This is an optimization exercise on Yosys and OpenROAD, whose aim is small area, not a production implementation.
Where RTL was checked, it was by simulation tests only, not by an equivalence proof against the original.
Some runs may be left out. An edit can pass the tests and still lose a function that they never use.
Only the layout flow was run in runs 3 and 4; the RTL was not checked for function there.
In run 11 the design's own scripts or RTL, not TritonCTS, make the clock network.
The flow treats the clock pin as an ideal source. Dropping or thinning the clock tree relies on that and would not hold on a real chip.

Figure 1. Met2 routing (run 1).
Bar = 50 um.
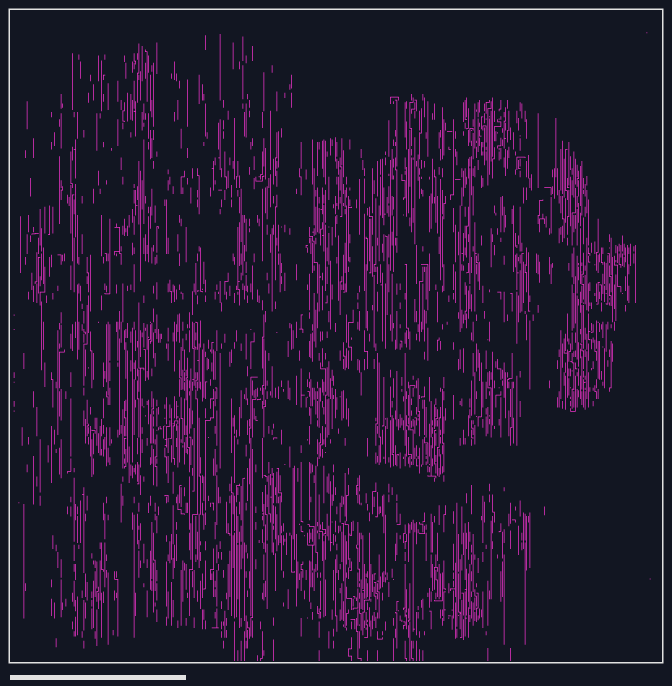
Figure 2. Nets reached from selected ports (run 1).
Bar = 50 um.
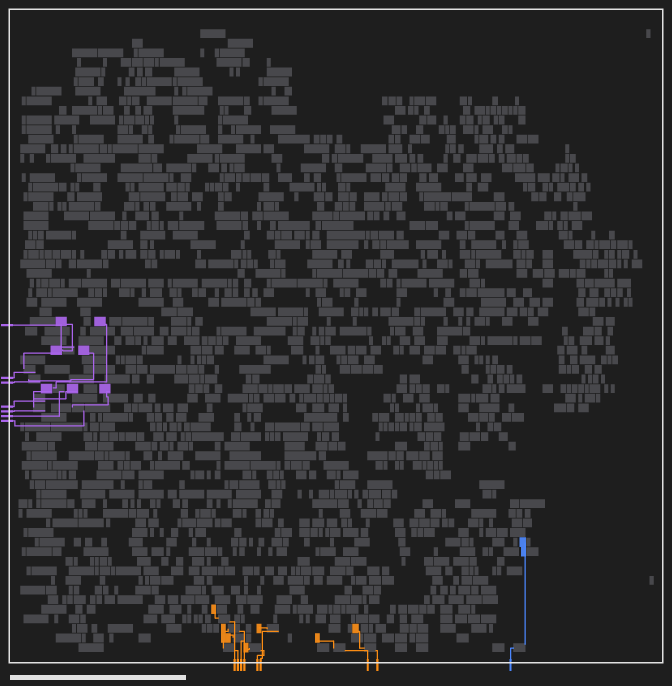
Figure 3. I/O pins on the die edge (run 1).
Pins as bars across the die edge, other pins in gray.
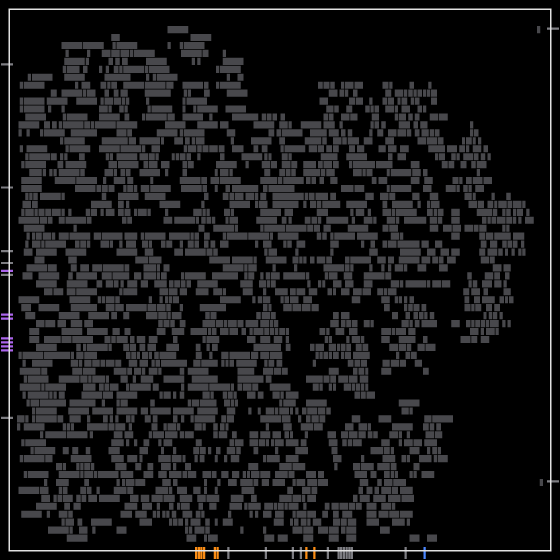
--- flow/config.mk ---
export PLATFORM = sky130hd
export DESIGN_NAME = ping_pong
export DESIGN_NICKNAME = ping_pong
export VERILOG_FILES = /design/flow/design.v
export SDC_FILE = /design/flow/constraint.sdc
export NUM_CORES = 4
export LEC_CHECK = 0
export CAP_MARGIN = 20
export CORE_MARGIN = 2
export CORE_UTILIZATION = 40
export SLEW_MARGIN = 20
--- flow/constraint.sdc ---
create_clock -name core_clock -period 14.0 [get_ports {sysclk}]
set_input_delay 2.8000 -clock core_clock [delete_from_list [all_inputs] [get_ports {sysclk}]]
set_output_delay 2.8000 -clock core_clock [all_outputs]
set_load 0.01 [all_outputs]
--- flow/design.v ---
`timescale 1ns / 1ps
module ball_write(X,Y,Sx,Sy,on);
    input [2:0] X;
    input [2:0] Y;
    input on;
    output reg [7:0] Sx;
    output reg [7:0] Sy;
    always @(X, Y, on)
    begin
    Sx = 8'b00000000;
    Sy = 8'b00000000;
    if (on == 0)
    begin
        Sx = 8'b00000000;
        Sy = 8'b00000000;
    end
    else
    begin
        if (X == 3'b000)
        begin
            Sx = 8'b00000001;
            if (Y == 3'b000)
            begin
                Sy = 8'b11111110;
            end
            else if (Y == 3'b001)
            begin
                Sy = 8'b11111101;
            end
            else if (Y == 3'b010)
            begin
                Sy = 8'b11111011;
            end
            else if (Y == 3'b011)
            begin
                Sy = 8'b11110111;
            end
            else if (Y == 3'b100)
            begin
                Sy = 8'b11101111;
            end
            else if (Y == 3'b101)
            begin
                Sy = 8'b11011111;
            end
            else if (Y == 3'b110)
            begin
                Sy = 8'b10111111;
            end
            else if (Y == 3'b111)
            begin
                Sy = 8'b01111111;
            end
        end
        if (X == 3'b001)
            Sx = 8'b00000010;
            if (Y == 3'b000)
            begin
                Sy = 8'b11111110;
            end
            else if (Y == 3'b001)
            begin
                Sy = 8'b11111101;
            end
            else if (Y == 3'b010)
            begin
                Sy = 8'b11111011;
            end
            else if (Y == 3'b011)
            begin
                Sy = 8'b11110111;
            end
            else if (Y == 3'b100)
            begin
                Sy = 8'b11101111;
            end
            else if (Y == 3'b101)
            begin
                Sy = 8'b11011111;
            end
            else if (Y == 3'b110)
            begin
                Sy = 8'b10111111;
            end
            else if (Y == 3'b111)
            begin
                Sy = 8'b01111111;
            end
        if (X == 3'b010)
        begin
            Sx = 8'b00000100;
            if (Y == 3'b000)
            begin
                Sy = 8'b11111110;
            end
            else if (Y == 3'b001)
            begin
                Sy = 8'b11111101;
            end
            else if (Y == 3'b010)
            begin
                Sy = 8'b11111011;
            end
            else if (Y == 3'b011)
            begin
                Sy = 8'b11110111;
            end
            else if (Y == 3'b100)
            begin
                Sy = 8'b11101111;
            end
            else if (Y == 3'b101)
            begin
                Sy = 8'b11011111;
            end
            else if (Y == 3'b110)
            begin
                Sy = 8'b10111111;
            end
            else if (Y == 3'b111)
            begin
                Sy = 8'b01111111;
            end
        end
        if (X == 3'b011)
        begin
            Sx = 8'b00001000;
            if (Y == 3'b000)
            begin
                Sy = 8'b11111110;
            end
            else if (Y == 3'b001)
            begin
                Sy = 8'b11111101;
            end
            else if (Y == 3'b010)
            begin
                Sy = 8'b11111011;
            end
            else if (Y == 3'b011)
            begin
                Sy = 8'b11110111;
            end
            else if (Y == 3'b100)
            begin
                Sy = 8'b11101111;
            end
            else if (Y == 3'b101)
            begin
                Sy = 8'b11011111;
            end
            else if (Y == 3'b110)
            begin
                Sy = 8'b10111111;
            end
            else if (Y == 3'b111)
            begin
                Sy = 8'b01111111;
            end
        end
        if (X == 3'b100)
        begin
            Sx = 8'b00010000;
            if (Y == 3'b000)
            begin
                Sy = 8'b11111110;
            end
            else if (Y == 3'b001)
            begin
                Sy = 8'b11111101;
            end
            else if (Y == 3'b010)
            begin
                Sy = 8'b11111011;
            end
            else if (Y == 3'b011)
            begin
                Sy = 8'b11110111;
            end
            else if (Y == 3'b100)
            begin
                Sy = 8'b11101111;
            end
            else if (Y == 3'b101)
            begin
                Sy = 8'b11011111;
            end
            else if (Y == 3'b110)
            begin
                Sy = 8'b10111111;
            end
            else if (Y == 3'b111)
            begin
                Sy = 8'b01111111;
            end
        end
        if (X == 3'b101)
        begin
            Sx = 8'b00100000;
            if (Y == 3'b000)
            begin
                Sy = 8'b11111110;
            end
            else if (Y == 3'b001)
            begin
                Sy = 8'b11111101;
            end
            else if (Y == 3'b010)
            begin
                Sy = 8'b11111011;
            end
            else if (Y == 3'b011)
            begin
                Sy = 8'b11110111;
            end
            else if (Y == 3'b100)
            begin
                Sy = 8'b11101111;
            end
            else if (Y == 3'b101)
            begin
                Sy = 8'b11011111;
            end
            else if (Y == 3'b110)
            begin
                Sy = 8'b10111111;
            end
            else if (Y == 3'b111)
            begin
                Sy = 8'b01111111;
            end
        end
        if (X == 3'b110)
        begin
            Sx = 8'b01000000;
            if (Y == 3'b000)
            begin
                Sy = 8'b11111110;
            end
            else if (Y == 3'b001)
            begin
                Sy = 8'b11111101;
            end
            else if (Y == 3'b010)
            begin
                Sy = 8'b11111011;
            end
            else if (Y == 3'b011)
            begin
                Sy = 8'b11110111;
            end
            else if (Y == 3'b100)
            begin
                Sy = 8'b11101111;
            end
            else if (Y == 3'b101)
            begin
                Sy = 8'b11011111;
            end
            else if (Y == 3'b110)
            begin
                Sy = 8'b10111111;
            end
            else if (Y == 3'b111)
            begin
                Sy = 8'b01111111;
            end
        end
        if (X == 3'b111)
        begin
            Sx = 8'b10000000;
            if (Y == 3'b000)
            begin
                Sy = 8'b11111110;
            end
            else if (Y == 3'b001)
            begin
                Sy = 8'b11111101;
            end
            else if (Y == 3'b010)
            begin
                Sy = 8'b11111011;
            end
            else if (Y == 3'b011)
            begin
                Sy = 8'b11110111;
            end
            else if (Y == 3'b100)
            begin
                Sy = 8'b11101111;
            end
            else if (Y == 3'b101)
            begin
                Sy = 8'b11011111;
            end
            else if (Y == 3'b110)
            begin
                Sy = 8'b10111111;
            end
            else if (Y == 3'b111)
            begin
                Sy = 8'b01111111;
            end
        end
    end
end
endmodule
`timescale 1ns / 1ps
module paddle_write1(pos,Sx,Sy,on);
       input [2:0] pos; 
       input on;
       output reg [7:0] Sx;
       output reg [7:0] Sy;
       always @(pos, on)
       begin
            if (on == 0)
            begin
                Sx = 8'b00000000;
                Sy = 8'b00000000;
            end
            else
            begin
                Sx = 8'b00000000;
                Sx[pos] = 1'b1;
                Sx[pos + 1] = 1'b1;
                Sx[pos + 2] = 1'b1;
                Sy = 8'b01111111;
            end
       end
endmodule
module paddle_write2(pos,Sx,Sy,on);
       input [2:0] pos; 
       input on;
       output reg [7:0] Sx;
       output reg [7:0] Sy;
       always @(pos, on)
       begin
            if (on == 0)
            begin
                Sx = 8'b00000000;
                Sy = 8'b00000000;
            end
            else
            begin
                Sx = 8'b00000000;
                Sx[pos] = 1'b1;
                Sx[pos + 1] = 1'b1;
                Sx[pos + 2] = 1'b1;
                Sy = 8'b11111110;
            end
       end
endmodule
`timescale 1ns / 1ps
module ping_pong(Ox,Oy,sysclk,rst,p1b1,p1b2,p2b1,p2b2,divclk,divclk2,divclk3,DA,D1,D2,Dt1,Dt2
);
    input sysclk;
    input rst;
    input p1b1;
    input p1b2;
    input p2b1;
    input p2b2;
    output [7:0] Ox;
    output [7:0] Oy;
    output [6:0] DA;
    output Dt1, Dt2;
    assign Dt1 = 1'b1;
    assign Dt2 = 1'b1;
    wire [6:0] DA1;
    wire [6:0] DA2;
    output reg D1;
    output reg D2;
    assign DA = DA1 | DA2;
    wire [7:0] Sx;
    wire [7:0] Sy;
    wire [7:0] Px1;
    wire [7:0] Py1;
    wire [7:0] Px2;
    wire [7:0] Py2;
    wire [7:0] Px;
    wire [7:0] Py;
    wire [2:0] Wx;
    wire [2:0] Wy;
    output divclk;
    output divclk2;
    output divclk3;
    reg ball_on;
    reg paddle_on1;
    reg paddle_on2;
    ball_write l1(Wx, Wy, Sx, Sy, ball_on);
    reg [2:0] dir;
    reg [2:0] X;
    reg [2:0] Y;
    reg [2:0] P1;
    reg [2:0] P2;
    integer ctr;
    integer disp;
    reg [3:0] sc1;
    reg [3:0] sc2;
    paddle_write1 d1(P1, Px1, Py1, paddle_on1);
    paddle_write2 d2(P2, Px2, Py2, paddle_on2);
    assign Wx = X;
    assign Wy = Y;
    assign Ox = Sx | Px1 | Px2;
    assign Oy = Sy | Py1 | Py2;
    wire rise1, rise2, rise3;
    freq_div  #(.DIVISOR(28'd700))  f1(sysclk, rst, divclk,  rise1);
    freq_div2 #(.DIVISOR(28'd1000)) f2(sysclk, rst, divclk2, rise2);
    freq_div3 #(.DIVISOR(28'd200))  f3(sysclk, rst, divclk3, rise3);
    bcd_display bd1(sc1, D1, DA1);
    bcd_display bd2(sc2, D2, DA2);
    always @(posedge sysclk)
    begin
        if (rst)
        begin
            D1 <= 1'b1;
            D2 <= 1'b1;
            disp <= 0;
        end
        else if (rise3)
        begin
            if (disp % 2 == 0)
            begin
                D1 <= 1'b1;
                D2 <= 1'b0;
            end
            if (disp % 2 == 1)
            begin
                D1 <= 1'b0;
                D2 <= 1'b1;
            end
            disp <= disp + 1;
        end
    end
    reg [2:0] nP1, nP2;
    always @(*)
    begin
        nP1 = P1;
        nP2 = P2;
        if (p1b1 == 1)
        begin
            if (nP1 != 3'b000)
                nP1 = nP1 - 1;
        end
        if (p1b2 == 1)
        begin
            if (nP1 != 3'b101)
                nP1 = nP1 + 1;
        end
        if (p2b1 == 1)
        begin
            if (nP2 != 3'b000)
                nP2 = nP2 - 1;
        end
        if (p2b2 == 1)
        begin
            if (nP2 != 3'b101)
                nP2 = nP2 + 1;
        end
    end
    always @(posedge sysclk)
    begin
        if (rst)
        begin
            P1 <= 3'b000;
            P2 <= 3'b000;
        end
        else if (rise2)
        begin
            P1 <= nP1;
            P2 <= nP2;
        end
    end
    always @(posedge sysclk)
    begin
        if (rst)
        begin
            ball_on <= 1;
            paddle_on1 <= 0;
            paddle_on2 <= 0;
            ctr <= 0;
        end
        else if (rise3)
        begin
            if (ctr % 3 == 0)
            begin
                ball_on <= 1;
                paddle_on1 <= 0;
                paddle_on2 <= 0;
            end
            if (ctr % 3 == 1)
            begin
                ball_on <= 0;
                paddle_on1 <= 1;
                paddle_on2 <= 0;
            end
            if (ctr % 3 == 2)
            begin
                ball_on <= 0;
                paddle_on1 <= 0;
                paddle_on2 <= 1;
            end
            ctr <= ctr + 1;
        end
    end
    reg [2:0] nX, nY, ndir;
    reg [3:0] nsc1, nsc2;
    always @(*)
    begin
        nX = X;
        nY = Y;
        ndir = dir;
        nsc1 = sc1;
        nsc2 = sc2;
        if (nX == 3'b000)
        begin
            if (ndir == 3'b011)
                ndir = 3'b001;
            if (ndir == 3'b100)
                ndir = 3'b000;
            if (ndir == 3'b101)
               ndir = 3'b111;
        end
        if (nX == 3'b111)
        begin
            if (ndir == 3'b000)
                ndir = 3'b100;
            if (ndir == 3'b001)
                ndir = 3'b011;
            if (ndir == 3'b111)
               ndir = 3'b101;
        end
        if (nY == 3'b000 )
        begin
            if (P2 == nX)
            begin
                ndir = 3'b011;
            end
            else if (P2 + 1 == nX)
            begin
                ndir = 3'b010;
            end
            else if (P2 + 2 == nX)
            begin
                ndir = 3'b001;
            end
            else
            begin
                nX = 3'b100;
                nY = 3'b100;
                ndir = 3'b010;
                nsc1 = nsc1 + 1;
            end
        end
        if (nY == 3'b111)
        begin
            if (P1 == nX)
            begin
                ndir = 3'b101;
            end
            else if (P1 + 1 == nX)
            begin
                ndir = 3'b110;
            end
            else if (P1 + 2 == nX)
            begin
                ndir = 3'b111;
            end
            else
            begin
                nX = 3'b100;
                nY = 3'b100;
                ndir = 3'b110;
                nsc2 = nsc2 + 1;
            end
        end
        if (ndir == 3'b000)
        begin
            nX = nX + 1;
        end
        if (ndir == 3'b001)
        begin
            nX = nX + 1;
            nY = nY + 1;
        end
        if (ndir == 3'b010)
        begin
            nY = nY + 1;
        end
        if (ndir == 3'b011)
        begin
            nX = nX - 1;
            nY = nY + 1;
        end
        if (ndir == 3'b100)
        begin
            nX = nX - 1;
        end
        if (ndir == 3'b101)
        begin
            nX = nX - 1;
            nY = nY - 1;
        end
        if (ndir == 3'b110)
         begin
            nY = nY - 1;
        end
        if (ndir == 3'b111)
        begin
            nX = nX + 1;
            nY = nY - 1;
        end
    end
    always @(posedge sysclk)
    begin
        if (rst)
        begin
            dir <= 3'b001;
            X <= 3'b100;
            Y <= 3'b100;
            sc1 <= 4'b0000;
            sc2 <= 4'b0000;
        end
        else if (rise1 && ctr % 3 == 0)
        begin
            dir <= ndir;
            X <= nX;
            Y <= nY;
            sc1 <= nsc1;
            sc2 <= nsc2;
        end
    end
endmodule
module freq_div(clk, rst, out_clk, rise);
    input clk;
    input rst;
    output reg out_clk;
    output rise;
    reg[27:0] counter;
    parameter DIVISOR = 28'd7000000;
    assign rise = !out_clk && (counter < DIVISOR/2);
    always @(posedge clk)
    begin
        if (rst)
        begin
            counter <= 28'd0;
            out_clk <= 1'b0;
        end
        else
        begin
        counter <= counter + 1;
        if (counter >= (DIVISOR-1))
            counter <= 28'd0;
        out_clk <= (counter < DIVISOR/2) ? 1'b1 : 1'b0;
        end
    end
endmodule
module freq_div2(clk, rst, out_clk, rise);
    input clk;
    input rst;
    output reg out_clk;
    output rise;
    reg[27:0] counter;
    parameter DIVISOR = 28'd10000000;
    assign rise = !out_clk && (counter < DIVISOR/2);
    always @(posedge clk)
    begin
        if (rst)
        begin
            counter <= 28'd0;
            out_clk <= 1'b0;
        end
        else
        begin
        counter <= counter + 1;
        if (counter >= (DIVISOR-1))
            counter <= 28'd0;
        out_clk <= (counter < DIVISOR/2) ? 1'b1 : 1'b0;
        end
    end
endmodule
module freq_div3(clk, rst, out_clk, rise);
    input clk;
    input rst;
    output reg out_clk;
    output rise;
    reg[27:0] counter;
    parameter DIVISOR = 28'd2000000;
    assign rise = !out_clk && (counter < DIVISOR/2);
    always @(posedge clk)
    begin
        if (rst)
        begin
            counter <= 28'd0;
            out_clk <= 1'b0;
        end
        else
        begin
        counter <= counter + 1;
        if (counter >= (DIVISOR-1))
            counter <= 28'd0;
        out_clk <= (counter < DIVISOR/2) ? 1'b1 : 1'b0;
        end
    end
endmodule
module bcd_display(
    input [3:0] sc1,
    input D1,
    output reg [6:0] DA1
);
    always @(*)
    begin
        if (D1 == 1'b0)
            DA1 = 7'b0000000;
        else
        begin
            case (sc1)
                4'b0000: DA1 = 7'b1000000;  
                4'b0001: DA1 = 7'b1111001;  
                4'b0010: DA1 = 7'b0100100;  
                4'b0011: DA1 = 7'b0110000;  
                4'b0100: DA1 = 7'b0011001;  
                4'b0101: DA1 = 7'b0010010;  
                4'b0110: DA1 = 7'b0000010;  
                4'b0111: DA1 = 7'b1111000;  
                4'b1000: DA1 = 7'b0000000;  
                4'b1001: DA1 = 7'b0010000;  
                default : DA1 = 7'b0000000;
           endcase
        end
    end
endmodule
--- flow/run.sh ---
#!/bin/bash
# synth_recipe.tcl (not shown) runs the flow's synth.tcl, then flattens the netlist and writes it again
# the make line also repeats each setting of config.mk as NAME=value (left out here)
make -C /OpenROAD-flow-scripts/flow DESIGN_CONFIG=/design/flow/config.mk WORK_HOME=/design/flow/orfs CLKGATE_MAP_FILE= SYNTH_SCRIPT=/design/flow/synth_recipe.tcl finish
==> metrics.md, run 1 <==
| Metric | Value |
|---|---|
| Req. time, crit path | 14310 ps |
| Worst Path Arrival | 12980 ps |
| Critical Path Source Type | register |
| Maxcap violations | 0 |
| CTS root buf | clkbuf_16 |
| Buffers and inverters on the worst path | 6 |
| Most used routing layer | met2 |
| CLK BUF | 17 |
| WS Path Type | reg2reg |
| Area growth syn-to-layout | 10.6% |
| Outcome | complete, no violations |
| Clock Skew | 8.87 ps |
| Signal buffers | 41 |
| Synth Area in Compound Gates | 19.8% |
| Critical path origin | ctr[0]$_SDFFE_PP0P_ |
| Fill cells | 3231 |
| Post-Layout Inst Area | 14500 um2 |
| CTS Buffer Depth | 2 |
| Inverters excl. clock | 61 |
| Post-synth EDFFs | 0 |
| Via count | 11500 |
| Actual slew at the worst max-slew pin | 1000 ps |
| Post-route DRC violation count | 0 |
| CTS clk-pin slew, worst paths | 80 ps |
| Synth warn | 8 |
| DR pass1 iterations | 9 |
About Figure 1:
The layer carries 13100 um of wire. 1386 nets have wire on it.

About Figure 2:
Orange is Oy, bits 8, direction output, edge bottom, end cells 8, buffers 8, wire 89.1 um. Blue is p2b2, bits 1, direction input, edge bottom, end cells 2, buffers 1, wire 33.4 um. Purple is DA, bits 7, direction output, edge left, end cells 7, buffers 7, wire 238 um.

About Figure 3:
Purple is DA, pins 7, direction output, edge left. Blue is p2b2, pins 1, direction input, edge bottom. Orange is Oy, pins 8, direction output, edge bottom.
All pins by edge: 21 bottom, 13 left, 2 right.

Figure 4. Clock nets (run 1).
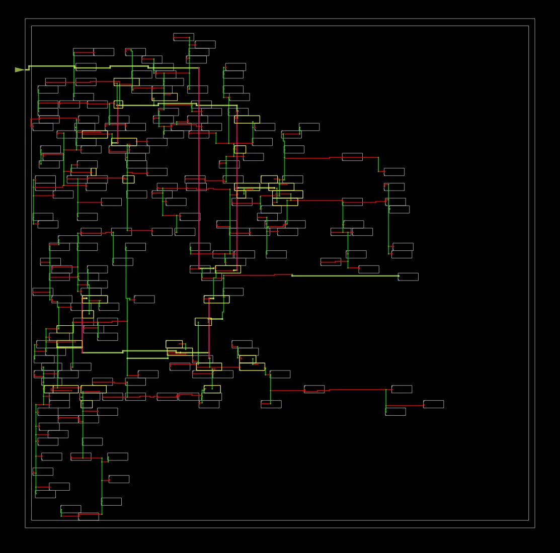

--- run 2 (changed files replaced; the others as in run 1) ---
==> flow/design.v <==
module ping_pong(Ox,Oy,sysclk,rst,p1b1,p1b2,p2b1,p2b2,divclk,divclk2,divclk3,DA,D1,D2,Dt1,Dt2);
    input sysclk;
    input rst;
    input p1b1;
    input p1b2;
    input p2b1;
    input p2b2;
    output [7:0] Ox;
    output [7:0] Oy;
    output [6:0] DA;
    output D1, D2;
    output Dt1, Dt2;
    output divclk, divclk2, divclk3;
    assign Dt1 = 1'b1;
    assign Dt2 = 1'b1;
    reg [6:0] b;
    reg [3:0] k10;
    reg [2:0] k7;
    wire bz = (b == 7'd0);
    wire bw = (b == 7'd99);
    always @(posedge sysclk) begin
        if (rst) begin
            b <= 7'd0;
            k10 <= 4'd0;
            k7 <= 3'd0;
        end else begin
            b <= bw ? 7'd0 : b + 7'd1;
            if (bw) begin
                k10 <= (k10 == 4'd9) ? 4'd0 : k10 + 4'd1;
                k7 <= (k7 == 3'd6) ? 3'd0 : k7 + 3'd1;
            end
        end
    end
    assign divclk  = (k7 == 3'd0) ? !bz : (k7 == 3'd1 || k7 == 3'd2) ? 1'b1 :
                     (k7 == 3'd3) ? (b <= 7'd50) : 1'b0;
    assign divclk2 = (k10 == 4'd0) ? !bz : (k10 <= 4'd4) ? 1'b1 :
                     (k10 == 4'd5) ? bz : 1'b0;
    assign divclk3 = k10[0] ? bz : !bz;
    wire rise1 = bz && (k7 == 3'd0);
    wire rise2 = bz && (k10 == 4'd0);
    wire rise3 = bz && !k10[0];
    reg u, v, p;
    wire R = u & v;
    wire ball_on = (u == v);
    wire paddle_on1 = !u & v;
    wire paddle_on2 = u & !v;
    always @(posedge sysclk) begin
        if (rst) begin
            u <= 1'b1;
            v <= 1'b1;
            p <= 1'b0;
        end else if (rise3) begin
            u <= !u & v;
            v <= !u & !v;
            p <= !p;
        end
    end
    assign D1 = R | p;
    assign D2 = R | !p;
    reg [2:0] P1, P2;
    function [2:0] pnext;
        input [2:0] P;
        input bdn, bup;
        begin
            pnext = P;
            if (bdn && P != 3'd0) pnext = pnext - 3'd1;
            if (bup && pnext != 3'd5) pnext = pnext + 3'd1;
        end
    endfunction
    always @(posedge sysclk) begin
        if (rst) begin
            P1 <= 3'd0;
            P2 <= 3'd0;
        end else if (rise2) begin
            P1 <= pnext(P1, p1b1, p1b2);
            P2 <= pnext(P2, p2b1, p2b2);
        end
    end
    reg [2:0] X, Y;
    reg dl, dr, dy;
    reg [3:0] sc1, sc2;
    wire [2:0] d2 = X - P2;
    wire [2:0] d1 = X - P1;
    reg [2:0] nX, nY;
    reg ndl, ndr, ndy, inc1, inc2;
    always @(*) begin
        nX = X;
        nY = Y;
        ndl = dl;
        ndr = dr;
        ndy = dy;
        inc1 = 1'b0;
        inc2 = 1'b0;
        if (X == 3'd0 && dl) begin ndl = 1'b0; ndr = 1'b1; end
        if (X == 3'd7 && dr) begin ndl = 1'b1; ndr = 1'b0; end
        if (Y == 3'd0) begin
            ndy = 1'b1;
            if (d2 == 3'd0) begin ndl = 1'b1; ndr = 1'b0; end
            else if (d2 == 3'd1) begin ndl = 1'b0; ndr = 1'b0; end
            else if (d2 == 3'd2) begin ndl = 1'b0; ndr = 1'b1; end
            else begin nX = 3'd4; nY = 3'd4; ndl = 1'b0; ndr = 1'b0; inc1 = 1'b1; end
        end
        if (Y == 3'd7) begin
            ndy = 1'b0;
            if (d1 == 3'd0) begin ndl = 1'b1; ndr = 1'b0; end
            else if (d1 == 3'd1) begin ndl = 1'b0; ndr = 1'b0; end
            else if (d1 == 3'd2) begin ndl = 1'b0; ndr = 1'b1; end
            else begin nX = 3'd4; nY = 3'd4; ndl = 1'b0; ndr = 1'b0; inc2 = 1'b1; end
        end
        if (ndl) nX = nX - 3'd1;
        if (ndr) nX = nX + 3'd1;
        if (ndy) nY = nY + 3'd1; else nY = nY - 3'd1;
    end
    always @(posedge sysclk) begin
        if (rst) begin
            X <= 3'd4;
            Y <= 3'd4;
            dl <= 1'b0;
            dr <= 1'b1;
            dy <= 1'b1;
            sc1 <= 4'd0;
            sc2 <= 4'd0;
        end else if (rise1 && u) begin
            X <= nX;
            Y <= nY;
            dl <= ndl;
            dr <= ndr;
            dy <= ndy;
            if (inc1) sc1 <= sc1 + 4'd1;
            if (inc2) sc2 <= sc2 + 4'd1;
        end
    end
    wire [2:0] Pm = paddle_on1 ? P1 : P2;
    wire [2:0] Xm = ball_on ? X : Pm;
    reg [7:0] ox;
    integer i;
    always @(*) begin
        for (i = 0; i < 8; i = i + 1)
            ox[i] = ball_on ? (Xm == i) : ((i - Xm) >= 0 && (i - Xm) <= 2);
    end
    assign Ox = ox;
    assign Oy = ball_on ? ~(8'd1 << Y) : paddle_on1 ? 8'b01111111 : 8'b11111110;
    wire [3:0] sc = p ? sc1 : sc2;
    reg [6:0] seg;
    always @(*) begin
        case (sc)
            4'd0: seg = 7'b1000000;
            4'd1: seg = 7'b1111001;
            4'd2: seg = 7'b0100100;
            4'd3: seg = 7'b0110000;
            4'd4: seg = 7'b0011001;
            4'd5: seg = 7'b0010010;
            4'd6: seg = 7'b0000010;
            4'd7: seg = 7'b1111000;
            4'd9: seg = 7'b0010000;
            default: seg = 7'b0000000;
        endcase
    end
    assign DA = seg;
endmodule
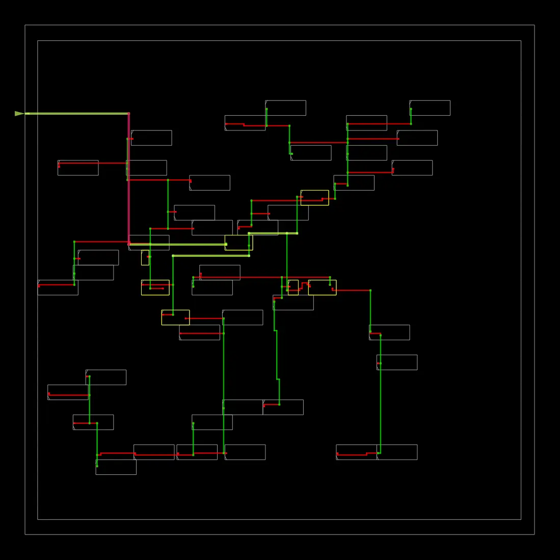
Figure 5: run 2, clock nets.
Clock Skew: 9.51 ps
Worst-Skew Late Latency: 290 ps
TritonCTS Buffers: 5

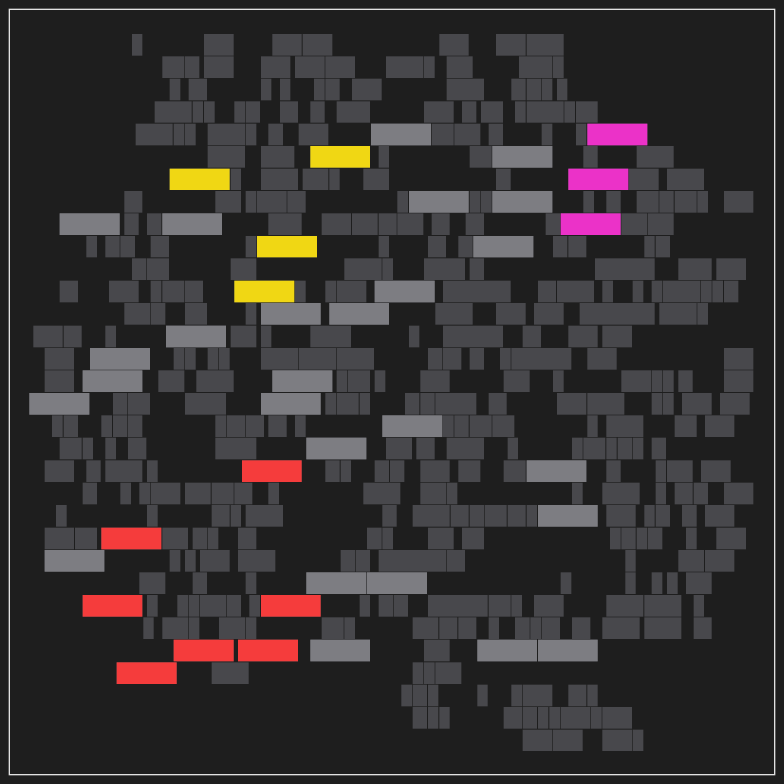
Figure 6: run 2, sequential cells colored by netlist name.
Other sequential cells in the stronger gray, the rest of the logic in the fainter gray.
Magenta is P1, placed flops 3. Red is b, placed flops 7, where lower left. Yellow is sc2, placed flops 4.

==> metrics.md, run 2 <==
| Metric | Value |
|---|---|
| Outcome | complete, no violations (unchanged) |
| Fill cells | 751 (was 3231) |
| Synth warn | 1 (was 8) |
| Post-route DRC violation count | 0 (unchanged) |
| Detailed-route wire length per cell | 12.4 um (was 14.0 um) |
| Most used routing layer | met2 (unchanged) |
| RSZ-0062 raised after global routing | no |
| Via count | 2650 (was 11500) |
| Critical path origin | u$_SDFFE_PP1P_ (was ctr[0]$_SDFFE_PP0P_) |
| Non-clock buffer area fraction after layout | 9.35% (was 2.68%) |
| CTS clk-pin slew, worst paths | 80 ps (about the same) |
| Maxcap violations | 0 (unchanged) |
| Inverters excl. clock | 31 (was 61) |
| Post-synthesis async set-or-reset flop share | 0% (unchanged) |
| Seq/total area | 22.2% (was 26.7%) |
| Post-synth EDFFs | 0 (unchanged) |
| Req. time, crit path | 11200 ps (was 14310 ps) |
| H-tree levels | 2 (was 4) |
| Synth top area share | 25.5% (was 29.5%) |
| Area growth syn-to-layout | 15.1% (was 10.6%) |
| Actual slew at the worst max-slew pin | 622 ps (was 1000 ps) |
| CTS Buffer Depth | 2 (unchanged) |
| DR pass1 iterations | 4 (was 9) |
| CTS root buf | clkbuf_8 (was clkbuf_16) |
| Worst Path Arrival | 3640 ps (was 12980 ps) |
| Signal buffers | 34 (was 41) |
| Critical Path Source Type | register (unchanged) |
| R2R setup slack | 10680 ps (was 1330 ps) |
| Post-Layout Inst Area | 3610 um2 (was 14500 um2) |
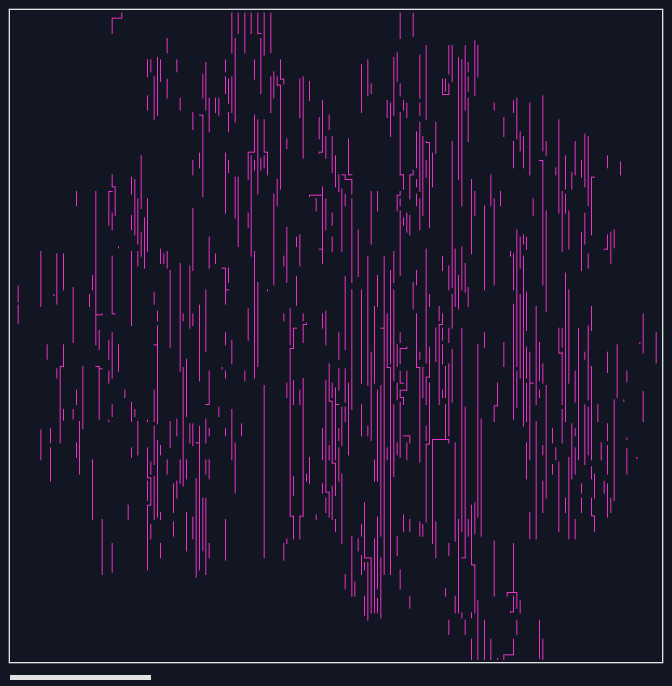
Figure 7: run 2, met2 routing.
Bar = 20 um.
The longest straight run is 45.2 um. The layer holds 46% of the routed length. The layer carries 2960 um of wire. 355 nets have wire on it.

Figure 8. I/O pins on the die edge (run 2).
Pins as bars across the die edge, other pins in gray.
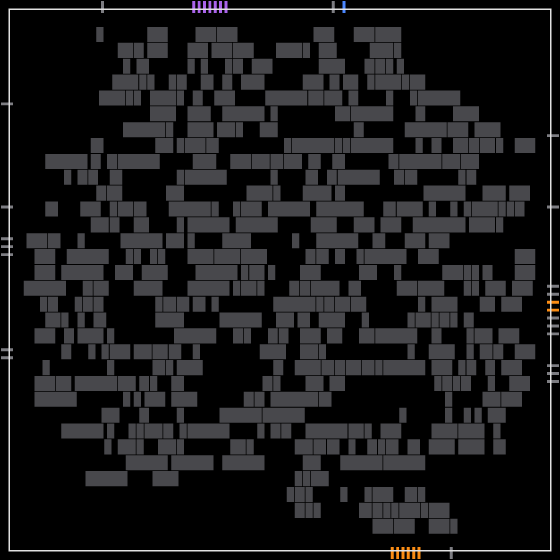

==> run 3: a larger rewrite; changed files in full <==
removed: flow/run.sh
==> flow/design.v <==
module timebase(input clk, input rst, output divclk, output divclk2, output divclk3,
                output rise1, output rise2, output rise3);
    reg [6:0] b;
    reg [3:0] k10;
    reg [2:0] k7;
    wire bz = (b == 7'd0);
    wire bw = (b == 7'd99);
    always @(posedge clk) begin
        if (rst) begin
            b <= 7'd0;
            k10 <= 4'd0;
            k7 <= 3'd0;
        end else begin
            b <= bw ? 7'd0 : b + 7'd1;
            if (bw) begin
                k10 <= (k10 == 4'd9) ? 4'd0 : k10 + 4'd1;
                k7 <= (k7 == 3'd6) ? 3'd0 : k7 + 3'd1;
            end
        end
    end
    assign divclk  = (k7 == 3'd0) ? !bz : (k7 == 3'd1 || k7 == 3'd2) ? 1'b1 :
                     (k7 == 3'd3) ? (b <= 7'd50) : 1'b0;
    assign divclk2 = (k10 == 4'd0) ? !bz : (k10 <= 4'd4) ? 1'b1 :
                     (k10 == 4'd5) ? bz : 1'b0;
    assign divclk3 = k10[0] ? bz : !bz;
    assign rise1 = bz && (k7 == 3'd0);
    assign rise2 = bz && (k10 == 4'd0);
    assign rise3 = bz && !k10[0];
endmodule
module phase(input clk, input rst, input rise3, output u, output ball_on, output paddle_on1,
             output paddle_on2, output p, output D1, output D2);
    reg u, v, p;
    wire R = u & v;
    assign ball_on = (u == v);
    assign paddle_on1 = !u & v;
    assign paddle_on2 = u & !v;
    always @(posedge clk) begin
        if (rst) begin
            u <= 1'b1;
            v <= 1'b1;
            p <= 1'b0;
        end else if (rise3) begin
            u <= !u & v;
            v <= !u & !v;
            p <= !p;
        end
    end
    assign D1 = R | p;
    assign D2 = R | !p;
endmodule
module paddles(input clk, input rst, input rise2, input p1b1, input p1b2, input p2b1, input p2b2,
               output reg [2:0] P1, output reg [2:0] P2);
    function [2:0] pnext;
        input [2:0] P;
        input bdn, bup;
        begin
            pnext = P;
            if (bdn && P != 3'd0) pnext = pnext - 3'd1;
            if (bup && pnext != 3'd5) pnext = pnext + 3'd1;
        end
    endfunction
    always @(posedge clk) begin
        if (rst) begin
            P1 <= 3'd0;
            P2 <= 3'd0;
        end else if (rise2) begin
            P1 <= pnext(P1, p1b1, p1b2);
            P2 <= pnext(P2, p2b1, p2b2);
        end
    end
endmodule
module ballst(input clk, input rst, input en, input [2:0] P1, input [2:0] P2,
              output reg [2:0] X, output reg [2:0] Y, output reg [3:0] sc1, output reg [3:0] sc2);
    reg dl, dr, dy;
    wire [2:0] d2 = X - P2;
    wire [2:0] d1 = X - P1;
    reg [2:0] nX, nY;
    reg ndl, ndr, ndy, inc1, inc2;
    always @(*) begin
        nX = X;
        nY = Y;
        ndl = dl;
        ndr = dr;
        ndy = dy;
        inc1 = 1'b0;
        inc2 = 1'b0;
        if (X == 3'd0 && dl) begin ndl = 1'b0; ndr = 1'b1; end
        if (X == 3'd7 && dr) begin ndl = 1'b1; ndr = 1'b0; end
        if (Y == 3'd0) begin
            ndy = 1'b1;
            if (d2 == 3'd0) begin ndl = 1'b1; ndr = 1'b0; end
            else if (d2 == 3'd1) begin ndl = 1'b0; ndr = 1'b0; end
            else if (d2 == 3'd2) begin ndl = 1'b0; ndr = 1'b1; end
            else begin nX = 3'd4; nY = 3'd4; ndl = 1'b0; ndr = 1'b0; inc1 = 1'b1; end
        end
        if (Y == 3'd7) begin
            ndy = 1'b0;
            if (d1 == 3'd0) begin ndl = 1'b1; ndr = 1'b0; end
            else if (d1 == 3'd1) begin ndl = 1'b0; ndr = 1'b0; end
            else if (d1 == 3'd2) begin ndl = 1'b0; ndr = 1'b1; end
            else begin nX = 3'd4; nY = 3'd4; ndl = 1'b0; ndr = 1'b0; inc2 = 1'b1; end
        end
        if (ndl) nX = nX - 3'd1;
        if (ndr) nX = nX + 3'd1;
        if (ndy) nY = nY + 3'd1; else nY = nY - 3'd1;
    end
    always @(posedge clk) begin
        if (rst) begin
            X <= 3'd4;
            Y <= 3'd4;
            dl <= 1'b0;
            dr <= 1'b1;
            dy <= 1'b1;
            sc1 <= 4'd0;
            sc2 <= 4'd0;
        end else if (en) begin
            X <= nX;
            Y <= nY;
            dl <= ndl;
            dr <= ndr;
            dy <= ndy;
            if (inc1) sc1 <= sc1 + 4'd1;
            if (inc2) sc2 <= sc2 + 4'd1;
        end
    end
endmodule
module matrix(input ball_on, input paddle_on1, input [2:0] X, input [2:0] Y, input [2:0] P1,
              input [2:0] P2, output [7:0] Ox, output [7:0] Oy);
    wire [2:0] Pm = paddle_on1 ? P1 : P2;
    wire [2:0] Xm = ball_on ? X : Pm;
    reg [7:0] ox;
    integer i;
    always @(*) begin
        for (i = 0; i < 8; i = i + 1)
            ox[i] = ball_on ? (Xm == i) : ((i - Xm) <= 2);
    end
    assign Ox = ox;
    assign Oy = ball_on ? ~(8'd1 << Y) : paddle_on1 ? 8'b01111111 : 8'b11111110;
endmodule
module segs(input p, input [3:0] sc1, input [3:0] sc2, output reg [6:0] seg);
    wire [3:0] sc = p ? sc1 : sc2;
    always @(*) begin
        case (sc)
            4'd0: seg = 7'b1000000;
            4'd1: seg = 7'b1111001;
            4'd2: seg = 7'b0100100;
            4'd3: seg = 7'b0110000;
            4'd4: seg = 7'b0011001;
            4'd5: seg = 7'b0010010;
            4'd6: seg = 7'b0000010;
            4'd7: seg = 7'b1111000;
            4'd9: seg = 7'b0010000;
            default: seg = 7'b0000000;
        endcase
    end
endmodule
module ping_pong(Ox,Oy,sysclk,rst,p1b1,p1b2,p2b1,p2b2,divclk,divclk2,divclk3,DA,D1,D2,Dt1,Dt2);
    input sysclk;
    input rst;
    input p1b1;
    input p1b2;
    input p2b1;
    input p2b2;
    output [7:0] Ox;
    output [7:0] Oy;
    output [6:0] DA;
    output D1, D2;
    output Dt1, Dt2;
    output divclk, divclk2, divclk3;
    assign Dt1 = 1'b1;
    assign Dt2 = 1'b1;
    wire rise1, rise2, rise3, u, ball_on, paddle_on1, paddle_on2, p;
    wire [2:0] P1, P2, X, Y;
    wire [3:0] sc1, sc2;
    timebase tb(sysclk, rst, divclk, divclk2, divclk3, rise1, rise2, rise3);
    phase ph(sysclk, rst, rise3, u, ball_on, paddle_on1, paddle_on2, p, D1, D2);
    paddles pd(sysclk, rst, rise2, p1b1, p1b2, p2b1, p2b2, P1, P2);
    ballst bl(sysclk, rst, rise1 & u, P1, P2, X, Y, sc1, sc2);
    matrix mx(ball_on, paddle_on1, X, Y, P1, P2, Ox, Oy);
    segs sg(p, sc1, sc2, DA);
endmodule
==> flow/flow/run.sh <==
#!/bin/bash
# Own layout flow: the standard ORFS flow, with two synthesis changes and one
# placement change:
#  - ABC maps the logic with an area-oriented script (flow/abc_area.script)
#    instead of ORFS's speed script; the clock period is long, so timing is not at risk;
#  - no extraction of half/full adder cells, so ABC can optimise the adder logic
#    together with the rest;
#  - ports are buffered with buf_1 rather than the default buffer choice.
# Everything else (register inference, flattening, renaming, floorplan, PDN,
# placement, CTS, routing) is the standard flow, run through standard.sh.
set -euo pipefail
W=$(pwd)
S=$W/mysynth
mkdir -p $S
# synth.tcl as ORFS has it, with the ABC script replaced right after the preamble
awk -v abc="$W/flow/abc_area.script" '{print} /^source .*synth_preamble.tcl/ {print "set abc_args [list -script " abc " {*}$lib_args {*}$lib_dont_use_args -constr $::env(OBJECTS_DIR)/abc.constr]"}' \
    "$FLOW_HOME/scripts/synth.tcl" > $S/synth.tcl
grep -q "flow/abc_area.script" $S/synth.tcl
# synth_recipe.tcl, sourcing the patched synth.tcl
sed "s#\$::env(SCRIPTS_DIR)/synth.tcl#$S/synth.tcl#" $W/synth_recipe.tcl > $S/synth_recipe.tcl
grep -q "$S/synth.tcl" $S/synth_recipe.tcl
bash $W/standard.sh SYNTH_SCRIPT=$S/synth_recipe.tcl ADDER_MAP_FILE= \
    "BUFFER_PORTS_ARGS=-buffer_cell sky130_fd_sc_hd__buf_1" finish > $W/flow_make.log 2>&1
==> flow/flow/abc_area.script <==
strash
dc2
dch -f
amap
topo
==> flow/standard.sh <==
#!/bin/bash
# synth_recipe.tcl (not shown) runs the flow's synth.tcl, then flattens the netlist and writes it again
# the make line also repeats each setting of config.mk as NAME=value (left out here)
make -C /OpenROAD-flow-scripts/flow DESIGN_CONFIG=/design/flow/config.mk WORK_HOME=/design/flow/orfs CLKGATE_MAP_FILE= SYNTH_SCRIPT=/design/flow/synth_recipe.tcl "${@:-finish}"
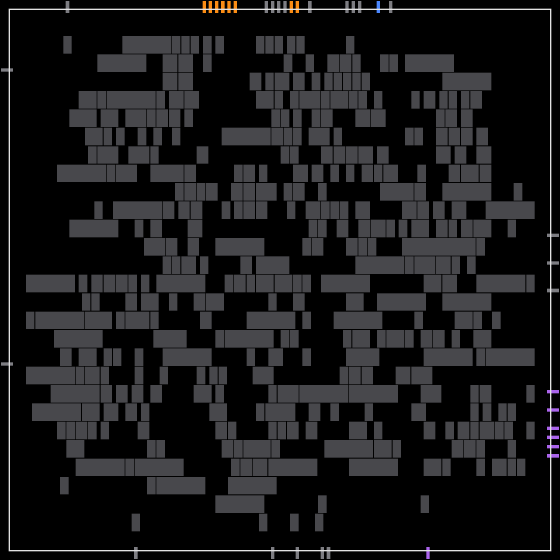
Figure 9: run 3, I/O pins on the die edge.
Pins as bars across the die edge, other pins in gray.
Purple is DA, pins 7, direction output, edge 6 right, 1 bottom. Orange is Oy, pins 8, direction output, edge top. Blue is p2b2, pins 1, direction input, edge top.

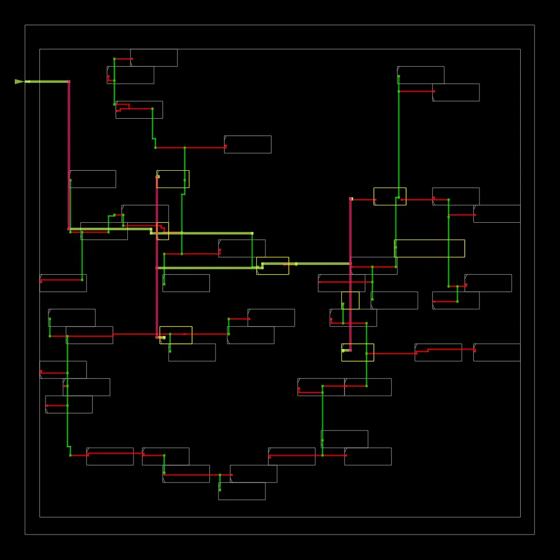
Figure 10: run 3, clock nets.
clock sinks: 40
CLK BUF: 5

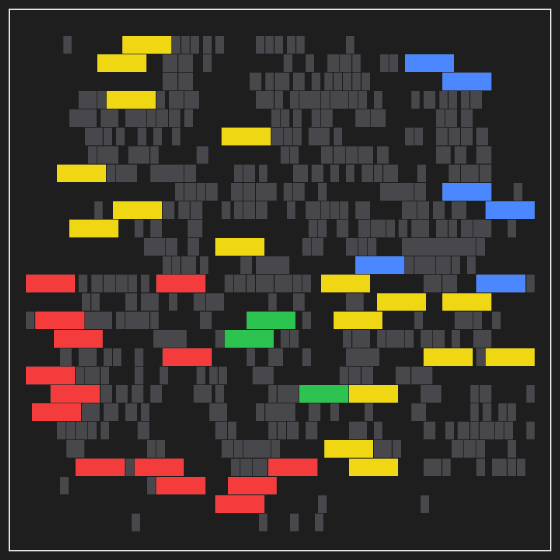
Figure 11: run 3, flops by top-level scope.
Other cells in gray.
Red is tb, placed flops 14. Yellow is bl, placed flops 17, where all over the die. Green is ph, placed flops 3. Blue is pd, placed flops 6.

==> metrics.md, run 3 <==
| Metric | Value |
|---|---|
| Outcome | complete, no violations (unchanged) |
| Non-clock buffer area fraction after layout | 4.99% (was 9.35%) |
| Detailed-route wire length per cell | 12.2 um (was 12.4 um) |
| Critical path origin | ph.v$_SDFFE_PP1P_ (was u$_SDFFE_PP1P_) |
| Actual slew at the worst max-slew pin | 913 ps (was 622 ps) |
| Buffers and inverters on the worst path | 3 (was 4) |
| Worst Path Arrival | 2470 ps (was 3640 ps) |
| Synth Area in Compound Gates | 30.5% (was 16.0%) |
| Post-route DRC violation count | 0 (unchanged) |
| Post-synthesis async set-or-reset flop share | 0% (unchanged) |
| Critical Path Source Type | register (unchanged) |
| R2R setup slack | 10930 ps (was 10680 ps) |
| DR pass1 iterations | 4 (unchanged) |
| TritonCTS Buffers | 5 (unchanged) |
| Via count | 2393 (was 2650) |
| H-tree levels | 2 (unchanged) |
| Post-Layout Inst Area | 2640 um2 (was 3610 um2) |
| CTS-repair resized insts | 0 (unchanged) |
| Seq/total area | 30.4% (was 22.2%) |
| Clock Skew | 10.0 ps (was 9.51 ps) |
| 1st-iter DRT viols | 136 (was 75) |
| Synth warn | 6 (was 1) |
| CTS Buffer Depth | 2 (unchanged) |
| Largest net degree at the start of global routing | 18 (was 32) |
| Synth top area share | 34.7% (was 25.5%) |
| Maxcap violations | 0 (unchanged) |
| Fill cells | 587 (was 751) |
| Most used routing layer | met2 (unchanged) |
| Flops & latches, synth | 40 (unchanged) |
Figure 12. Met2 routing (run 3).
Bar = 20 um.
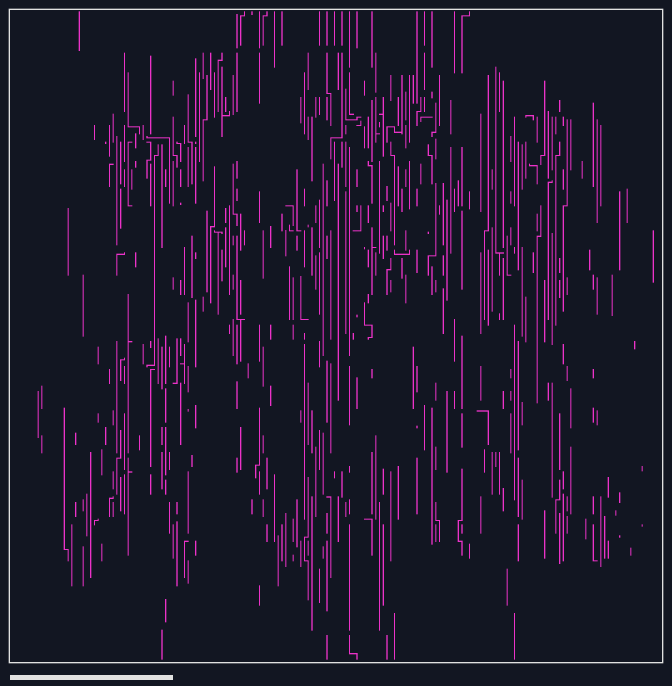

--- run 4 (changed files replaced; the others as in run 3) ---
==> flow/design.v <==
module timebase(input clk, input rst, output divclk, output divclk2, output divclk3,
                output rise1, output rise2, output rise3);
    reg [5:0] c;
    reg [1:0] m4;
    reg [2:0] m7;
    reg [2:0] m5;
    wire e = (c[4:0] == 5'b10001);
    wire fb = ~(c[5] ^ c[4]) ^ e;
    always @(posedge clk) begin
        if (rst) begin
            c <= 6'b110001;
            m4 <= 2'd0;
            m7 <= 3'd0;
            m5 <= 3'd0;
        end else begin
            c <= {c[4:0], fb};
            if (e) begin
                m4 <= m4 + 2'd1;
                m7 <= (m7 == 3'd6) ? 3'd0 : m7 + 3'd1;
                if (m4 == 2'd3) m5 <= (m5 == 3'd4) ? 3'd0 : m5 + 3'd1;
            end
        end
    end
    assign divclk3 = (m4 == 2'd1) || (m4 == 2'd2);
    assign rise3 = e && (m4 == 2'd0);
    assign divclk = (m7 == 3'd0) ? m4[0] : (m4[0] == m7[0]);
    assign rise1 = e && (m7 == 3'd0) && !m4[0];
    assign divclk2 = (m5 == 3'd0) ? (m4 != 2'd0) : (m5 == 3'd1) ? 1'b1 :
                     (m5 == 3'd2) ? (m4 != 2'd3) : 1'b0;
    assign rise2 = e && (m5 == 3'd0) && (m4 == 2'd0);
endmodule
module phase(input clk, input rst, input rise3, output u, output ball_on, output paddle_on1,
             output paddle_on2, output p, output D1, output D2);
    reg u, v, p;
    wire R = u & v;
    assign ball_on = (u == v);
    assign paddle_on1 = !u & v;
    assign paddle_on2 = u & !v;
    always @(posedge clk) begin
        if (rst) begin
            u <= 1'b1;
            v <= 1'b1;
            p <= 1'b0;
        end else if (rise3) begin
            u <= !u & v;
            v <= !u & !v;
            p <= !p;
        end
    end
    assign D1 = R | p;
    assign D2 = R | !p;
endmodule
module paddles(input clk, input rst, input rise2, input p1b1, input p1b2, input p2b1, input p2b2,
               output reg [2:0] P1, output reg [2:0] P2);
    function [2:0] pnext;
        input [2:0] q;
        input bdn, bup;
        reg z, f, up, dn;
        begin
            z = !q[2] & !q[0];
            f = q[2] & !q[1];
            up = bup & (bdn ? z : !f);
            dn = bdn & !bup & !z;
            pnext = up ? {q[1], q[0], !q[2]} : dn ? {!q[0], q[2], q[1]} : q;
        end
    endfunction
    always @(posedge clk) begin
        if (rst) begin
            P1 <= 3'd0;
            P2 <= 3'd0;
        end else if (rise2) begin
            P1 <= pnext(P1, p1b1, p1b2);
            P2 <= pnext(P2, p2b1, p2b2);
        end
    end
endmodule
module pbin(input [2:0] q, output [2:0] b);
    assign b = {q[2] & !q[0], q[1] & q[0], q[2] ^ q[1] ^ q[0]};
endmodule
module ballst(input clk, input rst, input en, input [2:0] P1, input [2:0] P2,
              output reg [2:0] X, output reg [2:0] Y, output reg [3:0] sc1, output reg [3:0] sc2);
    reg dl, dr, dy;
    wire yb = (Y == 3'd0);
    wire yt = (Y == 3'd7);
    wire edg = yb | yt;
    wire [2:0] Pj = yt ? P1 : P2;
    wire [2:0] Pm;
    pbin pb(Pj, Pm);
    wire [2:0] d = X - Pm;
    wire h0 = (d == 3'd0), h1 = (d == 3'd1), h2 = (d == 3'd2);
    wire miss = edg & !(h0 | h1 | h2);
    wire ndl = edg ? h0 : ((dl & (X != 3'd0)) | (dr & (X == 3'd7)));
    wire ndr = edg ? h2 : ((dr & (X != 3'd7)) | (dl & (X == 3'd0)));
    wire ndy = yb | (dy & !yt);
    wire [2:0] nX = miss ? 3'd4 : ndr ? X + 3'd1 : ndl ? X - 3'd1 : X;
    wire [2:0] nY = miss ? (yb ? 3'd5 : 3'd3) : ndy ? Y + 3'd1 : Y - 3'd1;
    always @(posedge clk) begin
        if (rst) begin
            X <= 3'd4; Y <= 3'd4; dl <= 1'b0; dr <= 1'b1; dy <= 1'b1;
            sc1 <= 4'd0; sc2 <= 4'd0;
        end else if (en) begin
            X <= nX; Y <= nY; dl <= ndl; dr <= ndr; dy <= ndy;
            if (miss & yb) sc1 <= sc1 + 4'd1;
            if (miss & yt) sc2 <= sc2 + 4'd1;
        end
    end
endmodule
module pmask(input [2:0] q, output [7:0] m);
    assign m = {q[2] & !q[1], q[2] & !q[0], q[2], q[1], q[0], !q[2], !q[2] & !q[1], !q[2] & !q[0]};
endmodule
module matrix(input ball_on, input paddle_on1, input [2:0] X, input [2:0] Y, input [2:0] P1,
              input [2:0] P2, output [7:0] Ox, output [7:0] Oy);
    wire [2:0] Pm = paddle_on1 ? P1 : P2;
    wire [7:0] pm;
    pmask mk(Pm, pm);
    assign Ox = ball_on ? (8'd1 << X) : pm;
    assign Oy = ball_on ? ~(8'd1 << Y) : paddle_on1 ? 8'b01111111 : 8'b11111110;
endmodule
module segs(input p, input [3:0] sc1, input [3:0] sc2, output reg [6:0] seg);
    wire [3:0] sc = p ? sc1 : sc2;
    always @(*) begin
        case (sc)
            4'd0: seg = 7'b1000000;
            4'd1: seg = 7'b1111001;
            4'd2: seg = 7'b0100100;
            4'd3: seg = 7'b0110000;
            4'd4: seg = 7'b0011001;
            4'd5: seg = 7'b0010010;
            4'd6: seg = 7'b0000010;
            4'd7: seg = 7'b1111000;
            4'd9: seg = 7'b0010000;
            default: seg = 7'b0000000;
        endcase
    end
endmodule
module ping_pong(Ox,Oy,sysclk,rst,p1b1,p1b2,p2b1,p2b2,divclk,divclk2,divclk3,DA,D1,D2,Dt1,Dt2);
    input sysclk;
    input rst;
    input p1b1;
    input p1b2;
    input p2b1;
    input p2b2;
    output [7:0] Ox;
    output [7:0] Oy;
    output [6:0] DA;
    output D1, D2;
    output Dt1, Dt2;
    output divclk, divclk2, divclk3;
    assign Dt1 = 1'b1;
    assign Dt2 = 1'b1;
    wire rise1, rise2, rise3, u, ball_on, paddle_on1, paddle_on2, p;
    wire [2:0] P1, P2, X, Y;
    wire [3:0] sc1, sc2;
    timebase tb(sysclk, rst, divclk, divclk2, divclk3, rise1, rise2, rise3);
    phase ph(sysclk, rst, rise3, u, ball_on, paddle_on1, paddle_on2, p, D1, D2);
    paddles pd(sysclk, rst, rise2, p1b1, p1b2, p2b1, p2b2, P1, P2);
    ballst bl(sysclk, rst, rise1 & u, P1, P2, X, Y, sc1, sc2);
    matrix mx(ball_on, paddle_on1, X, Y, P1, P2, Ox, Oy);
    segs sg(p, sc1, sc2, DA);
endmodule
==> flow/flow/run.sh <==
#!/bin/bash
# Own layout flow: the standard ORFS flow, with two synthesis changes and one
# placement change:
#  - ABC maps the logic with an area-oriented script (flow/abc_area.script)
#    instead of ORFS's speed script; the clock period is long, so timing is not at risk;
#  - no extraction of half/full adder cells, so ABC can optimise the adder logic
#    together with the rest;
#  - ports are buffered with buf_1 rather than the default buffer choice.
# Everything else (register inference, flattening, renaming, floorplan, PDN,
# placement, CTS, routing) is the standard flow, run through standard.sh.
set -euo pipefail
W=$(pwd)
S=$W/mysynth
mkdir -p $S
# synth.tcl as ORFS has it, with the ABC script replaced right after the preamble
awk -v abc="$W/flow/abc_area.script" '{print} /^source .*synth_preamble.tcl/ {print "set abc_args [list -script " abc " {*}$lib_args {*}$lib_dont_use_args -constr $::env(OBJECTS_DIR)/abc.constr]"}' \
    "$FLOW_HOME/scripts/synth.tcl" > $S/synth.tcl
grep -q "flow/abc_area.script" $S/synth.tcl
# synth_recipe.tcl, sourcing the patched synth.tcl
sed "s#\$::env(SCRIPTS_DIR)/synth.tcl#$S/synth.tcl#" $W/synth_recipe.tcl > $S/synth_recipe.tcl
grep -q "$S/synth.tcl" $S/synth_recipe.tcl
bash $W/standard.sh SYNTH_SCRIPT=$S/synth_recipe.tcl ADDER_MAP_FILE= \
    "BUFFER_PORTS_ARGS=-buffer_cell sky130_fd_sc_hd__buf_1" \
    "CTS_ARGS=-sink_clustering_enable -repair_clock_nets -dont_use_dummy_load -sink_clustering_size 40 -sink_clustering_max_diameter 300 -buf_list sky130_fd_sc_hd__clkbuf_8 -root_buf sky130_fd_sc_hd__clkbuf_8" finish > $W/flow_make.log 2>&1
==> flow/flow/abc_area.script <==
strash
fraig
dc2
balance
rewrite -z
refactor -z
rewrite -z
dch -f
amap
topo
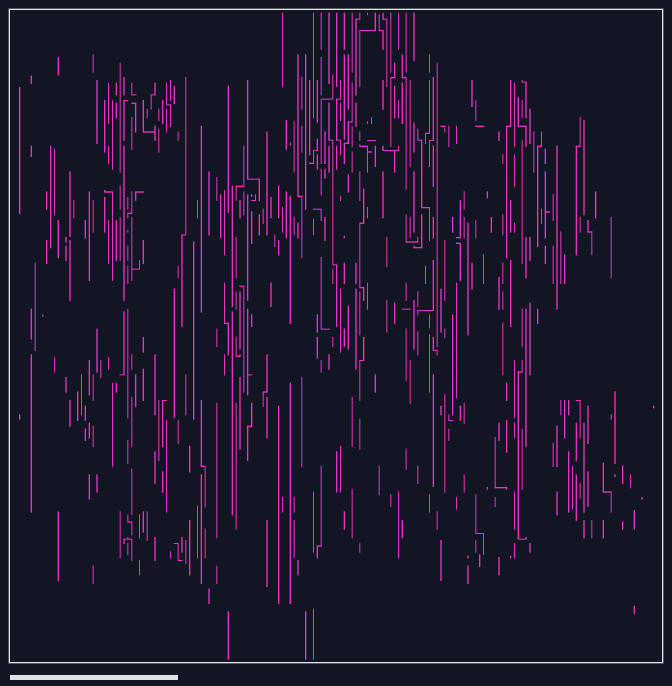
Figure 13: run 4, met2 routing.
Bar = 20 um.
The layer holds 45% of the routed length. The wires run mostly vertical. The longest straight run is 33.7 um.

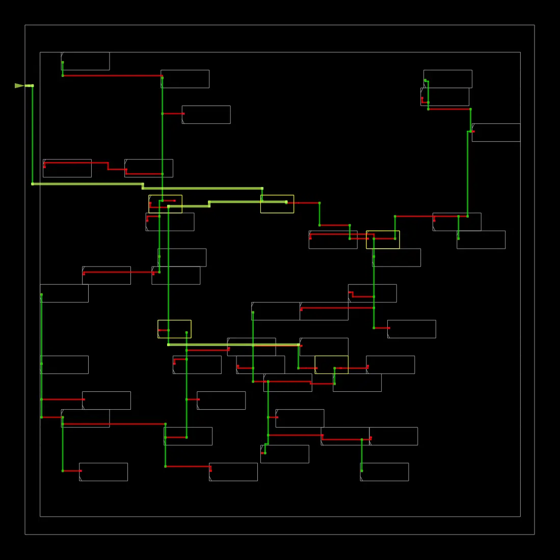
Figure 14: run 4, clock nets.
FF+latch count: 40
Worst-Skew Late Latency: 280 ps
Clock Skew: 6.20 ps

==> metrics.md, run 4 <==
| Metric | Value |
|---|---|
| Outcome | complete, no violations (unchanged) |
| Fill cells | 532 (was 587) |
| Critical Path Source Type | register (unchanged) |
| Area growth syn-to-layout | 13.1% (was 14.2%) |
| Seq/total area | 32.7% (was 30.4%) |
| Post-synthesis async set-or-reset flop share | 0% (unchanged) |
| Worst Path Arrival | 2180 ps (was 2470 ps) |
| Detailed-route wire length per cell | 11.8 um (was 12.2 um) |
| CTS clk-pin slew, worst paths | 70 ps (was 80 ps) |
| Buffers and inverters on the worst path | 5 (was 3) |
| TritonCTS Buffers | 5 (unchanged) |
| DR pass1 iterations | 4 (unchanged) |
| WS Path Type | reg2out (unchanged) |
| Maxcap violations | 0 (unchanged) |
| Clock sinks | 40 (unchanged) |
| CTS-repair resized insts | 0 (unchanged) |
| Req. time, crit path | 11200 ps (about the same) |
| Flops & latches, synth | 40 (unchanged) |
| R2R setup slack | 9560 ps (was 10930 ps) |
| Synth top area share | 37.0% (was 34.7%) |
| H-tree levels | 2 (unchanged) |
| Inverters excl. clock | 49 (unchanged) |
| Most used routing layer | met2 (unchanged) |
| CTS Buffer Depth | 2 (unchanged) |
| Critical path origin | ph.v$_SDFFE_PP1P_ (unchanged) |
| Post-route DRC violation count | 0 (unchanged) |
| Synth warn | 5 (was 6) |
| CLK BUF | 5 (unchanged) |
| Actual slew at the worst max-slew pin | 583 ps (was 913 ps) |
| Non-clock buffer area fraction after layout | 5.67% (was 4.99%) |
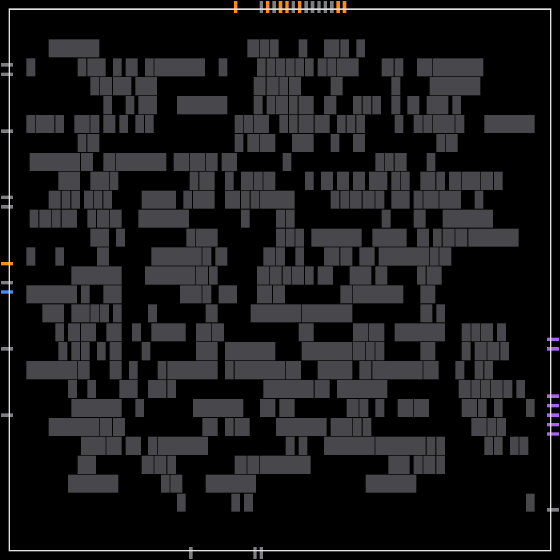
Figure 15: run 4, I/O pins on the die edge.
Pins as bars across the die edge, other pins in gray.
Blue is p2b2, pins 1, direction input, edge left. Purple is DA, pins 7, direction output, edge right. Orange is Oy, pins 8, direction output, edge 7 top, 1 left.
All pins by edge: 15 top, 10 left, 8 right, 3 bottom.

Figure 16. Flops by top-level scope (run 4).
Other cells in gray.
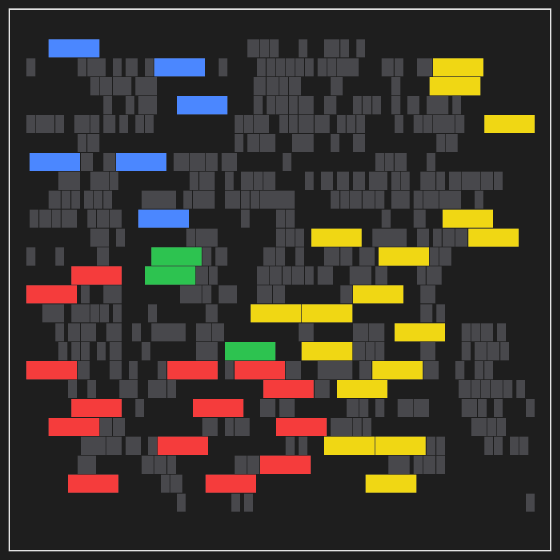

==> run 5, diff against run 4 <==
--- a/flow/design.v
+++ b/flow/design.v
@@ -31,5 +31,5 @@
 endmodule
-module phase(input clk, input rst, input rise3, output u, output ball_on, output paddle_on1,
-             output paddle_on2, output p, output D1, output D2);
-    reg u, v, p;
+module phase(input clk, input rst, input rise3, output reg u, output ball_on, output paddle_on1,
+             output paddle_on2, output reg p, output D1, output D2);
+    reg v;
     wire R = u & v;
--- a/flow/flow/run.sh
+++ b/flow/flow/run.sh
@@ -22,3 +22,2 @@
 bash $W/standard.sh SYNTH_SCRIPT=$S/synth_recipe.tcl ADDER_MAP_FILE= \
-    "BUFFER_PORTS_ARGS=-buffer_cell sky130_fd_sc_hd__buf_1" \
-    "CTS_ARGS=-sink_clustering_enable -repair_clock_nets -dont_use_dummy_load -sink_clustering_size 40 -sink_clustering_max_diameter 300 -buf_list sky130_fd_sc_hd__clkbuf_8 -root_buf sky130_fd_sc_hd__clkbuf_8" finish > $W/flow_make.log 2>&1
+    "BUFFER_PORTS_ARGS=-buffer_cell sky130_fd_sc_hd__buf_1" finish > $W/flow_make.log 2>&1
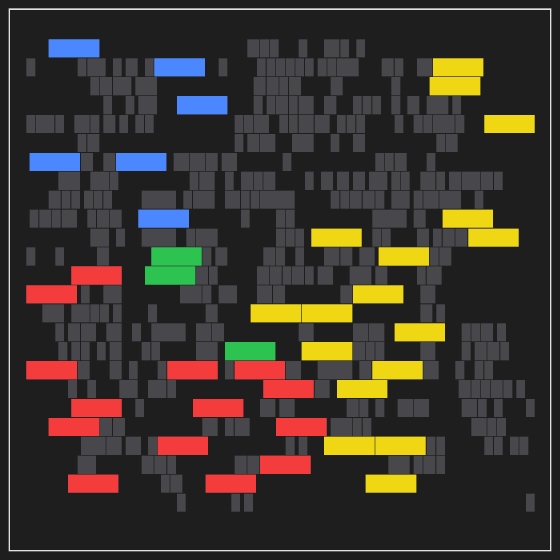
Figure 17: run 5, flops by top-level scope.
Other cells in gray.
Blue is pd, placed flops 6, where upper left. Red is tb, placed flops 14. Yellow is bl, placed flops 17. Green is ph, placed flops 3.

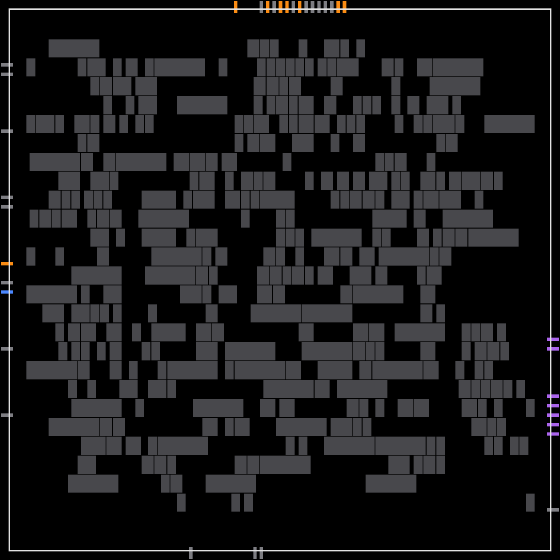
Figure 18: run 5, I/O pins on the die edge.
Pins as bars across the die edge, other pins in gray.
Purple is DA, pins 7, direction output, edge right. Blue is p2b2, pins 1, direction input, edge left. Orange is Oy, pins 8, direction output, edge 7 top, 1 left.

==> metrics.md, run 5 <==
| Metric | Value |
|---|---|
| Outcome | complete, no violations (unchanged) |
| Non-clock buffer area fraction after layout | 5.62% (was 5.67%) |
| DR pass1 iterations | 4 (unchanged) |
| Fill cells | 531 (was 532) |
| Post-Layout Inst Area | 2470 um2 (was 2450 um2) |
| TritonCTS Buffers | 5 (unchanged) |
| Area growth syn-to-layout | 14.1% (was 13.1%) |
| Syn Inst Count | 315 (unchanged) |
| Synth warn | 5 (unchanged) |
| Post-place setup slack | 9330 ps (unchanged) |
| WS Path Type | reg2out (unchanged) |
| Actual slew at the worst max-slew pin | 581 ps (was 583 ps) |
| Rows | 26 (unchanged) |
| Crit path max fanout | 5 (unchanged) |
| Worst-Skew Late Latency | 290 ps (was 280 ps) |
| Seq/total area | 32.4% (was 32.7%) |
| RSZ-0062 raised after global routing | no (unchanged) |
| CTS clk-pin slew, worst paths | 70 ps (about the same) |
| Met2 wire len | 2200 um (was 2240 um) |
| Req. time, crit path | 11200 ps (about the same) |
| Clock sinks | 40 (unchanged) |
| CTS root buf | clkbuf_8 (unchanged) |
| Most flop-heavy register | tb.c (unchanged) |
| CTS Buffer Depth | 2 (unchanged) |
| Largest net degree at the start of global routing | 33 (unchanged) |
| Post-synthesis async set-or-reset flop share | 0% (unchanged) |
| Signal buffers | 35 (unchanged) |
| Post-route DRC violation count | 0 (unchanged) |
| Inverters excl. clock | 49 (unchanged) |
| CTS-repair resized insts | 0 (unchanged) |
| 1st-iter DRT viols | 211 (was 178) |
| Detailed-route wire length per cell | 11.8 um (about the same) |
| Most used routing layer | met2 (unchanged) |
| Critical Path Source Type | register (unchanged) |
| FF+latch count | 40 (unchanged) |
| Postcts setup bufs | 0 (unchanged) |
| H-tree levels | 2 (unchanged) |
| Buffers and inverters on the worst path | 5 (unchanged) |
| Synth Area in XOR/XNOR | 0% (unchanged) |
| Via count | 2213 (was 2207) |
| CLK BUF | 8 (was 5) |
| Maxcap violations | 0 (unchanged) |
| Critical Path Stages | 9 (unchanged) |
| Critical path origin | ph.v$_SDFFE_PP1P_ (unchanged) |
| R2R setup slack | 9560 ps (about the same) |
| Cts hold-fix bufs | 0 (unchanged) |
| Worst Path Arrival | 2180 ps (about the same) |
| Synth Area in Compound Gates | 28.2% (unchanged) |
| Top class by area | multi-input combinational cells (unchanged) |
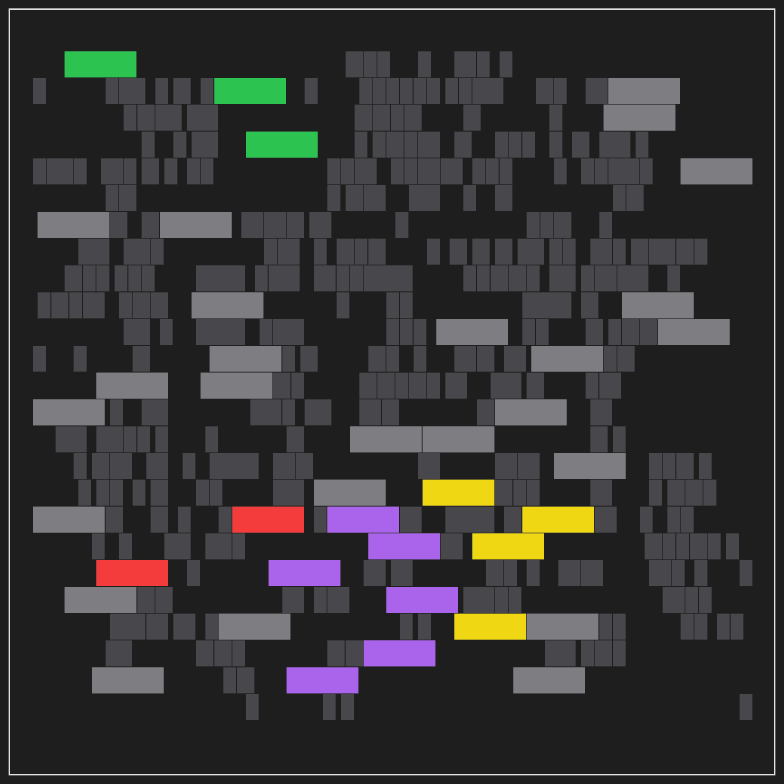
Figure 19: run 5, sequential cells colored by netlist name.
Other sequential cells in the stronger gray, the rest of the logic in the fainter gray.
Red is tb.m4, placed flops 2. Green is pd.P1, placed flops 3. Yellow is bl.sc1, placed flops 4. Purple is tb.c, placed flops 6, where bottom center.
Another 25 sequential cells are not colored.

Figure 20. Clock nets (run 5).
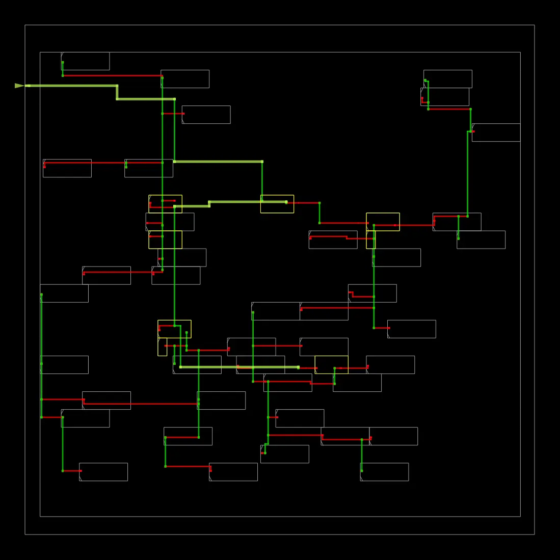

==> run 6, diff against run 5 <==
--- a/flow/design.v
+++ b/flow/design.v
@@ -12,4 +12,4 @@
             m4 <= 2'd0;
-            m7 <= 3'd0;
-            m5 <= 3'd0;
+            m7 <= 3'b111;
+            m5 <= 3'b000;
         end else begin
@@ -18,4 +18,4 @@
                 m4 <= m4 + 2'd1;
-                m7 <= (m7 == 3'd6) ? 3'd0 : m7 + 3'd1;
-                if (m4 == 2'd3) m5 <= (m5 == 3'd4) ? 3'd0 : m5 + 3'd1;
+                m7 <= {m7[1:0], m7[2] ^ m7[1]};
+                if (m4 == 2'd3) m5 <= {m5[1:0], !(m5[2] | m5[1])};
             end
@@ -23,25 +23,30 @@
     end
-    assign divclk3 = (m4 == 2'd1) || (m4 == 2'd2);
+    wire m7z = m7[2] & m7[1] & m7[0];                
+    wire m7h = (m7[0] & !m7[1]) | (m7[1] & m7[2]);   
+    wire m5z = !m5[2] & !m5[0];                       
+    wire m5o = m5[0] & !m5[1];                        
+    wire m5t = m5[1] & m5[0];                         
+    assign divclk3 = m4[1] ^ m4[0];
     assign rise3 = e && (m4 == 2'd0);
-    assign divclk = (m7 == 3'd0) ? m4[0] : (m4[0] == m7[0]);
-    assign rise1 = e && (m7 == 3'd0) && !m4[0];
-    assign divclk2 = (m5 == 3'd0) ? (m4 != 2'd0) : (m5 == 3'd1) ? 1'b1 :
-                     (m5 == 3'd2) ? (m4 != 2'd3) : 1'b0;
-    assign rise2 = e && (m5 == 3'd0) && (m4 == 2'd0);
+    assign divclk = !(m4[0] ^ m7h);
+    assign rise1 = e && m7z && !m4[0];
+    assign divclk2 = m5z ? (m4 != 2'd0) : m5o ? 1'b1 : m5t ? (m4 != 2'd3) : 1'b0;
+    assign rise2 = e && m5z && (m4 == 2'd0);
 endmodule
-module phase(input clk, input rst, input rise3, output reg u, output ball_on, output paddle_on1,
+module phase(input clk, input rst, input rise3, output u, output ball_on, output paddle_on1,
              output paddle_on2, output reg p, output D1, output D2);
-    reg v;
-    wire R = u & v;
-    assign ball_on = (u == v);
-    assign paddle_on1 = !u & v;
-    assign paddle_on2 = u & !v;
+    reg s1, s0;
+    wire R = !s1 & s0;
+    assign u = s0;
+    assign ball_on = !s1;
+    assign paddle_on1 = s1 & !s0;
+    assign paddle_on2 = s1 & s0;
     always @(posedge clk) begin
         if (rst) begin
-            u <= 1'b1;
-            v <= 1'b1;
+            s1 <= 1'b0;
+            s0 <= 1'b1;
             p <= 1'b0;
         end else if (rise3) begin
-            u <= !u & v;
-            v <= !u & !v;
+            s1 <= !s0;
+            s0 <= s1 & !s0;
             p <= !p;
--- a/flow/flow/run.sh
+++ b/flow/flow/run.sh
@@ -22,2 +22,3 @@
 bash $W/standard.sh SYNTH_SCRIPT=$S/synth_recipe.tcl ADDER_MAP_FILE= \
-    "BUFFER_PORTS_ARGS=-buffer_cell sky130_fd_sc_hd__buf_1" finish > $W/flow_make.log 2>&1
+    "BUFFER_PORTS_ARGS=-buffer_cell sky130_fd_sc_hd__buf_1" \
+    "CTS_ARGS=-sink_clustering_enable -repair_clock_nets -dont_use_dummy_load -sink_clustering_size 40 -sink_clustering_max_diameter 300 -buf_list sky130_fd_sc_hd__clkbuf_4 -root_buf sky130_fd_sc_hd__clkbuf_4" finish > $W/flow_make.log 2>&1
--- a/flow/config.mk
+++ b/flow/config.mk
@@ -9,3 +9,3 @@
 export CORE_MARGIN = 2
-export CORE_UTILIZATION = 40
+export CORE_UTILIZATION = 55
 export SLEW_MARGIN = 20
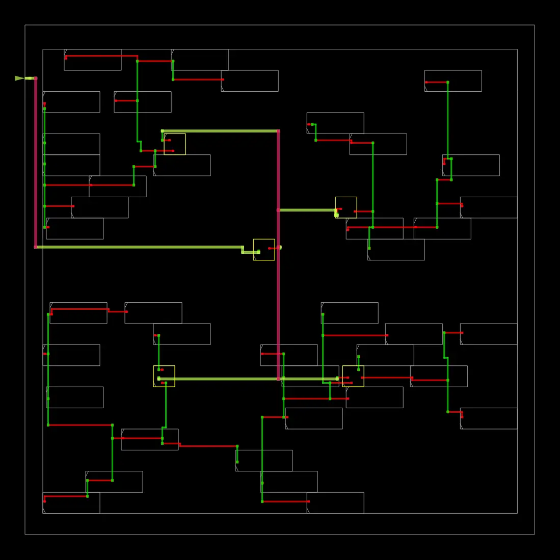
Figure 21: run 6, clock nets.
Clock Skew: 20.4 ps
Worst-Skew Late Latency: 350 ps

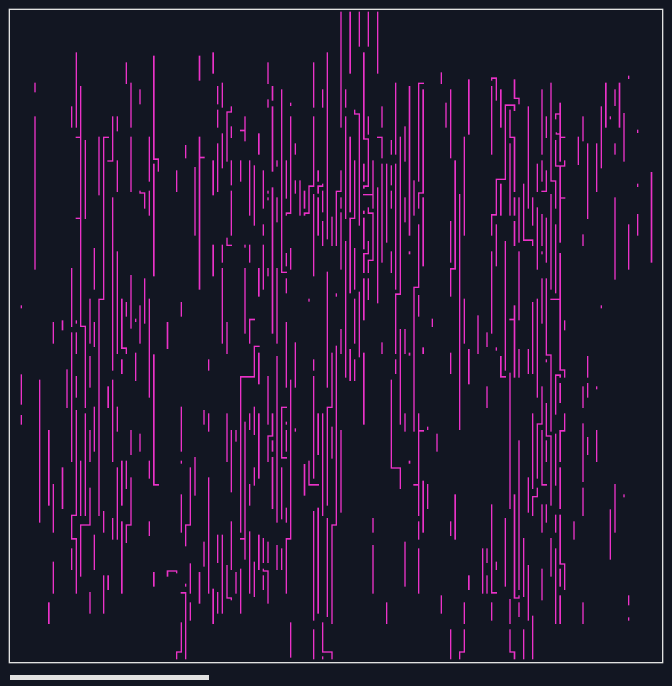
Figure 22: run 6, met2 routing.
Bar = 20 um.
295 nets have wire on it. The layer holds 45% of the routed length. The layer carries 2160 um of wire. The longest straight run is 24.1 um. The wires run mostly vertical.

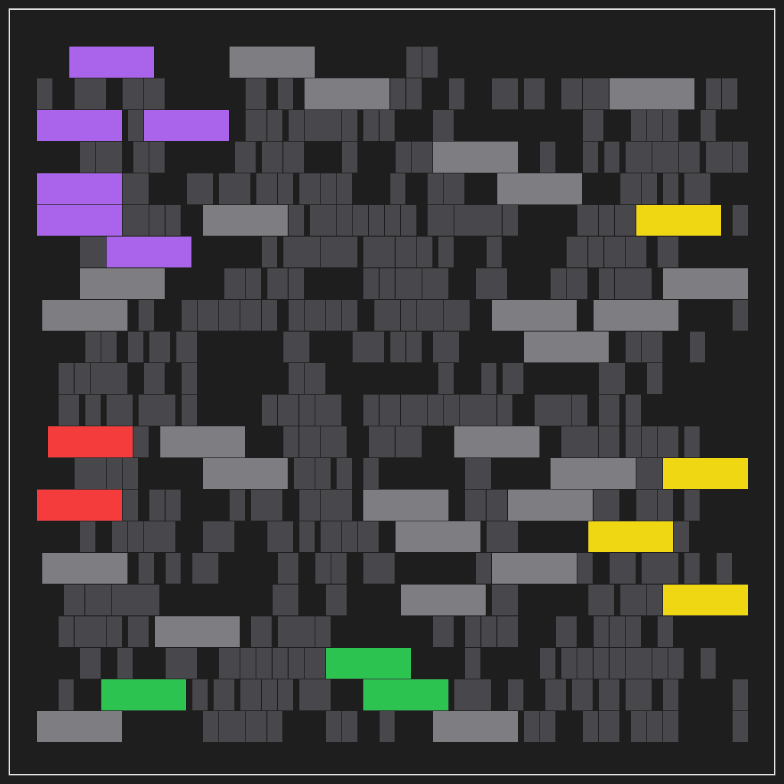
Figure 23: run 6, sequential cells colored by netlist name.
Other sequential cells in the stronger gray, the rest of the logic in the fainter gray.
Red is tb.m4, placed flops 2. Green is pd.P1, placed flops 3. Yellow is bl.sc1, placed flops 4. Purple is tb.c, placed flops 6, where upper left.
Another 25 sequential cells are not colored.

==> metrics.md, run 6 <==
| Metric | Value |
|---|---|
| Outcome | complete, no violations (unchanged) |
| Critical path origin | ph.s1$_SDFFE_PP0P_ (was ph.v$_SDFFE_PP1P_) |
| Cts hold-fix bufs | 0 (unchanged) |
| Post-place setup slack | 9160 ps (was 9330 ps) |
| CLK BUF | 5 (was 8) |
| Post-route DRC violation count | 0 (unchanged) |
| CTS-repair resized insts | 0 (unchanged) |
| Fill cells | 363 (was 531) |
| Post-synth EDFFs | 0 (unchanged) |
| Syn Inst Count | 303 (was 315) |
| Met2 wire len | 2160 um (was 2200 um) |
| WS Path Type | reg2out (unchanged) |
| Top class by area | multi-input combinational cells (unchanged) |
| Rows | 22 (was 26) |
| Crit path max fanout | 14 (was 5) |
| Critical Path Stages | 7 (was 9) |
| TritonCTS Buffers | 5 (unchanged) |
| Clock sinks | 40 (unchanged) |
| R2R setup slack | 9810 ps (was 9560 ps) |
| CTS root buf | clkbuf_4 (was clkbuf_8) |
| Post-Layout Inst Area | 2310 um2 (was 2470 um2) |
| Flops & latches, synth | 40 (unchanged) |
| Buffers and inverters on the worst path | 4 (was 5) |
| Non-clock buffer area fraction after layout | 5.68% (was 5.62%) |
| Post-synthesis async set-or-reset flop share | 0% (unchanged) |
| CTS clk-pin slew, worst paths | 100 ps (was 70 ps) |
| Signal buffers | 34 (was 35) |
| Req. time, crit path | 11200 ps (about the same) |
| Largest net degree at the start of global routing | 31 (was 33) |
| Detailed-route wire length per cell | 12.2 um (was 11.8 um) |
| Synth top area share | 38.3% (was 37.0%) |
| Synth Area in XOR/XNOR | 0% (unchanged) |
| Final Max Tran Viols | 0 (unchanged) |
| CTS Buffer Depth | 2 (unchanged) |
| Area growth syn-to-layout | 10.4% (was 14.1%) |
| Inverters excl. clock | 44 (was 49) |
| Largest delay contributor family on the critical path | buffers and inverters (unchanged) |
| Most used routing layer | met2 (unchanged) |
| Most flop-heavy register | tb.c (unchanged) |
| Critical-path cell list | clkinv_1, nor2_1, clkinv_1, o22ai_1, clkinv_1, o22ai_1, buf_1 (was clkinv_1, nor2_1, clkinv_1, o22ai_1, clkinv_1, nor2_1, clkinv_1, o32ai_1, buf_1) |
| Via count | 2196 (was 2213) |
| Synth Area in Compound Gates | 26.2% (was 28.2%) |
| Reg-to-reg endpoint | bl.sc1[3]$_SDFFE_PP0P_ (unchanged) |
| Postcts setup bufs | 0 (unchanged) |
| Maxcap violations | 0 (unchanged) |
| FF+latch count | 40 (unchanged) |
| RSZ-0062 raised after global routing | no (unchanged) |
| CP peak stage delay | 440 ps (was 370 ps) |
Figure 24. Flops by top-level scope (run 6).
Other cells in gray.
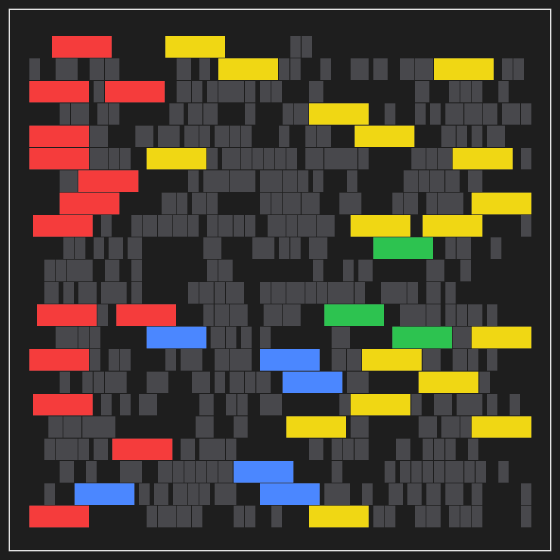

==> run 7, diff against run 6 <==
--- a/flow/flow/run.sh
+++ b/flow/flow/run.sh
@@ -23,2 +23,2 @@
     "BUFFER_PORTS_ARGS=-buffer_cell sky130_fd_sc_hd__buf_1" \
-    "CTS_ARGS=-sink_clustering_enable -repair_clock_nets -dont_use_dummy_load -sink_clustering_size 40 -sink_clustering_max_diameter 300 -buf_list sky130_fd_sc_hd__clkbuf_4 -root_buf sky130_fd_sc_hd__clkbuf_4" finish > $W/flow_make.log 2>&1
+    "CTS_ARGS=-sink_clustering_enable -repair_clock_nets -dont_use_dummy_load -sink_clustering_size 40 -sink_clustering_max_diameter 300 -buf_list sky130_fd_sc_hd__clkbuf_8 -root_buf sky130_fd_sc_hd__clkbuf_8" finish > $W/flow_make.log 2>&1
--- a/flow/config.mk
+++ b/flow/config.mk
@@ -9,3 +9,3 @@
 export CORE_MARGIN = 2
-export CORE_UTILIZATION = 55
+export CORE_UTILIZATION = 40
 export SLEW_MARGIN = 20
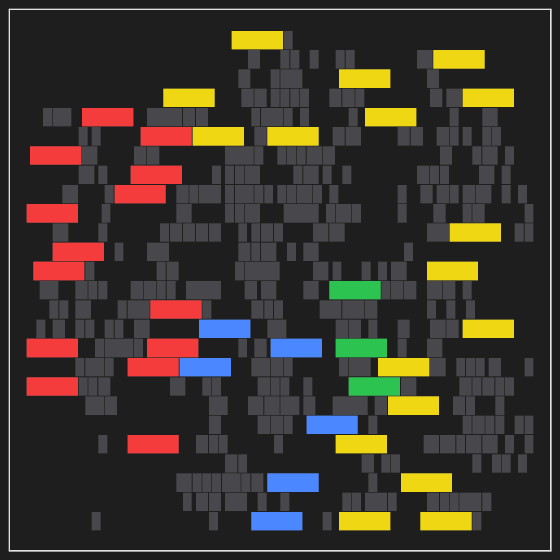
Figure 25: run 7, flops by top-level scope.
Other cells in gray.
Yellow is bl, placed flops 17. Red is tb, placed flops 14. Green is ph, placed flops 3. Blue is pd, placed flops 6.

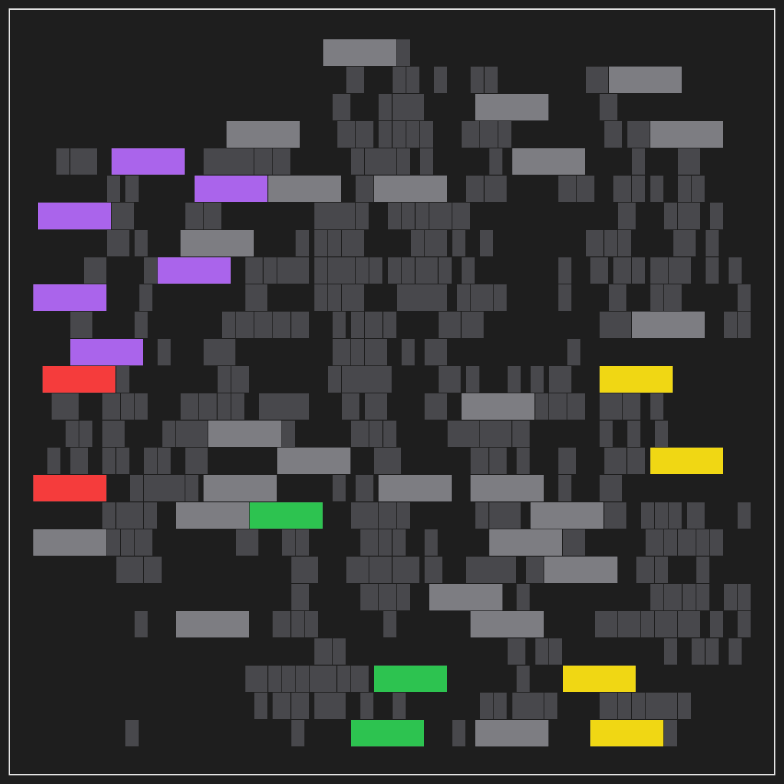
Figure 26: run 7, sequential cells colored by netlist name.
Other sequential cells in the stronger gray, the rest of the logic in the fainter gray.
Red is tb.m4, placed flops 2. Green is pd.P1, placed flops 3. Purple is tb.c, placed flops 6. Yellow is bl.sc1, placed flops 4.
Another 25 sequential cells are not colored.

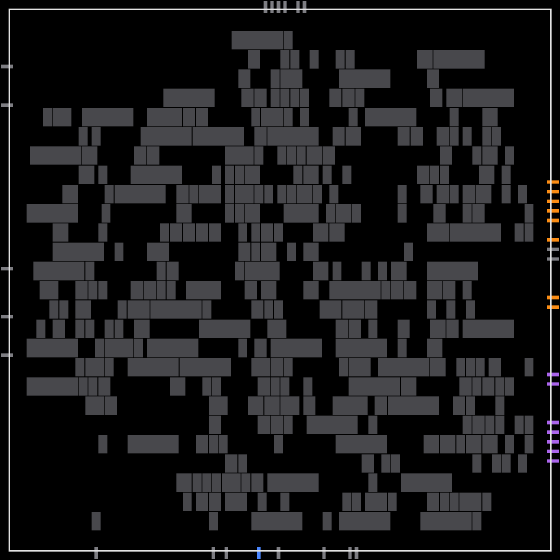
Figure 27: run 7, I/O pins on the die edge.
Pins as bars across the die edge, other pins in gray.
Orange is Oy, pins 8, direction output, edge right. Blue is p2b2, pins 1, direction input, edge bottom. Purple is DA, pins 7, direction output, edge right.
All pins by edge: 17 right, 8 bottom, 6 top, 5 left.

==> metrics.md, run 7 <==
| Metric | Value |
|---|---|
| CP peak stage delay | 430 ps (was 440 ps) |
| DR pass1 iterations | 4 (unchanged) |
| Post-Layout Inst Area | 2370 um2 (was 2310 um2) |
| Largest delay contributor family on the critical path | buffers and inverters (unchanged) |
| Critical Path Stages | 7 (unchanged) |
| CTS clk-pin slew, worst paths | 80 ps (was 100 ps) |
| Clock Skew | 15.6 ps (was 20.4 ps) |
| Most used routing layer | met2 (unchanged) |
| 1st-iter DRT viols | 100 (was 118) |
| Top class by area | multi-input combinational cells (unchanged) |
| Maxcap violations | 0 (unchanged) |
| CTS root buf | clkbuf_8 (was clkbuf_4) |
| Post-synthesis async set-or-reset flop share | 0% (unchanged) |
| Buffers and inverters on the worst path | 4 (unchanged) |
| Critical path origin | ph.s1$_SDFFE_PP0P_ (unchanged) |
| Area growth syn-to-layout | 13.2% (was 10.4%) |
| Synth top area share | 38.3% (unchanged) |
| H-tree levels | 2 (unchanged) |
| R2R setup slack | 9830 ps (was 9810 ps) |
| Critical-path cell list | clkinv_1, nor2_1, clkinv_1, o22ai_1, clkinv_1, o22ai_1, buf_1 (unchanged) |
| Via count | 2134 (was 2196) |
| CTS-repair resized insts | 0 (unchanged) |
| Seq/total area | 33.8% (was 34.7%) |
| Non-clock buffer area fraction after layout | 5.54% (was 5.68%) |
| Synth Area in XOR/XNOR | 0% (unchanged) |
| Post-synth EDFFs | 0 (unchanged) |
| Cts hold-fix bufs | 0 (unchanged) |
| Clock sinks | 40 (unchanged) |
| RSZ-0062 raised after global routing | no (unchanged) |
| Inverters excl. clock | 44 (unchanged) |
| CLK BUF | 5 (unchanged) |
| Fill cells | 538 (was 363) |
| CTS Buffer Depth | 2 (unchanged) |
| Syn Inst Count | 303 (unchanged) |
| Most flop-heavy register | tb.c (unchanged) |
| Post-place setup slack | 9090 ps (was 9160 ps) |
| Post-route DRC violation count | 0 (unchanged) |
| Reg-to-reg endpoint | bl.sc1[3]$_SDFFE_PP0P_ (unchanged) |
| Final Max Tran Viols | 0 (unchanged) |
| Signal buffers | 34 (unchanged) |
| Met2 wire len | 2310 um (was 2160 um) |
| TritonCTS Buffers | 5 (unchanged) |
| Worst Path Arrival | 2450 ps (about the same) |
| Critical Path Source Type | register (unchanged) |
| Worst-Skew Late Latency | 300 ps (was 350 ps) |
| Crit path max fanout | 14 (unchanged) |
| Synth Area in Compound Gates | 26.2% (unchanged) |
| Outcome | complete, no violations (unchanged) |
Figure 28. Met2 routing (run 7).
Bar = 20 um.
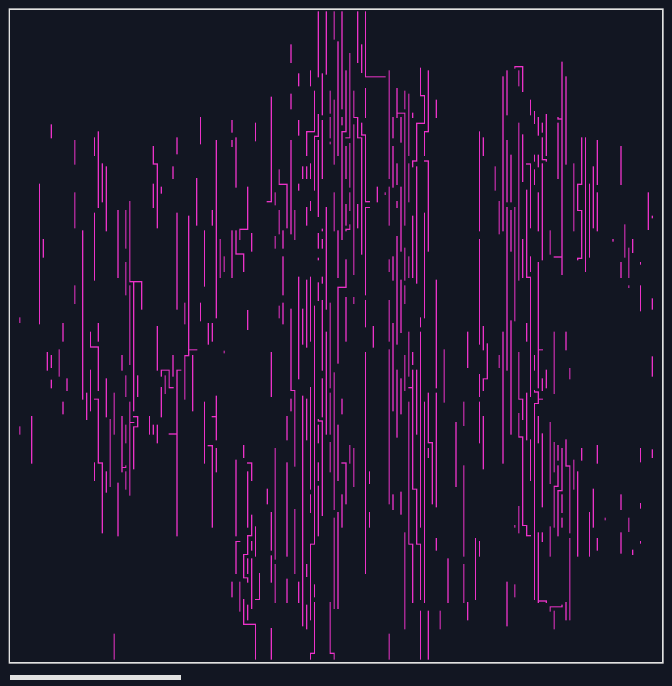

==> run 8, diff against run 7 <==
--- a/flow/design.v
+++ b/flow/design.v
@@ -86,3 +86,3 @@
               output reg [2:0] X, output reg [2:0] Y, output reg [3:0] sc1, output reg [3:0] sc2);
-    reg dl, dr, dy;
+    reg mv, rt, dy;
     wire yb = (Y == 3'd0);
@@ -90,3 +90,3 @@
     wire edg = yb | yt;
-    wire [2:0] Pj = yt ? P1 : P2;
+    wire [2:0] Pj = dy ? P1 : P2;
     wire [2:0] Pm;
@@ -96,13 +96,13 @@
     wire miss = edg & !(h0 | h1 | h2);
-    wire ndl = edg ? h0 : ((dl & (X != 3'd0)) | (dr & (X == 3'd7)));
-    wire ndr = edg ? h2 : ((dr & (X != 3'd7)) | (dl & (X == 3'd0)));
-    wire ndy = yb | (dy & !yt);
-    wire [2:0] nX = miss ? 3'd4 : ndr ? X + 3'd1 : ndl ? X - 3'd1 : X;
-    wire [2:0] nY = miss ? (yb ? 3'd5 : 3'd3) : ndy ? Y + 3'd1 : Y - 3'd1;
+    wire nmv = edg ? (h0 | h2) : mv;
+    wire nrt = edg ? h2 : ((X == 3'd0) | (rt & (X != 3'd7)));
+    wire ndy = dy ^ edg;
+    wire [2:0] nX = miss ? 3'd4 : !nmv ? X : nrt ? X + 3'd1 : X - 3'd1;
+    wire [2:0] nY = miss ? (dy ? 3'd3 : 3'd5) : ndy ? Y + 3'd1 : Y - 3'd1;
     always @(posedge clk) begin
         if (rst) begin
-            X <= 3'd4; Y <= 3'd4; dl <= 1'b0; dr <= 1'b1; dy <= 1'b1;
+            X <= 3'd4; Y <= 3'd4; mv <= 1'b1; rt <= 1'b1; dy <= 1'b1;
             sc1 <= 4'd0; sc2 <= 4'd0;
         end else if (en) begin
-            X <= nX; Y <= nY; dl <= ndl; dr <= ndr; dy <= ndy;
+            X <= nX; Y <= nY; mv <= nmv; rt <= nrt; dy <= ndy;
             if (miss & yb) sc1 <= sc1 + 4'd1;
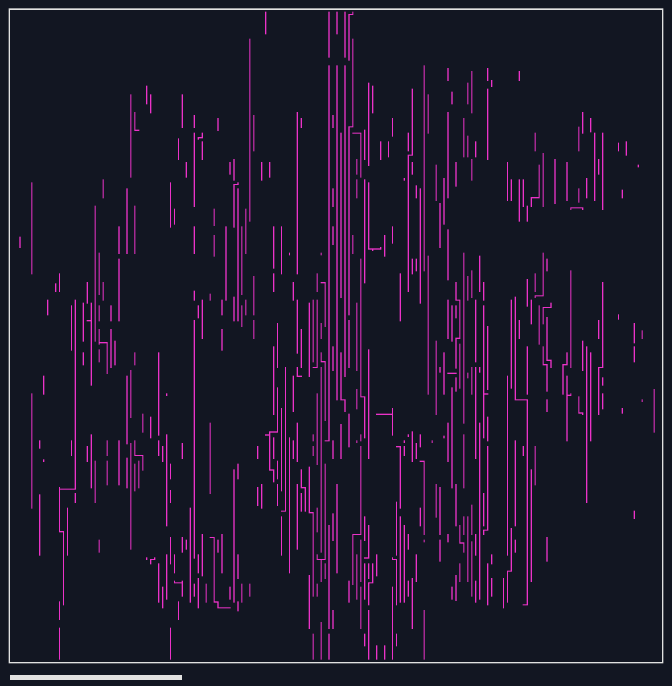
Figure 29: run 8, met2 routing.
Bar = 20 um.
The layer holds 45% of the routed length. The longest straight run is 43.5 um. The wires run mostly vertical. 275 nets have wire on it.

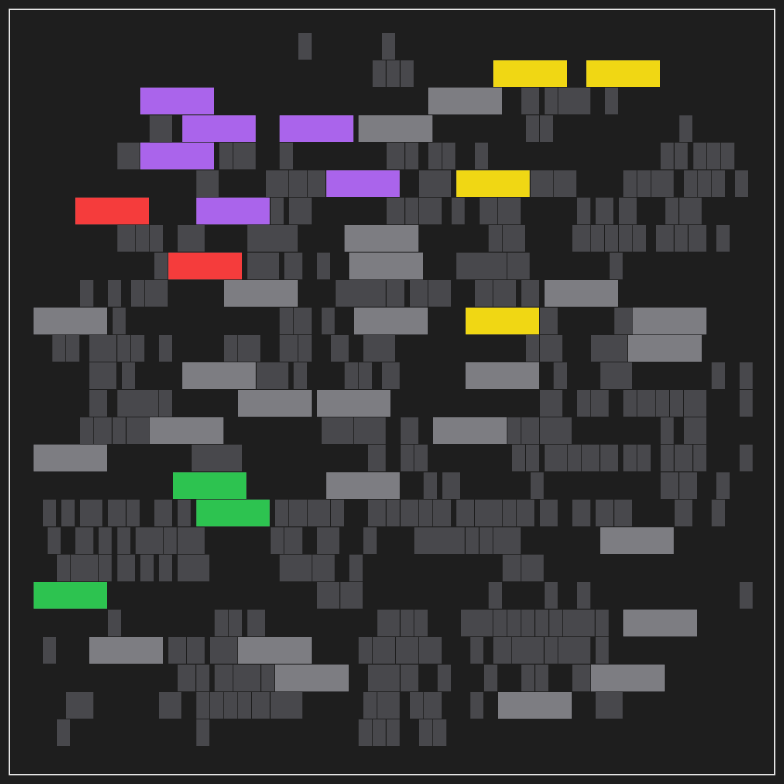
Figure 30: run 8, sequential cells colored by netlist name.
Other sequential cells in the stronger gray, the rest of the logic in the fainter gray.
Green is pd.P1, placed flops 3. Red is tb.m4, placed flops 2. Yellow is bl.sc1, placed flops 4. Purple is tb.c, placed flops 6, where upper left.

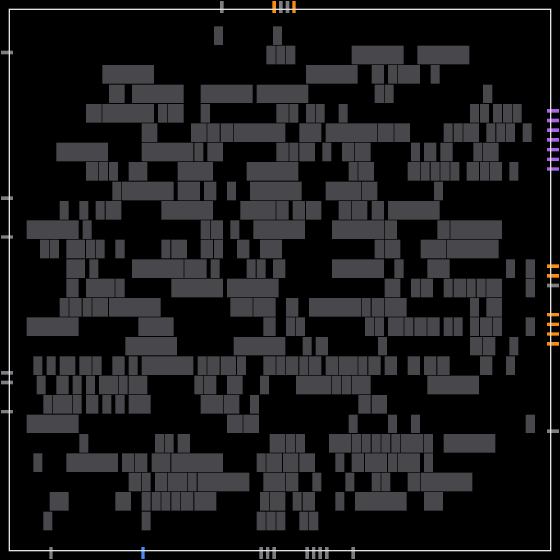
Figure 31: run 8, I/O pins on the die edge.
Pins as bars across the die edge, other pins in gray.
Orange is Oy, pins 8, direction output, edge 6 right, 2 top. Blue is p2b2, pins 1, direction input, edge bottom. Purple is DA, pins 7, direction output, edge right.

==> metrics.md, run 8 <==
| Metric | Value |
|---|---|
| Critical Path Stages | 7 (unchanged) |
| Synth top area share | 39.0% (was 38.3%) |
| CTS-repair resized insts | 0 (unchanged) |
| Met2 wire len | 2070 um (was 2310 um) |
| Non-clock buffer area fraction after layout | 5.64% (was 5.54%) |
| Final Max Tran Viols | 0 (unchanged) |
| Actual slew at the worst max-slew pin | 559 ps |
| Clock sinks | 40 (unchanged) |
| CTS Buffer Depth | 2 (unchanged) |
| Synth Area in XOR/XNOR | 0% (unchanged) |
| Post-synth EDFFs | 0 (unchanged) |
| CP peak stage delay | 440 ps (was 430 ps) |
| Inverters excl. clock | 41 (was 44) |
| Most used routing layer | met2 (unchanged) |
| Area leader, netlist | dfxtp_1 (unchanged) |
| Top class by area | multi-input combinational cells (unchanged) |
| Most flop-heavy register | tb.c (unchanged) |
| Area growth syn-to-layout | 13.5% (was 13.2%) |
| Synth warn | 5 (unchanged) |
| Req. time, crit path | 11200 ps (about the same) |
| TritonCTS Buffers | 5 (unchanged) |
| R2R setup slack | 10090 ps (was 9830 ps) |
| Reg-to-reg endpoint | bl.sc2[3]$_SDFFE_PP0P_ (was bl.sc1[3]$_SDFFE_PP0P_) |
| Largest net degree at the start of global routing | 35 (was 31) |
| Critical Path Source Type | register (unchanged) |
| Most frequent cell after synthesis | nor2_1 (unchanged) |
| Syn Inst Count | 289 (was 303) |
| CTS root buf | clkbuf_8 (unchanged) |
| Fill cells | 524 (was 538) |
| DR pass1 iterations | 5 (was 4) |
| Seq/total area | 34.4% (was 33.8%) |
| Largest delay contributor family on the critical path | buffers and inverters (unchanged) |
| Detailed-route wire length per cell | 11.6 um (was 12.2 um) |
| Critical-path cell list | clkinv_1, nor2_1, clkinv_1, o22ai_1, clkinv_1, o32ai_1, buf_1 (was clkinv_1, nor2_1, clkinv_1, o22ai_1, clkinv_1, o22ai_1, buf_1) |
| Worst Path Arrival | 2380 ps (was 2450 ps) |
| H-tree levels | 2 (unchanged) |
| CTS clk-pin slew, worst paths | 70 ps (was 80 ps) |
| Post-synthesis async set-or-reset flop share | 0% (unchanged) |
| Worst-Skew Late Latency | 290 ps (was 300 ps) |
| Cts hold-fix bufs | 0 (unchanged) |
| Post-route DRC violation count | 0 (unchanged) |
| Postcts setup bufs | 0 (unchanged) |
| Rows | 26 (unchanged) |
| Clock Skew | 17.0 ps (was 15.6 ps) |
| Buffers and inverters on the worst path | 4 (unchanged) |
| Synth Area in Compound Gates | 28.0% (was 26.2%) |
| Post-place setup slack | 9140 ps (was 9090 ps) |
| Critical path origin | ph.s1$_SDFFE_PP0P_ (unchanged) |
| Outcome | complete, no violations (unchanged) |
Figure 32. Clock nets (run 8).
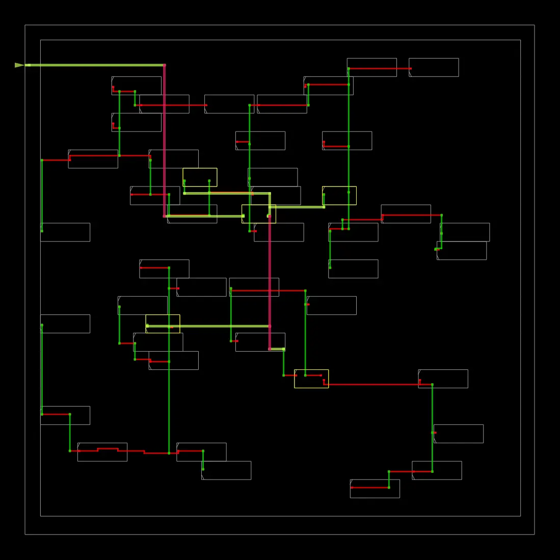

==> run 9, diff against run 8 <==
--- a/flow/flow/run.sh
+++ b/flow/flow/run.sh
@@ -23,2 +23,2 @@
     "BUFFER_PORTS_ARGS=-buffer_cell sky130_fd_sc_hd__buf_1" \
-    "CTS_ARGS=-sink_clustering_enable -repair_clock_nets -dont_use_dummy_load -sink_clustering_size 40 -sink_clustering_max_diameter 300 -buf_list sky130_fd_sc_hd__clkbuf_8 -root_buf sky130_fd_sc_hd__clkbuf_8" finish > $W/flow_make.log 2>&1
+    "CTS_ARGS=-sink_clustering_enable -repair_clock_nets -dont_use_dummy_load -sink_clustering_size 40 -sink_clustering_max_diameter 300 -buf_list sky130_fd_sc_hd__clkbuf_4 -root_buf sky130_fd_sc_hd__clkbuf_4" finish > $W/flow_make.log 2>&1
--- a/flow/config.mk
+++ b/flow/config.mk
@@ -9,3 +9,3 @@
 export CORE_MARGIN = 2
-export CORE_UTILIZATION = 40
+export CORE_UTILIZATION = 55
 export SLEW_MARGIN = 20
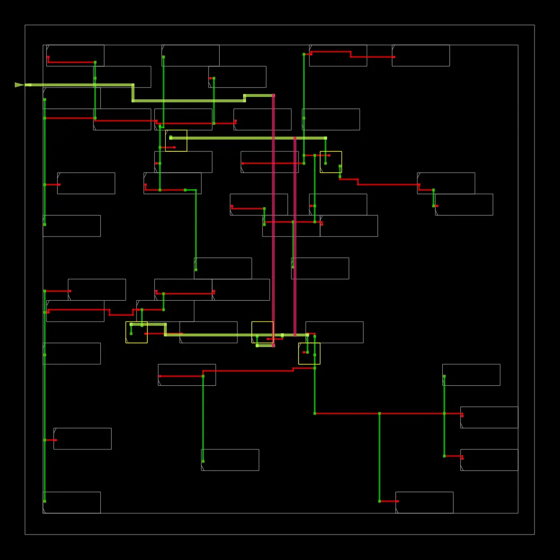
Figure 33: run 9, clock nets.
Worst-Skew Late Latency: 340 ps
Clock Skew: 28.3 ps

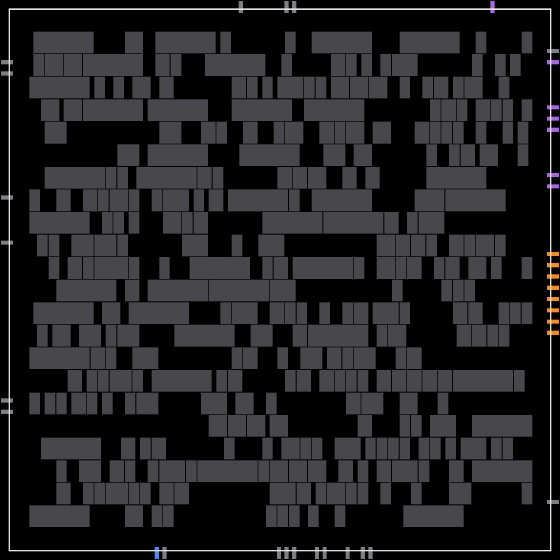
Figure 34: run 9, I/O pins on the die edge.
Pins as bars across the die edge, other pins in gray.
Purple is DA, pins 7, direction output, edge 6 right, 1 top. Blue is p2b2, pins 1, direction input, edge bottom. Orange is Oy, pins 8, direction output, edge right.

==> metrics.md, run 9 <==
| Metric | Value |
|---|---|
| Outcome | complete, no violations (unchanged) |
| Req. time, crit path | 11200 ps (about the same) |
| RSZ-0062 raised after global routing | no (unchanged) |
| Synth top area share | 39.0% (unchanged) |
| Top class by area | multi-input combinational cells (unchanged) |
| Reg-to-reg endpoint | bl.sc2[3]$_SDFFE_PP0P_ (unchanged) |
| Crit path max fanout | 14 (unchanged) |
| Post-Layout Inst Area | 2270 um2 (was 2330 um2) |
| Synth warn | 5 (unchanged) |
| FF+latch count | 40 (unchanged) |
| Most used routing layer | met2 (unchanged) |
| Most flop-heavy register | tb.c (unchanged) |
| Detailed-route wire length per cell | 12.0 um (was 11.6 um) |
| Post-synthesis async set-or-reset flop share | 0% (unchanged) |
| Worst Path Arrival | 2370 ps (was 2380 ps) |
| CLK BUF | 5 (unchanged) |
| Critical Path Stages | 7 (unchanged) |
| R2R setup slack | 9990 ps (was 10090 ps) |
| Largest net degree at the start of global routing | 35 (unchanged) |
| Cts hold-fix bufs | 0 (unchanged) |
| Non-clock buffer area fraction after layout | 5.78% (was 5.64%) |
| Post-route DRC violation count | 0 (unchanged) |
| Met2 wire len | 1990 um (was 2070 um) |
| Rows | 22 (was 26) |
| CTS clk-pin slew, worst paths | 120 ps (was 70 ps) |
| H-tree levels | 2 (unchanged) |
| Signal buffers | 34 (unchanged) |
| DR pass1 iterations | 4 (was 5) |
| WS Path Type | reg2out (unchanged) |
| Most frequent cell after synthesis | nor2_1 (unchanged) |
| Seq/total area | 35.2% (was 34.4%) |
| CP peak stage delay | 440 ps (about the same) |
| Via count | 2068 (was 2060) |
| Post-synth EDFFs | 0 (unchanged) |
| Syn Inst Count | 289 (unchanged) |
| Largest delay contributor family on the critical path | buffers and inverters (unchanged) |
| Inverters excl. clock | 41 (unchanged) |
| Buffers and inverters on the worst path | 4 (unchanged) |
| Post-place setup slack | 9180 ps (was 9140 ps) |
| Maxcap violations | 0 (unchanged) |
| Area growth syn-to-layout | 10.6% (was 13.5%) |
| Flops & latches, synth | 40 (unchanged) |
| Area leader, netlist | dfxtp_1 (unchanged) |
| Clock sinks | 40 (unchanged) |
| Critical-path cell list | clkinv_1, nor2_1, clkinv_1, o22ai_1, clkinv_1, o32ai_1, buf_1 (unchanged) |
| Synth Area in Compound Gates | 28.0% (unchanged) |
| Postcts setup bufs | 0 (unchanged) |
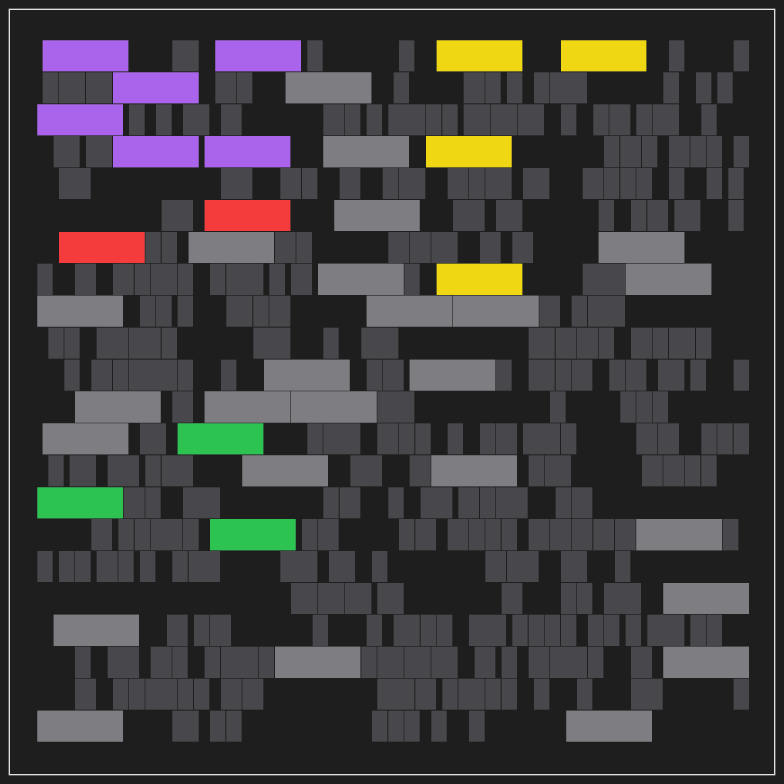
Figure 35: run 9, sequential cells colored by netlist name.
Other sequential cells in the stronger gray, the rest of the logic in the fainter gray.
Red is tb.m4, placed flops 2. Yellow is bl.sc1, placed flops 4, where top center. Purple is tb.c, placed flops 6, where upper left. Green is pd.P1, placed flops 3.

Figure 36. Flops by top-level scope (run 9).
Other cells in gray.
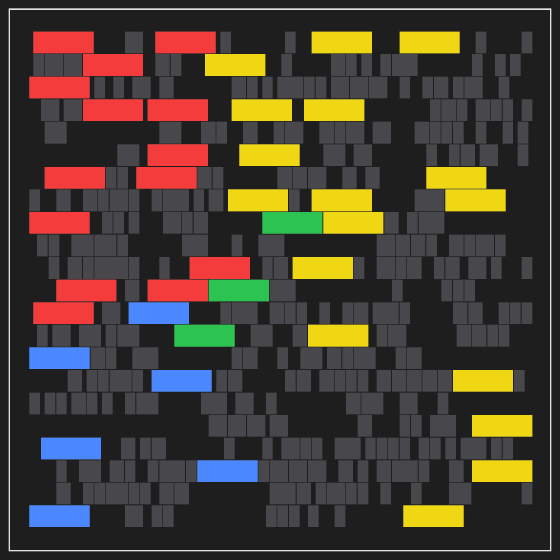

==> run 10, diff against run 9 <==
==> flow/flow/abc_area.script (replaced) <==
strash
drf
fraig
drw
resub
dc2
resub -K 8 -z
dc2 -b
dch -f
amap -F 50 -A 50
topo
--- a/flow/config.mk
+++ b/flow/config.mk
@@ -9,3 +9,3 @@
 export CORE_MARGIN = 2
-export CORE_UTILIZATION = 55
+export CORE_UTILIZATION = 60
 export SLEW_MARGIN = 20
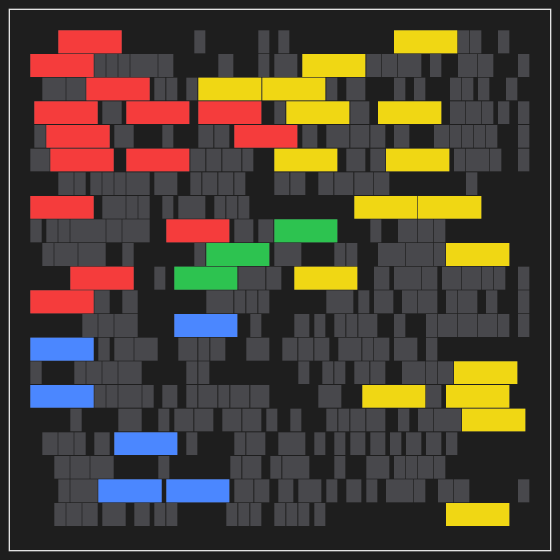
Figure 37: run 10, flops by top-level scope.
Other cells in gray.
Red is tb, placed flops 14. Green is ph, placed flops 3. Yellow is bl, placed flops 17. Blue is pd, placed flops 6, where lower left.

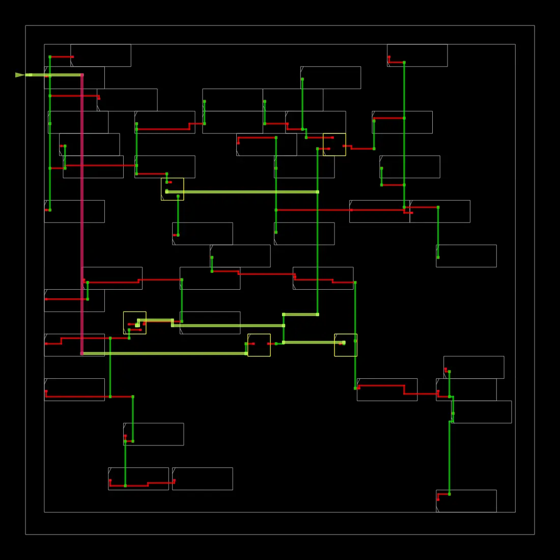
Figure 38: run 10, clock nets.
Clock Skew: 28.7 ps

==> metrics.md, run 10 <==
| Metric | Value |
|---|---|
| Synth Area in Compound Gates | 33.3% (was 28.0%) |
| Worst-Skew Late Latency | 340 ps (about the same) |
| H-tree levels | 2 (unchanged) |
| Cts hold-fix bufs | 0 (unchanged) |
| Largest delay contributor family on the critical path | buffers and inverters (unchanged) |
| Req. time, crit path | 11200 ps (about the same) |
| Most frequent cell after synthesis | clkinv_1 (was nor2_1) |
| CTS Buffer Depth | 2 (unchanged) |
| Met2 wire len | 1980 um (was 1990 um) |
| Post-synth EDFFs | 0 (unchanged) |
| Post-route DRC violation count | 0 (unchanged) |
| CP peak stage delay | 470 ps (was 440 ps) |
| Reg-to-reg endpoint | bl.sc1[3]$_SDFFE_PP0P_ (was bl.sc2[3]$_SDFFE_PP0P_) |
| DR pass1 iterations | 5 (was 4) |
| Maxcap violations | 0 (unchanged) |
| 1st-iter DRT viols | 139 (was 122) |
| Critical Path Source Type | register (unchanged) |
| Top class by area | multi-input combinational cells (unchanged) |
| Largest net degree at the start of global routing | 24 (was 35) |
| Seq/total area | 35.7% (was 35.2%) |
| Synth top area share | 39.5% (was 39.0%) |
| Critical-path cell list | clkinv_1, nor2_1, clkinv_1, o22ai_1, clkinv_1, o32ai_1, buf_1 (unchanged) |
| Synth Area in XOR/XNOR | 0% (unchanged) |
| Critical path origin | ph.s1$_SDFFE_PP0P_ (unchanged) |
| CLK BUF | 5 (unchanged) |
| Outcome | complete, no violations (unchanged) |
| Non-clock buffer area fraction after layout | 5.86% (was 5.78%) |
| Final Max Tran Viols | 0 (unchanged) |
| Clock sinks | 40 (unchanged) |
| Via count | 2107 (was 2068) |
| Crit path max fanout | 13 (was 14) |
| Rows | 21 (was 22) |
| Synth warn | 5 (unchanged) |
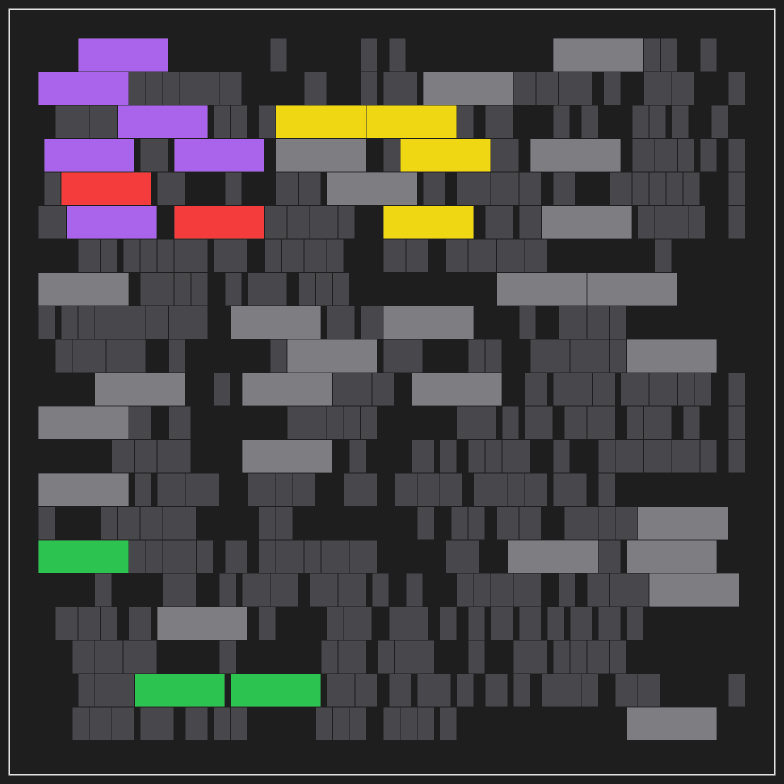
Figure 39: run 10, sequential cells colored by netlist name.
Other sequential cells in the stronger gray, the rest of the logic in the fainter gray.
Purple is tb.c, placed flops 6, where upper left. Red is tb.m4, placed flops 2. Green is pd.P1, placed flops 3. Yellow is bl.sc1, placed flops 4, where top center.
Another 25 sequential cells are not colored.

Figure 40. Met2 routing (run 10).
Bar = 20 um.
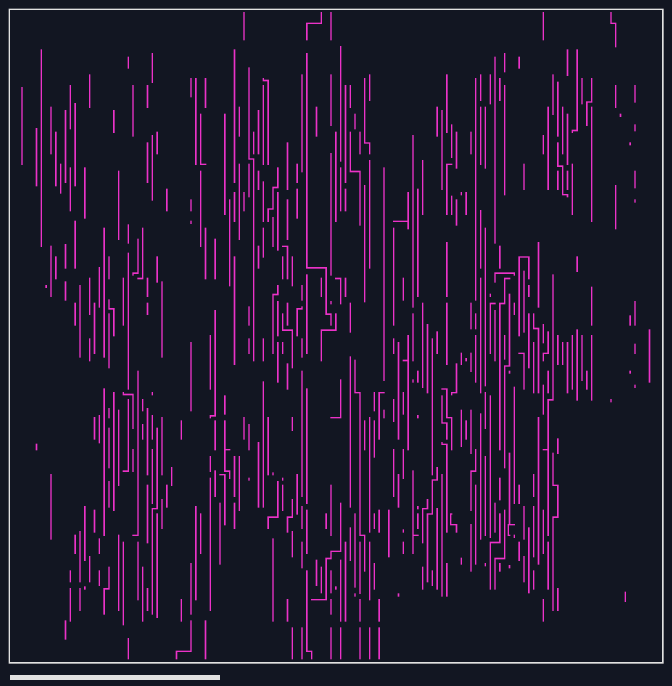

==> run 11, diff against run 10 <==
--- a/flow/design.v
+++ b/flow/design.v
@@ -47,3 +47,3 @@
             s0 <= 1'b1;
-            p <= 1'b0;
+            p <= 1'b1;
         end else if (rise3) begin
@@ -51,6 +51,6 @@
             s0 <= s1 & !s0;
-            p <= !p;
+            p <= !p | R;
         end
     end
-    assign D1 = R | p;
+    assign D1 = p;
     assign D2 = R | !p;
==> flow/flow/run.sh (replaced) <==
#!/bin/bash
# Own layout flow: the standard ORFS flow (standard.sh, on a copy of the
# ORFS scripts) with these changes:
#  - synthesis: ABC maps the logic with an area-oriented script
#    (flow/abc_area.script) instead of ORFS's speed script, and no half/full
#    adder cells are extracted, so ABC optimises adder logic with the rest.
#    Register inference, flattening and renaming are the standard synthesis's.
#  - placement: ports are buffered with buf_1.
#  - CTS: flow/manual_cts.tcl replaces clock_tree_synthesis: the clock port
#    drives one root clkbuf_4, which drives 6 leaf clkbuf_4s, each at the centre
#    of an equal-size cluster of registers. Every register gets its clock
#    through the same two buffer levels. The rest of the CTS step (placement
#    legalisation, timing repair) and everything after it is unchanged.
# The make output goes to flow_make.log and each ORFS step's log to orfs/logs/.
set -euo pipefail
W=$(pwd)
SD=$W/scripts
rm -rf $SD
cp -r "$FLOW_HOME/scripts" $SD
# synth.tcl with the ABC script replaced right after the preamble
awk -v abc="$W/flow/abc_area.script" '{print} /^source .*synth_preamble.tcl/ {print "set abc_args [list -script " abc " {*}$lib_args {*}$lib_dont_use_args -constr $::env(OBJECTS_DIR)/abc.constr]"}' \
    "$FLOW_HOME/scripts/synth.tcl" > $SD/synth.tcl
grep -q "flow/abc_area.script" $SD/synth.tcl
# cts.tcl with the hand-built clock tree in place of clock_tree_synthesis
awk -v m="$W/flow/manual_cts.tcl" '/^log_cmd clock_tree_synthesis/ {print "source " m; print "manual_cts sysclk sky130_fd_sc_hd__clkbuf_4 sky130_fd_sc_hd__clkbuf_4 6"; print "set_propagated_clock [all_clocks]"; next} {print}' \
    "$FLOW_HOME/scripts/cts.tcl" > $SD/cts.tcl
grep -q "^manual_cts " $SD/cts.tcl
bash $W/standard.sh SCRIPTS_DIR=$SD ADDER_MAP_FILE= \
    "BUFFER_PORTS_ARGS=-buffer_cell sky130_fd_sc_hd__buf_1" finish > $W/flow_make.log 2>&1
==> flow/flow/abc_area.script (replaced) <==
strash
drf
fraig
dch -f
fraig
drw
resub
dc2
resub -K 8 -z
dc2 -b
dch -f
amap -F 50 -A 50
topo
==> flow/flow/manual_cts.tcl (new file) <==
# Clock tree built by hand in place of clock_tree_synthesis: the clock port
# drives one root buffer, which drives $nleaf leaf buffers, each placed at the
# centre of a cluster of registers (k-means on register positions) and
# driving that cluster's clock pins. Every register sees the same two buffer
# levels.
proc manual_cts { port root_cell leaf_cell nleaf } {
  set db [ord::get_db]
  set block [ord::get_db_block]
  set clknet [$block findNet $port]
  set pts {}
  set sinks {}
  foreach it [$clknet getITerms] {
    set box [[$it getInst] getBBox]
    lappend sinks $it
    lappend pts [list [expr {([$box xMin] + [$box xMax]) / 2.0}] [expr {([$box yMin] + [$box yMax]) / 2.0}]]
  }
  set n [llength $pts]
  # k-means, seeded with points spread along the sorted x+y order
  set order [lsort -real -indices [lmap p $pts {expr {[lindex $p 0] + [lindex $p 1]}}]]
  set cent {}
  for {set k 0} {$k < $nleaf} {incr k} {
    lappend cent [lindex $pts [lindex $order [expr {int(($k + 0.5) * $n / $nleaf)}]]]
  }
  for {set iter 0} {$iter < 50} {incr iter} {
    # assignment with a capacity of ceil(n/nleaf) registers per leaf:
    # registers in order of their best-to-second-best distance gap
    set cap [expr {($n + $nleaf - 1) / $nleaf}]
    set cnt {}
    for {set k 0} {$k < $nleaf} {incr k} { lappend cnt 0 }
    set keyed {}
    set i 0
    foreach p $pts {
      set ds {}
      for {set k 0} {$k < $nleaf} {incr k} {
        set c [lindex $cent $k]
        lappend ds [expr {abs([lindex $p 0] - [lindex $c 0]) + abs([lindex $p 1] - [lindex $c 1])}]
      }
      set sd [lsort -real $ds]
      lappend keyed [list $i [expr {[lindex $sd 1] - [lindex $sd 0]}] $ds]
      incr i
    }
    set asg [lrepeat $n 0]
    foreach item [lsort -real -decreasing -index 1 $keyed] {
      lassign $item i gap ds
      set best -1; set bd 1e30
      for {set k 0} {$k < $nleaf} {incr k} {
        if {[lindex $cnt $k] < $cap && [lindex $ds $k] < $bd} { set bd [lindex $ds $k]; set best $k }
      }
      lset asg $i $best
      lset cnt $best [expr {[lindex $cnt $best] + 1}]
    }
    set newc {}
    for {set k 0} {$k < $nleaf} {incr k} {
      set sx 0; set sy 0; set m 0
      foreach p $pts a $asg {
        if {$a == $k} { set sx [expr {$sx + [lindex $p 0]}]; set sy [expr {$sy + [lindex $p 1]}]; incr m }
      }
      if {$m > 0} { lappend newc [list [expr {$sx / $m}] [expr {$sy / $m}]] } else { lappend newc [lindex $cent $k] }
    }
    set cent $newc
  }
  set rmaster [$db findMaster $root_cell]
  set lmaster [$db findMaster $leaf_cell]
  set root [odb::dbInst_create $block $rmaster clkbuf_0_$port]
  set rnet [odb::dbNet_create $block clknet_0_$port]
  $rnet setSigType CLOCK
  foreach it $sinks { $it disconnect }
  [$root findITerm A] connect $clknet
  [$root findITerm X] connect $rnet
  set rx 0; set ry 0
  for {set k 0} {$k < $nleaf} {incr k} {
    set leaf [odb::dbInst_create $block $lmaster clkbuf_1_${k}_$port]
    set lnet [odb::dbNet_create $block clknet_1_${k}_$port]
    $lnet setSigType CLOCK
    [$leaf findITerm A] connect $rnet
    [$leaf findITerm X] connect $lnet
    set c [lindex $cent $k]
    $leaf setLocation [expr {int([lindex $c 0])}] [expr {int([lindex $c 1])}]
    $leaf setPlacementStatus PLACED
    set rx [expr {$rx + [lindex $c 0]}]; set ry [expr {$ry + [lindex $c 1]}]
    set m 0
    foreach it $sinks a $asg { if {$a == $k} { $it connect $lnet; incr m } }
    puts "manual_cts: leaf $k at [lindex $c 0] [lindex $c 1] drives $m clock pins"
  }
  $root setLocation [expr {int($rx / $nleaf)}] [expr {int($ry / $nleaf)}]
  $root setPlacementStatus PLACED
}
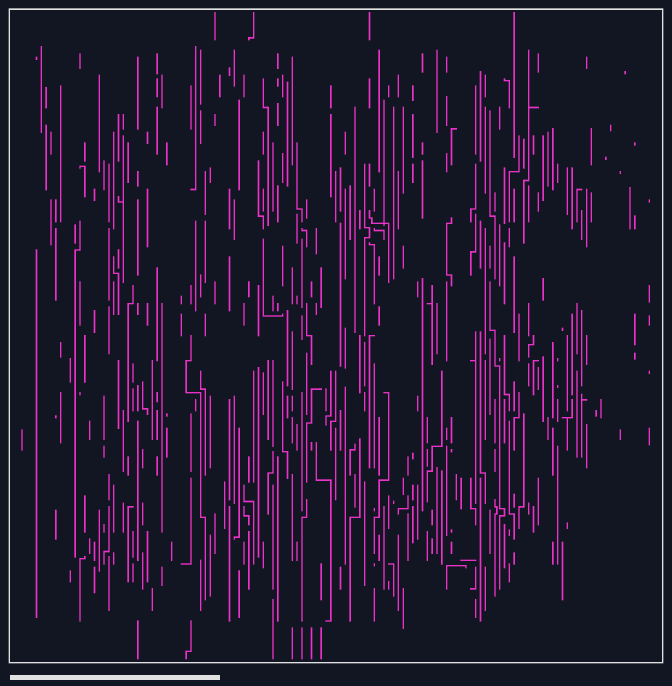
Figure 41: run 11, met2 routing.
Bar = 20 um.
The layer carries 2050 um of wire. The wires run mostly vertical. The longest straight run is 35.0 um. The layer holds 44% of the routed length.

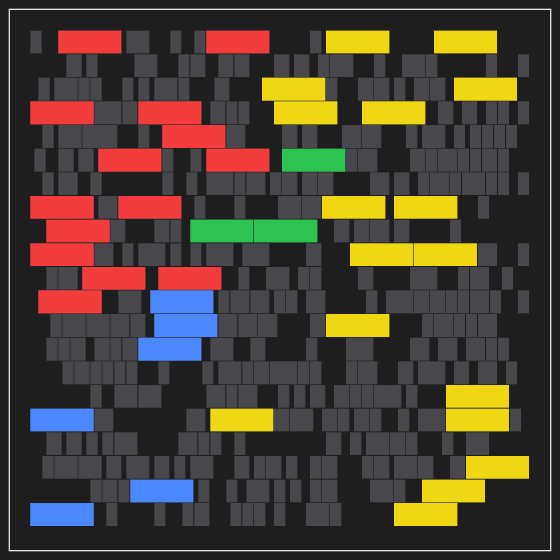
Figure 42: run 11, flops by top-level scope.
Other cells in gray.
Yellow is bl, placed flops 17. Blue is pd, placed flops 6. Red is tb, placed flops 14. Green is ph, placed flops 3.

==> metrics.md, run 11 <==
| Metric | Value |
|---|---|
| Actual slew at the worst max-slew pin | 583 ps (was 578 ps) |
| Buffers and inverters on the worst path | 4 (unchanged) |
| Maxcap violations | 0 (unchanged) |
| Postcts setup bufs | 0 (unchanged) |
| Worst Path Arrival | 2420 ps (was 2360 ps) |
| R2R setup slack | 10220 ps (was 10050 ps) |
| CTS clk-pin slew, worst paths | 70 ps (was 110 ps) |
| Seq/total area | 35.4% (was 35.7%) |
| Post-place setup slack | 9180 ps (was 9210 ps) |
| Largest delay contributor family on the critical path | buffers and inverters (unchanged) |
| Cts hold-fix bufs | 0 (unchanged) |
| Area growth syn-to-layout | 11.3% (was 10.6%) |
| Top class by area | multi-input combinational cells (unchanged) |
| Post-synth EDFFs | 0 (unchanged) |
| Outcome | complete, no violations (unchanged) |
| FF+latch count | 40 (unchanged) |
| Area leader, netlist | dfxtp_1 (unchanged) |
| Synth Area in Compound Gates | 32.9% (was 33.3%) |
| Fill cells | 304 (was 292) |
| Crit path max fanout | 14 (was 13) |
| Inverters excl. clock | 41 (unchanged) |
| Most flop-heavy register | tb.c (unchanged) |
| Rows | 21 (unchanged) |
| Critical path origin | ph.s1$_SDFFE_PP0P_ (unchanged) |
| Reg-to-reg endpoint | bl.sc1[3]$_SDFFE_PP0P_ (unchanged) |
| Post-synthesis async set-or-reset flop share | 0% (unchanged) |
| Flops & latches, synth | 40 (unchanged) |
| Critical Path Stages | 7 (unchanged) |
| Detailed-route wire length per cell | 12.6 um (was 12.4 um) |
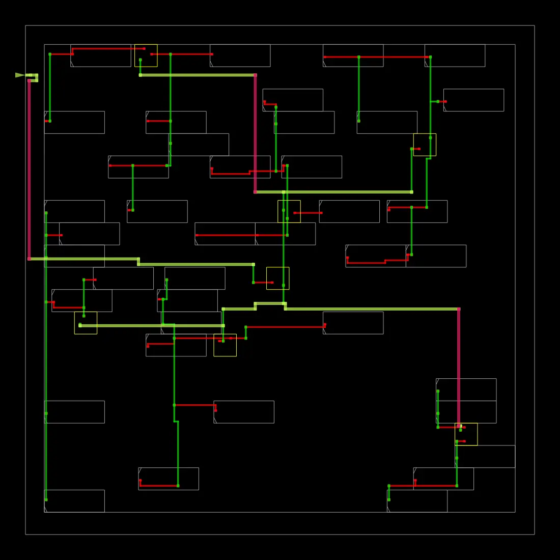
Figure 43: run 11, clock nets.
Clock Skew: 22.8 ps
Worst-Skew Late Latency: 370 ps

-- re-timing with driven ports --
How much do the figures lean on ideal ports? The routed layouts below were timed once more, with nothing changed but the port constraints. Step 1 sets driving cells, clkbuf_16 on the clock port and buf_2 on the other inputs (assumed; they add their load-dependent delay and slew). Step 2 times the ports against the registers' clock, not the clock port: input delays grow and output delays shrink by t, the midpoint of the rising clock arrivals with the driver on. a / b / c = ideal ports / drivers / drivers and shift; a / b = the first two.
run | t, ns | slack for setup (ns) | worst setup path at the end
run 1 | 0.474 | 1.332 / 1.332 / 1.332 | register to register
run 2 | 0.307 | 7.562 / 7.536 / 7.843 | register to output
run 3 | 0.321 | 8.733 / 8.706 / 9.027 | register to output
run 4 | 0.306 | 9.024 / 8.999 / 9.305 | register to output
run 5 | 0.308 | 9.018 / 8.992 / 9.300 | register to output
run 6 | 0.361 | 8.745 / 8.723 / 9.084 | register to output
run 7 | 0.315 | 8.747 / 8.721 / 9.036 | register to output
run 8 | 0.307 | 8.817 / 8.793 / 9.100 | register to output
run 9 | 0.359 | 8.833 / 8.805 / 9.164 | register to output
run 10 | 0.352 | 8.837 / 8.812 / 9.163 | register to output
run 11 | 0.378 | 8.783 / 8.759 / 9.137 | register to output
After both steps setup and hold are still met in every run listed.
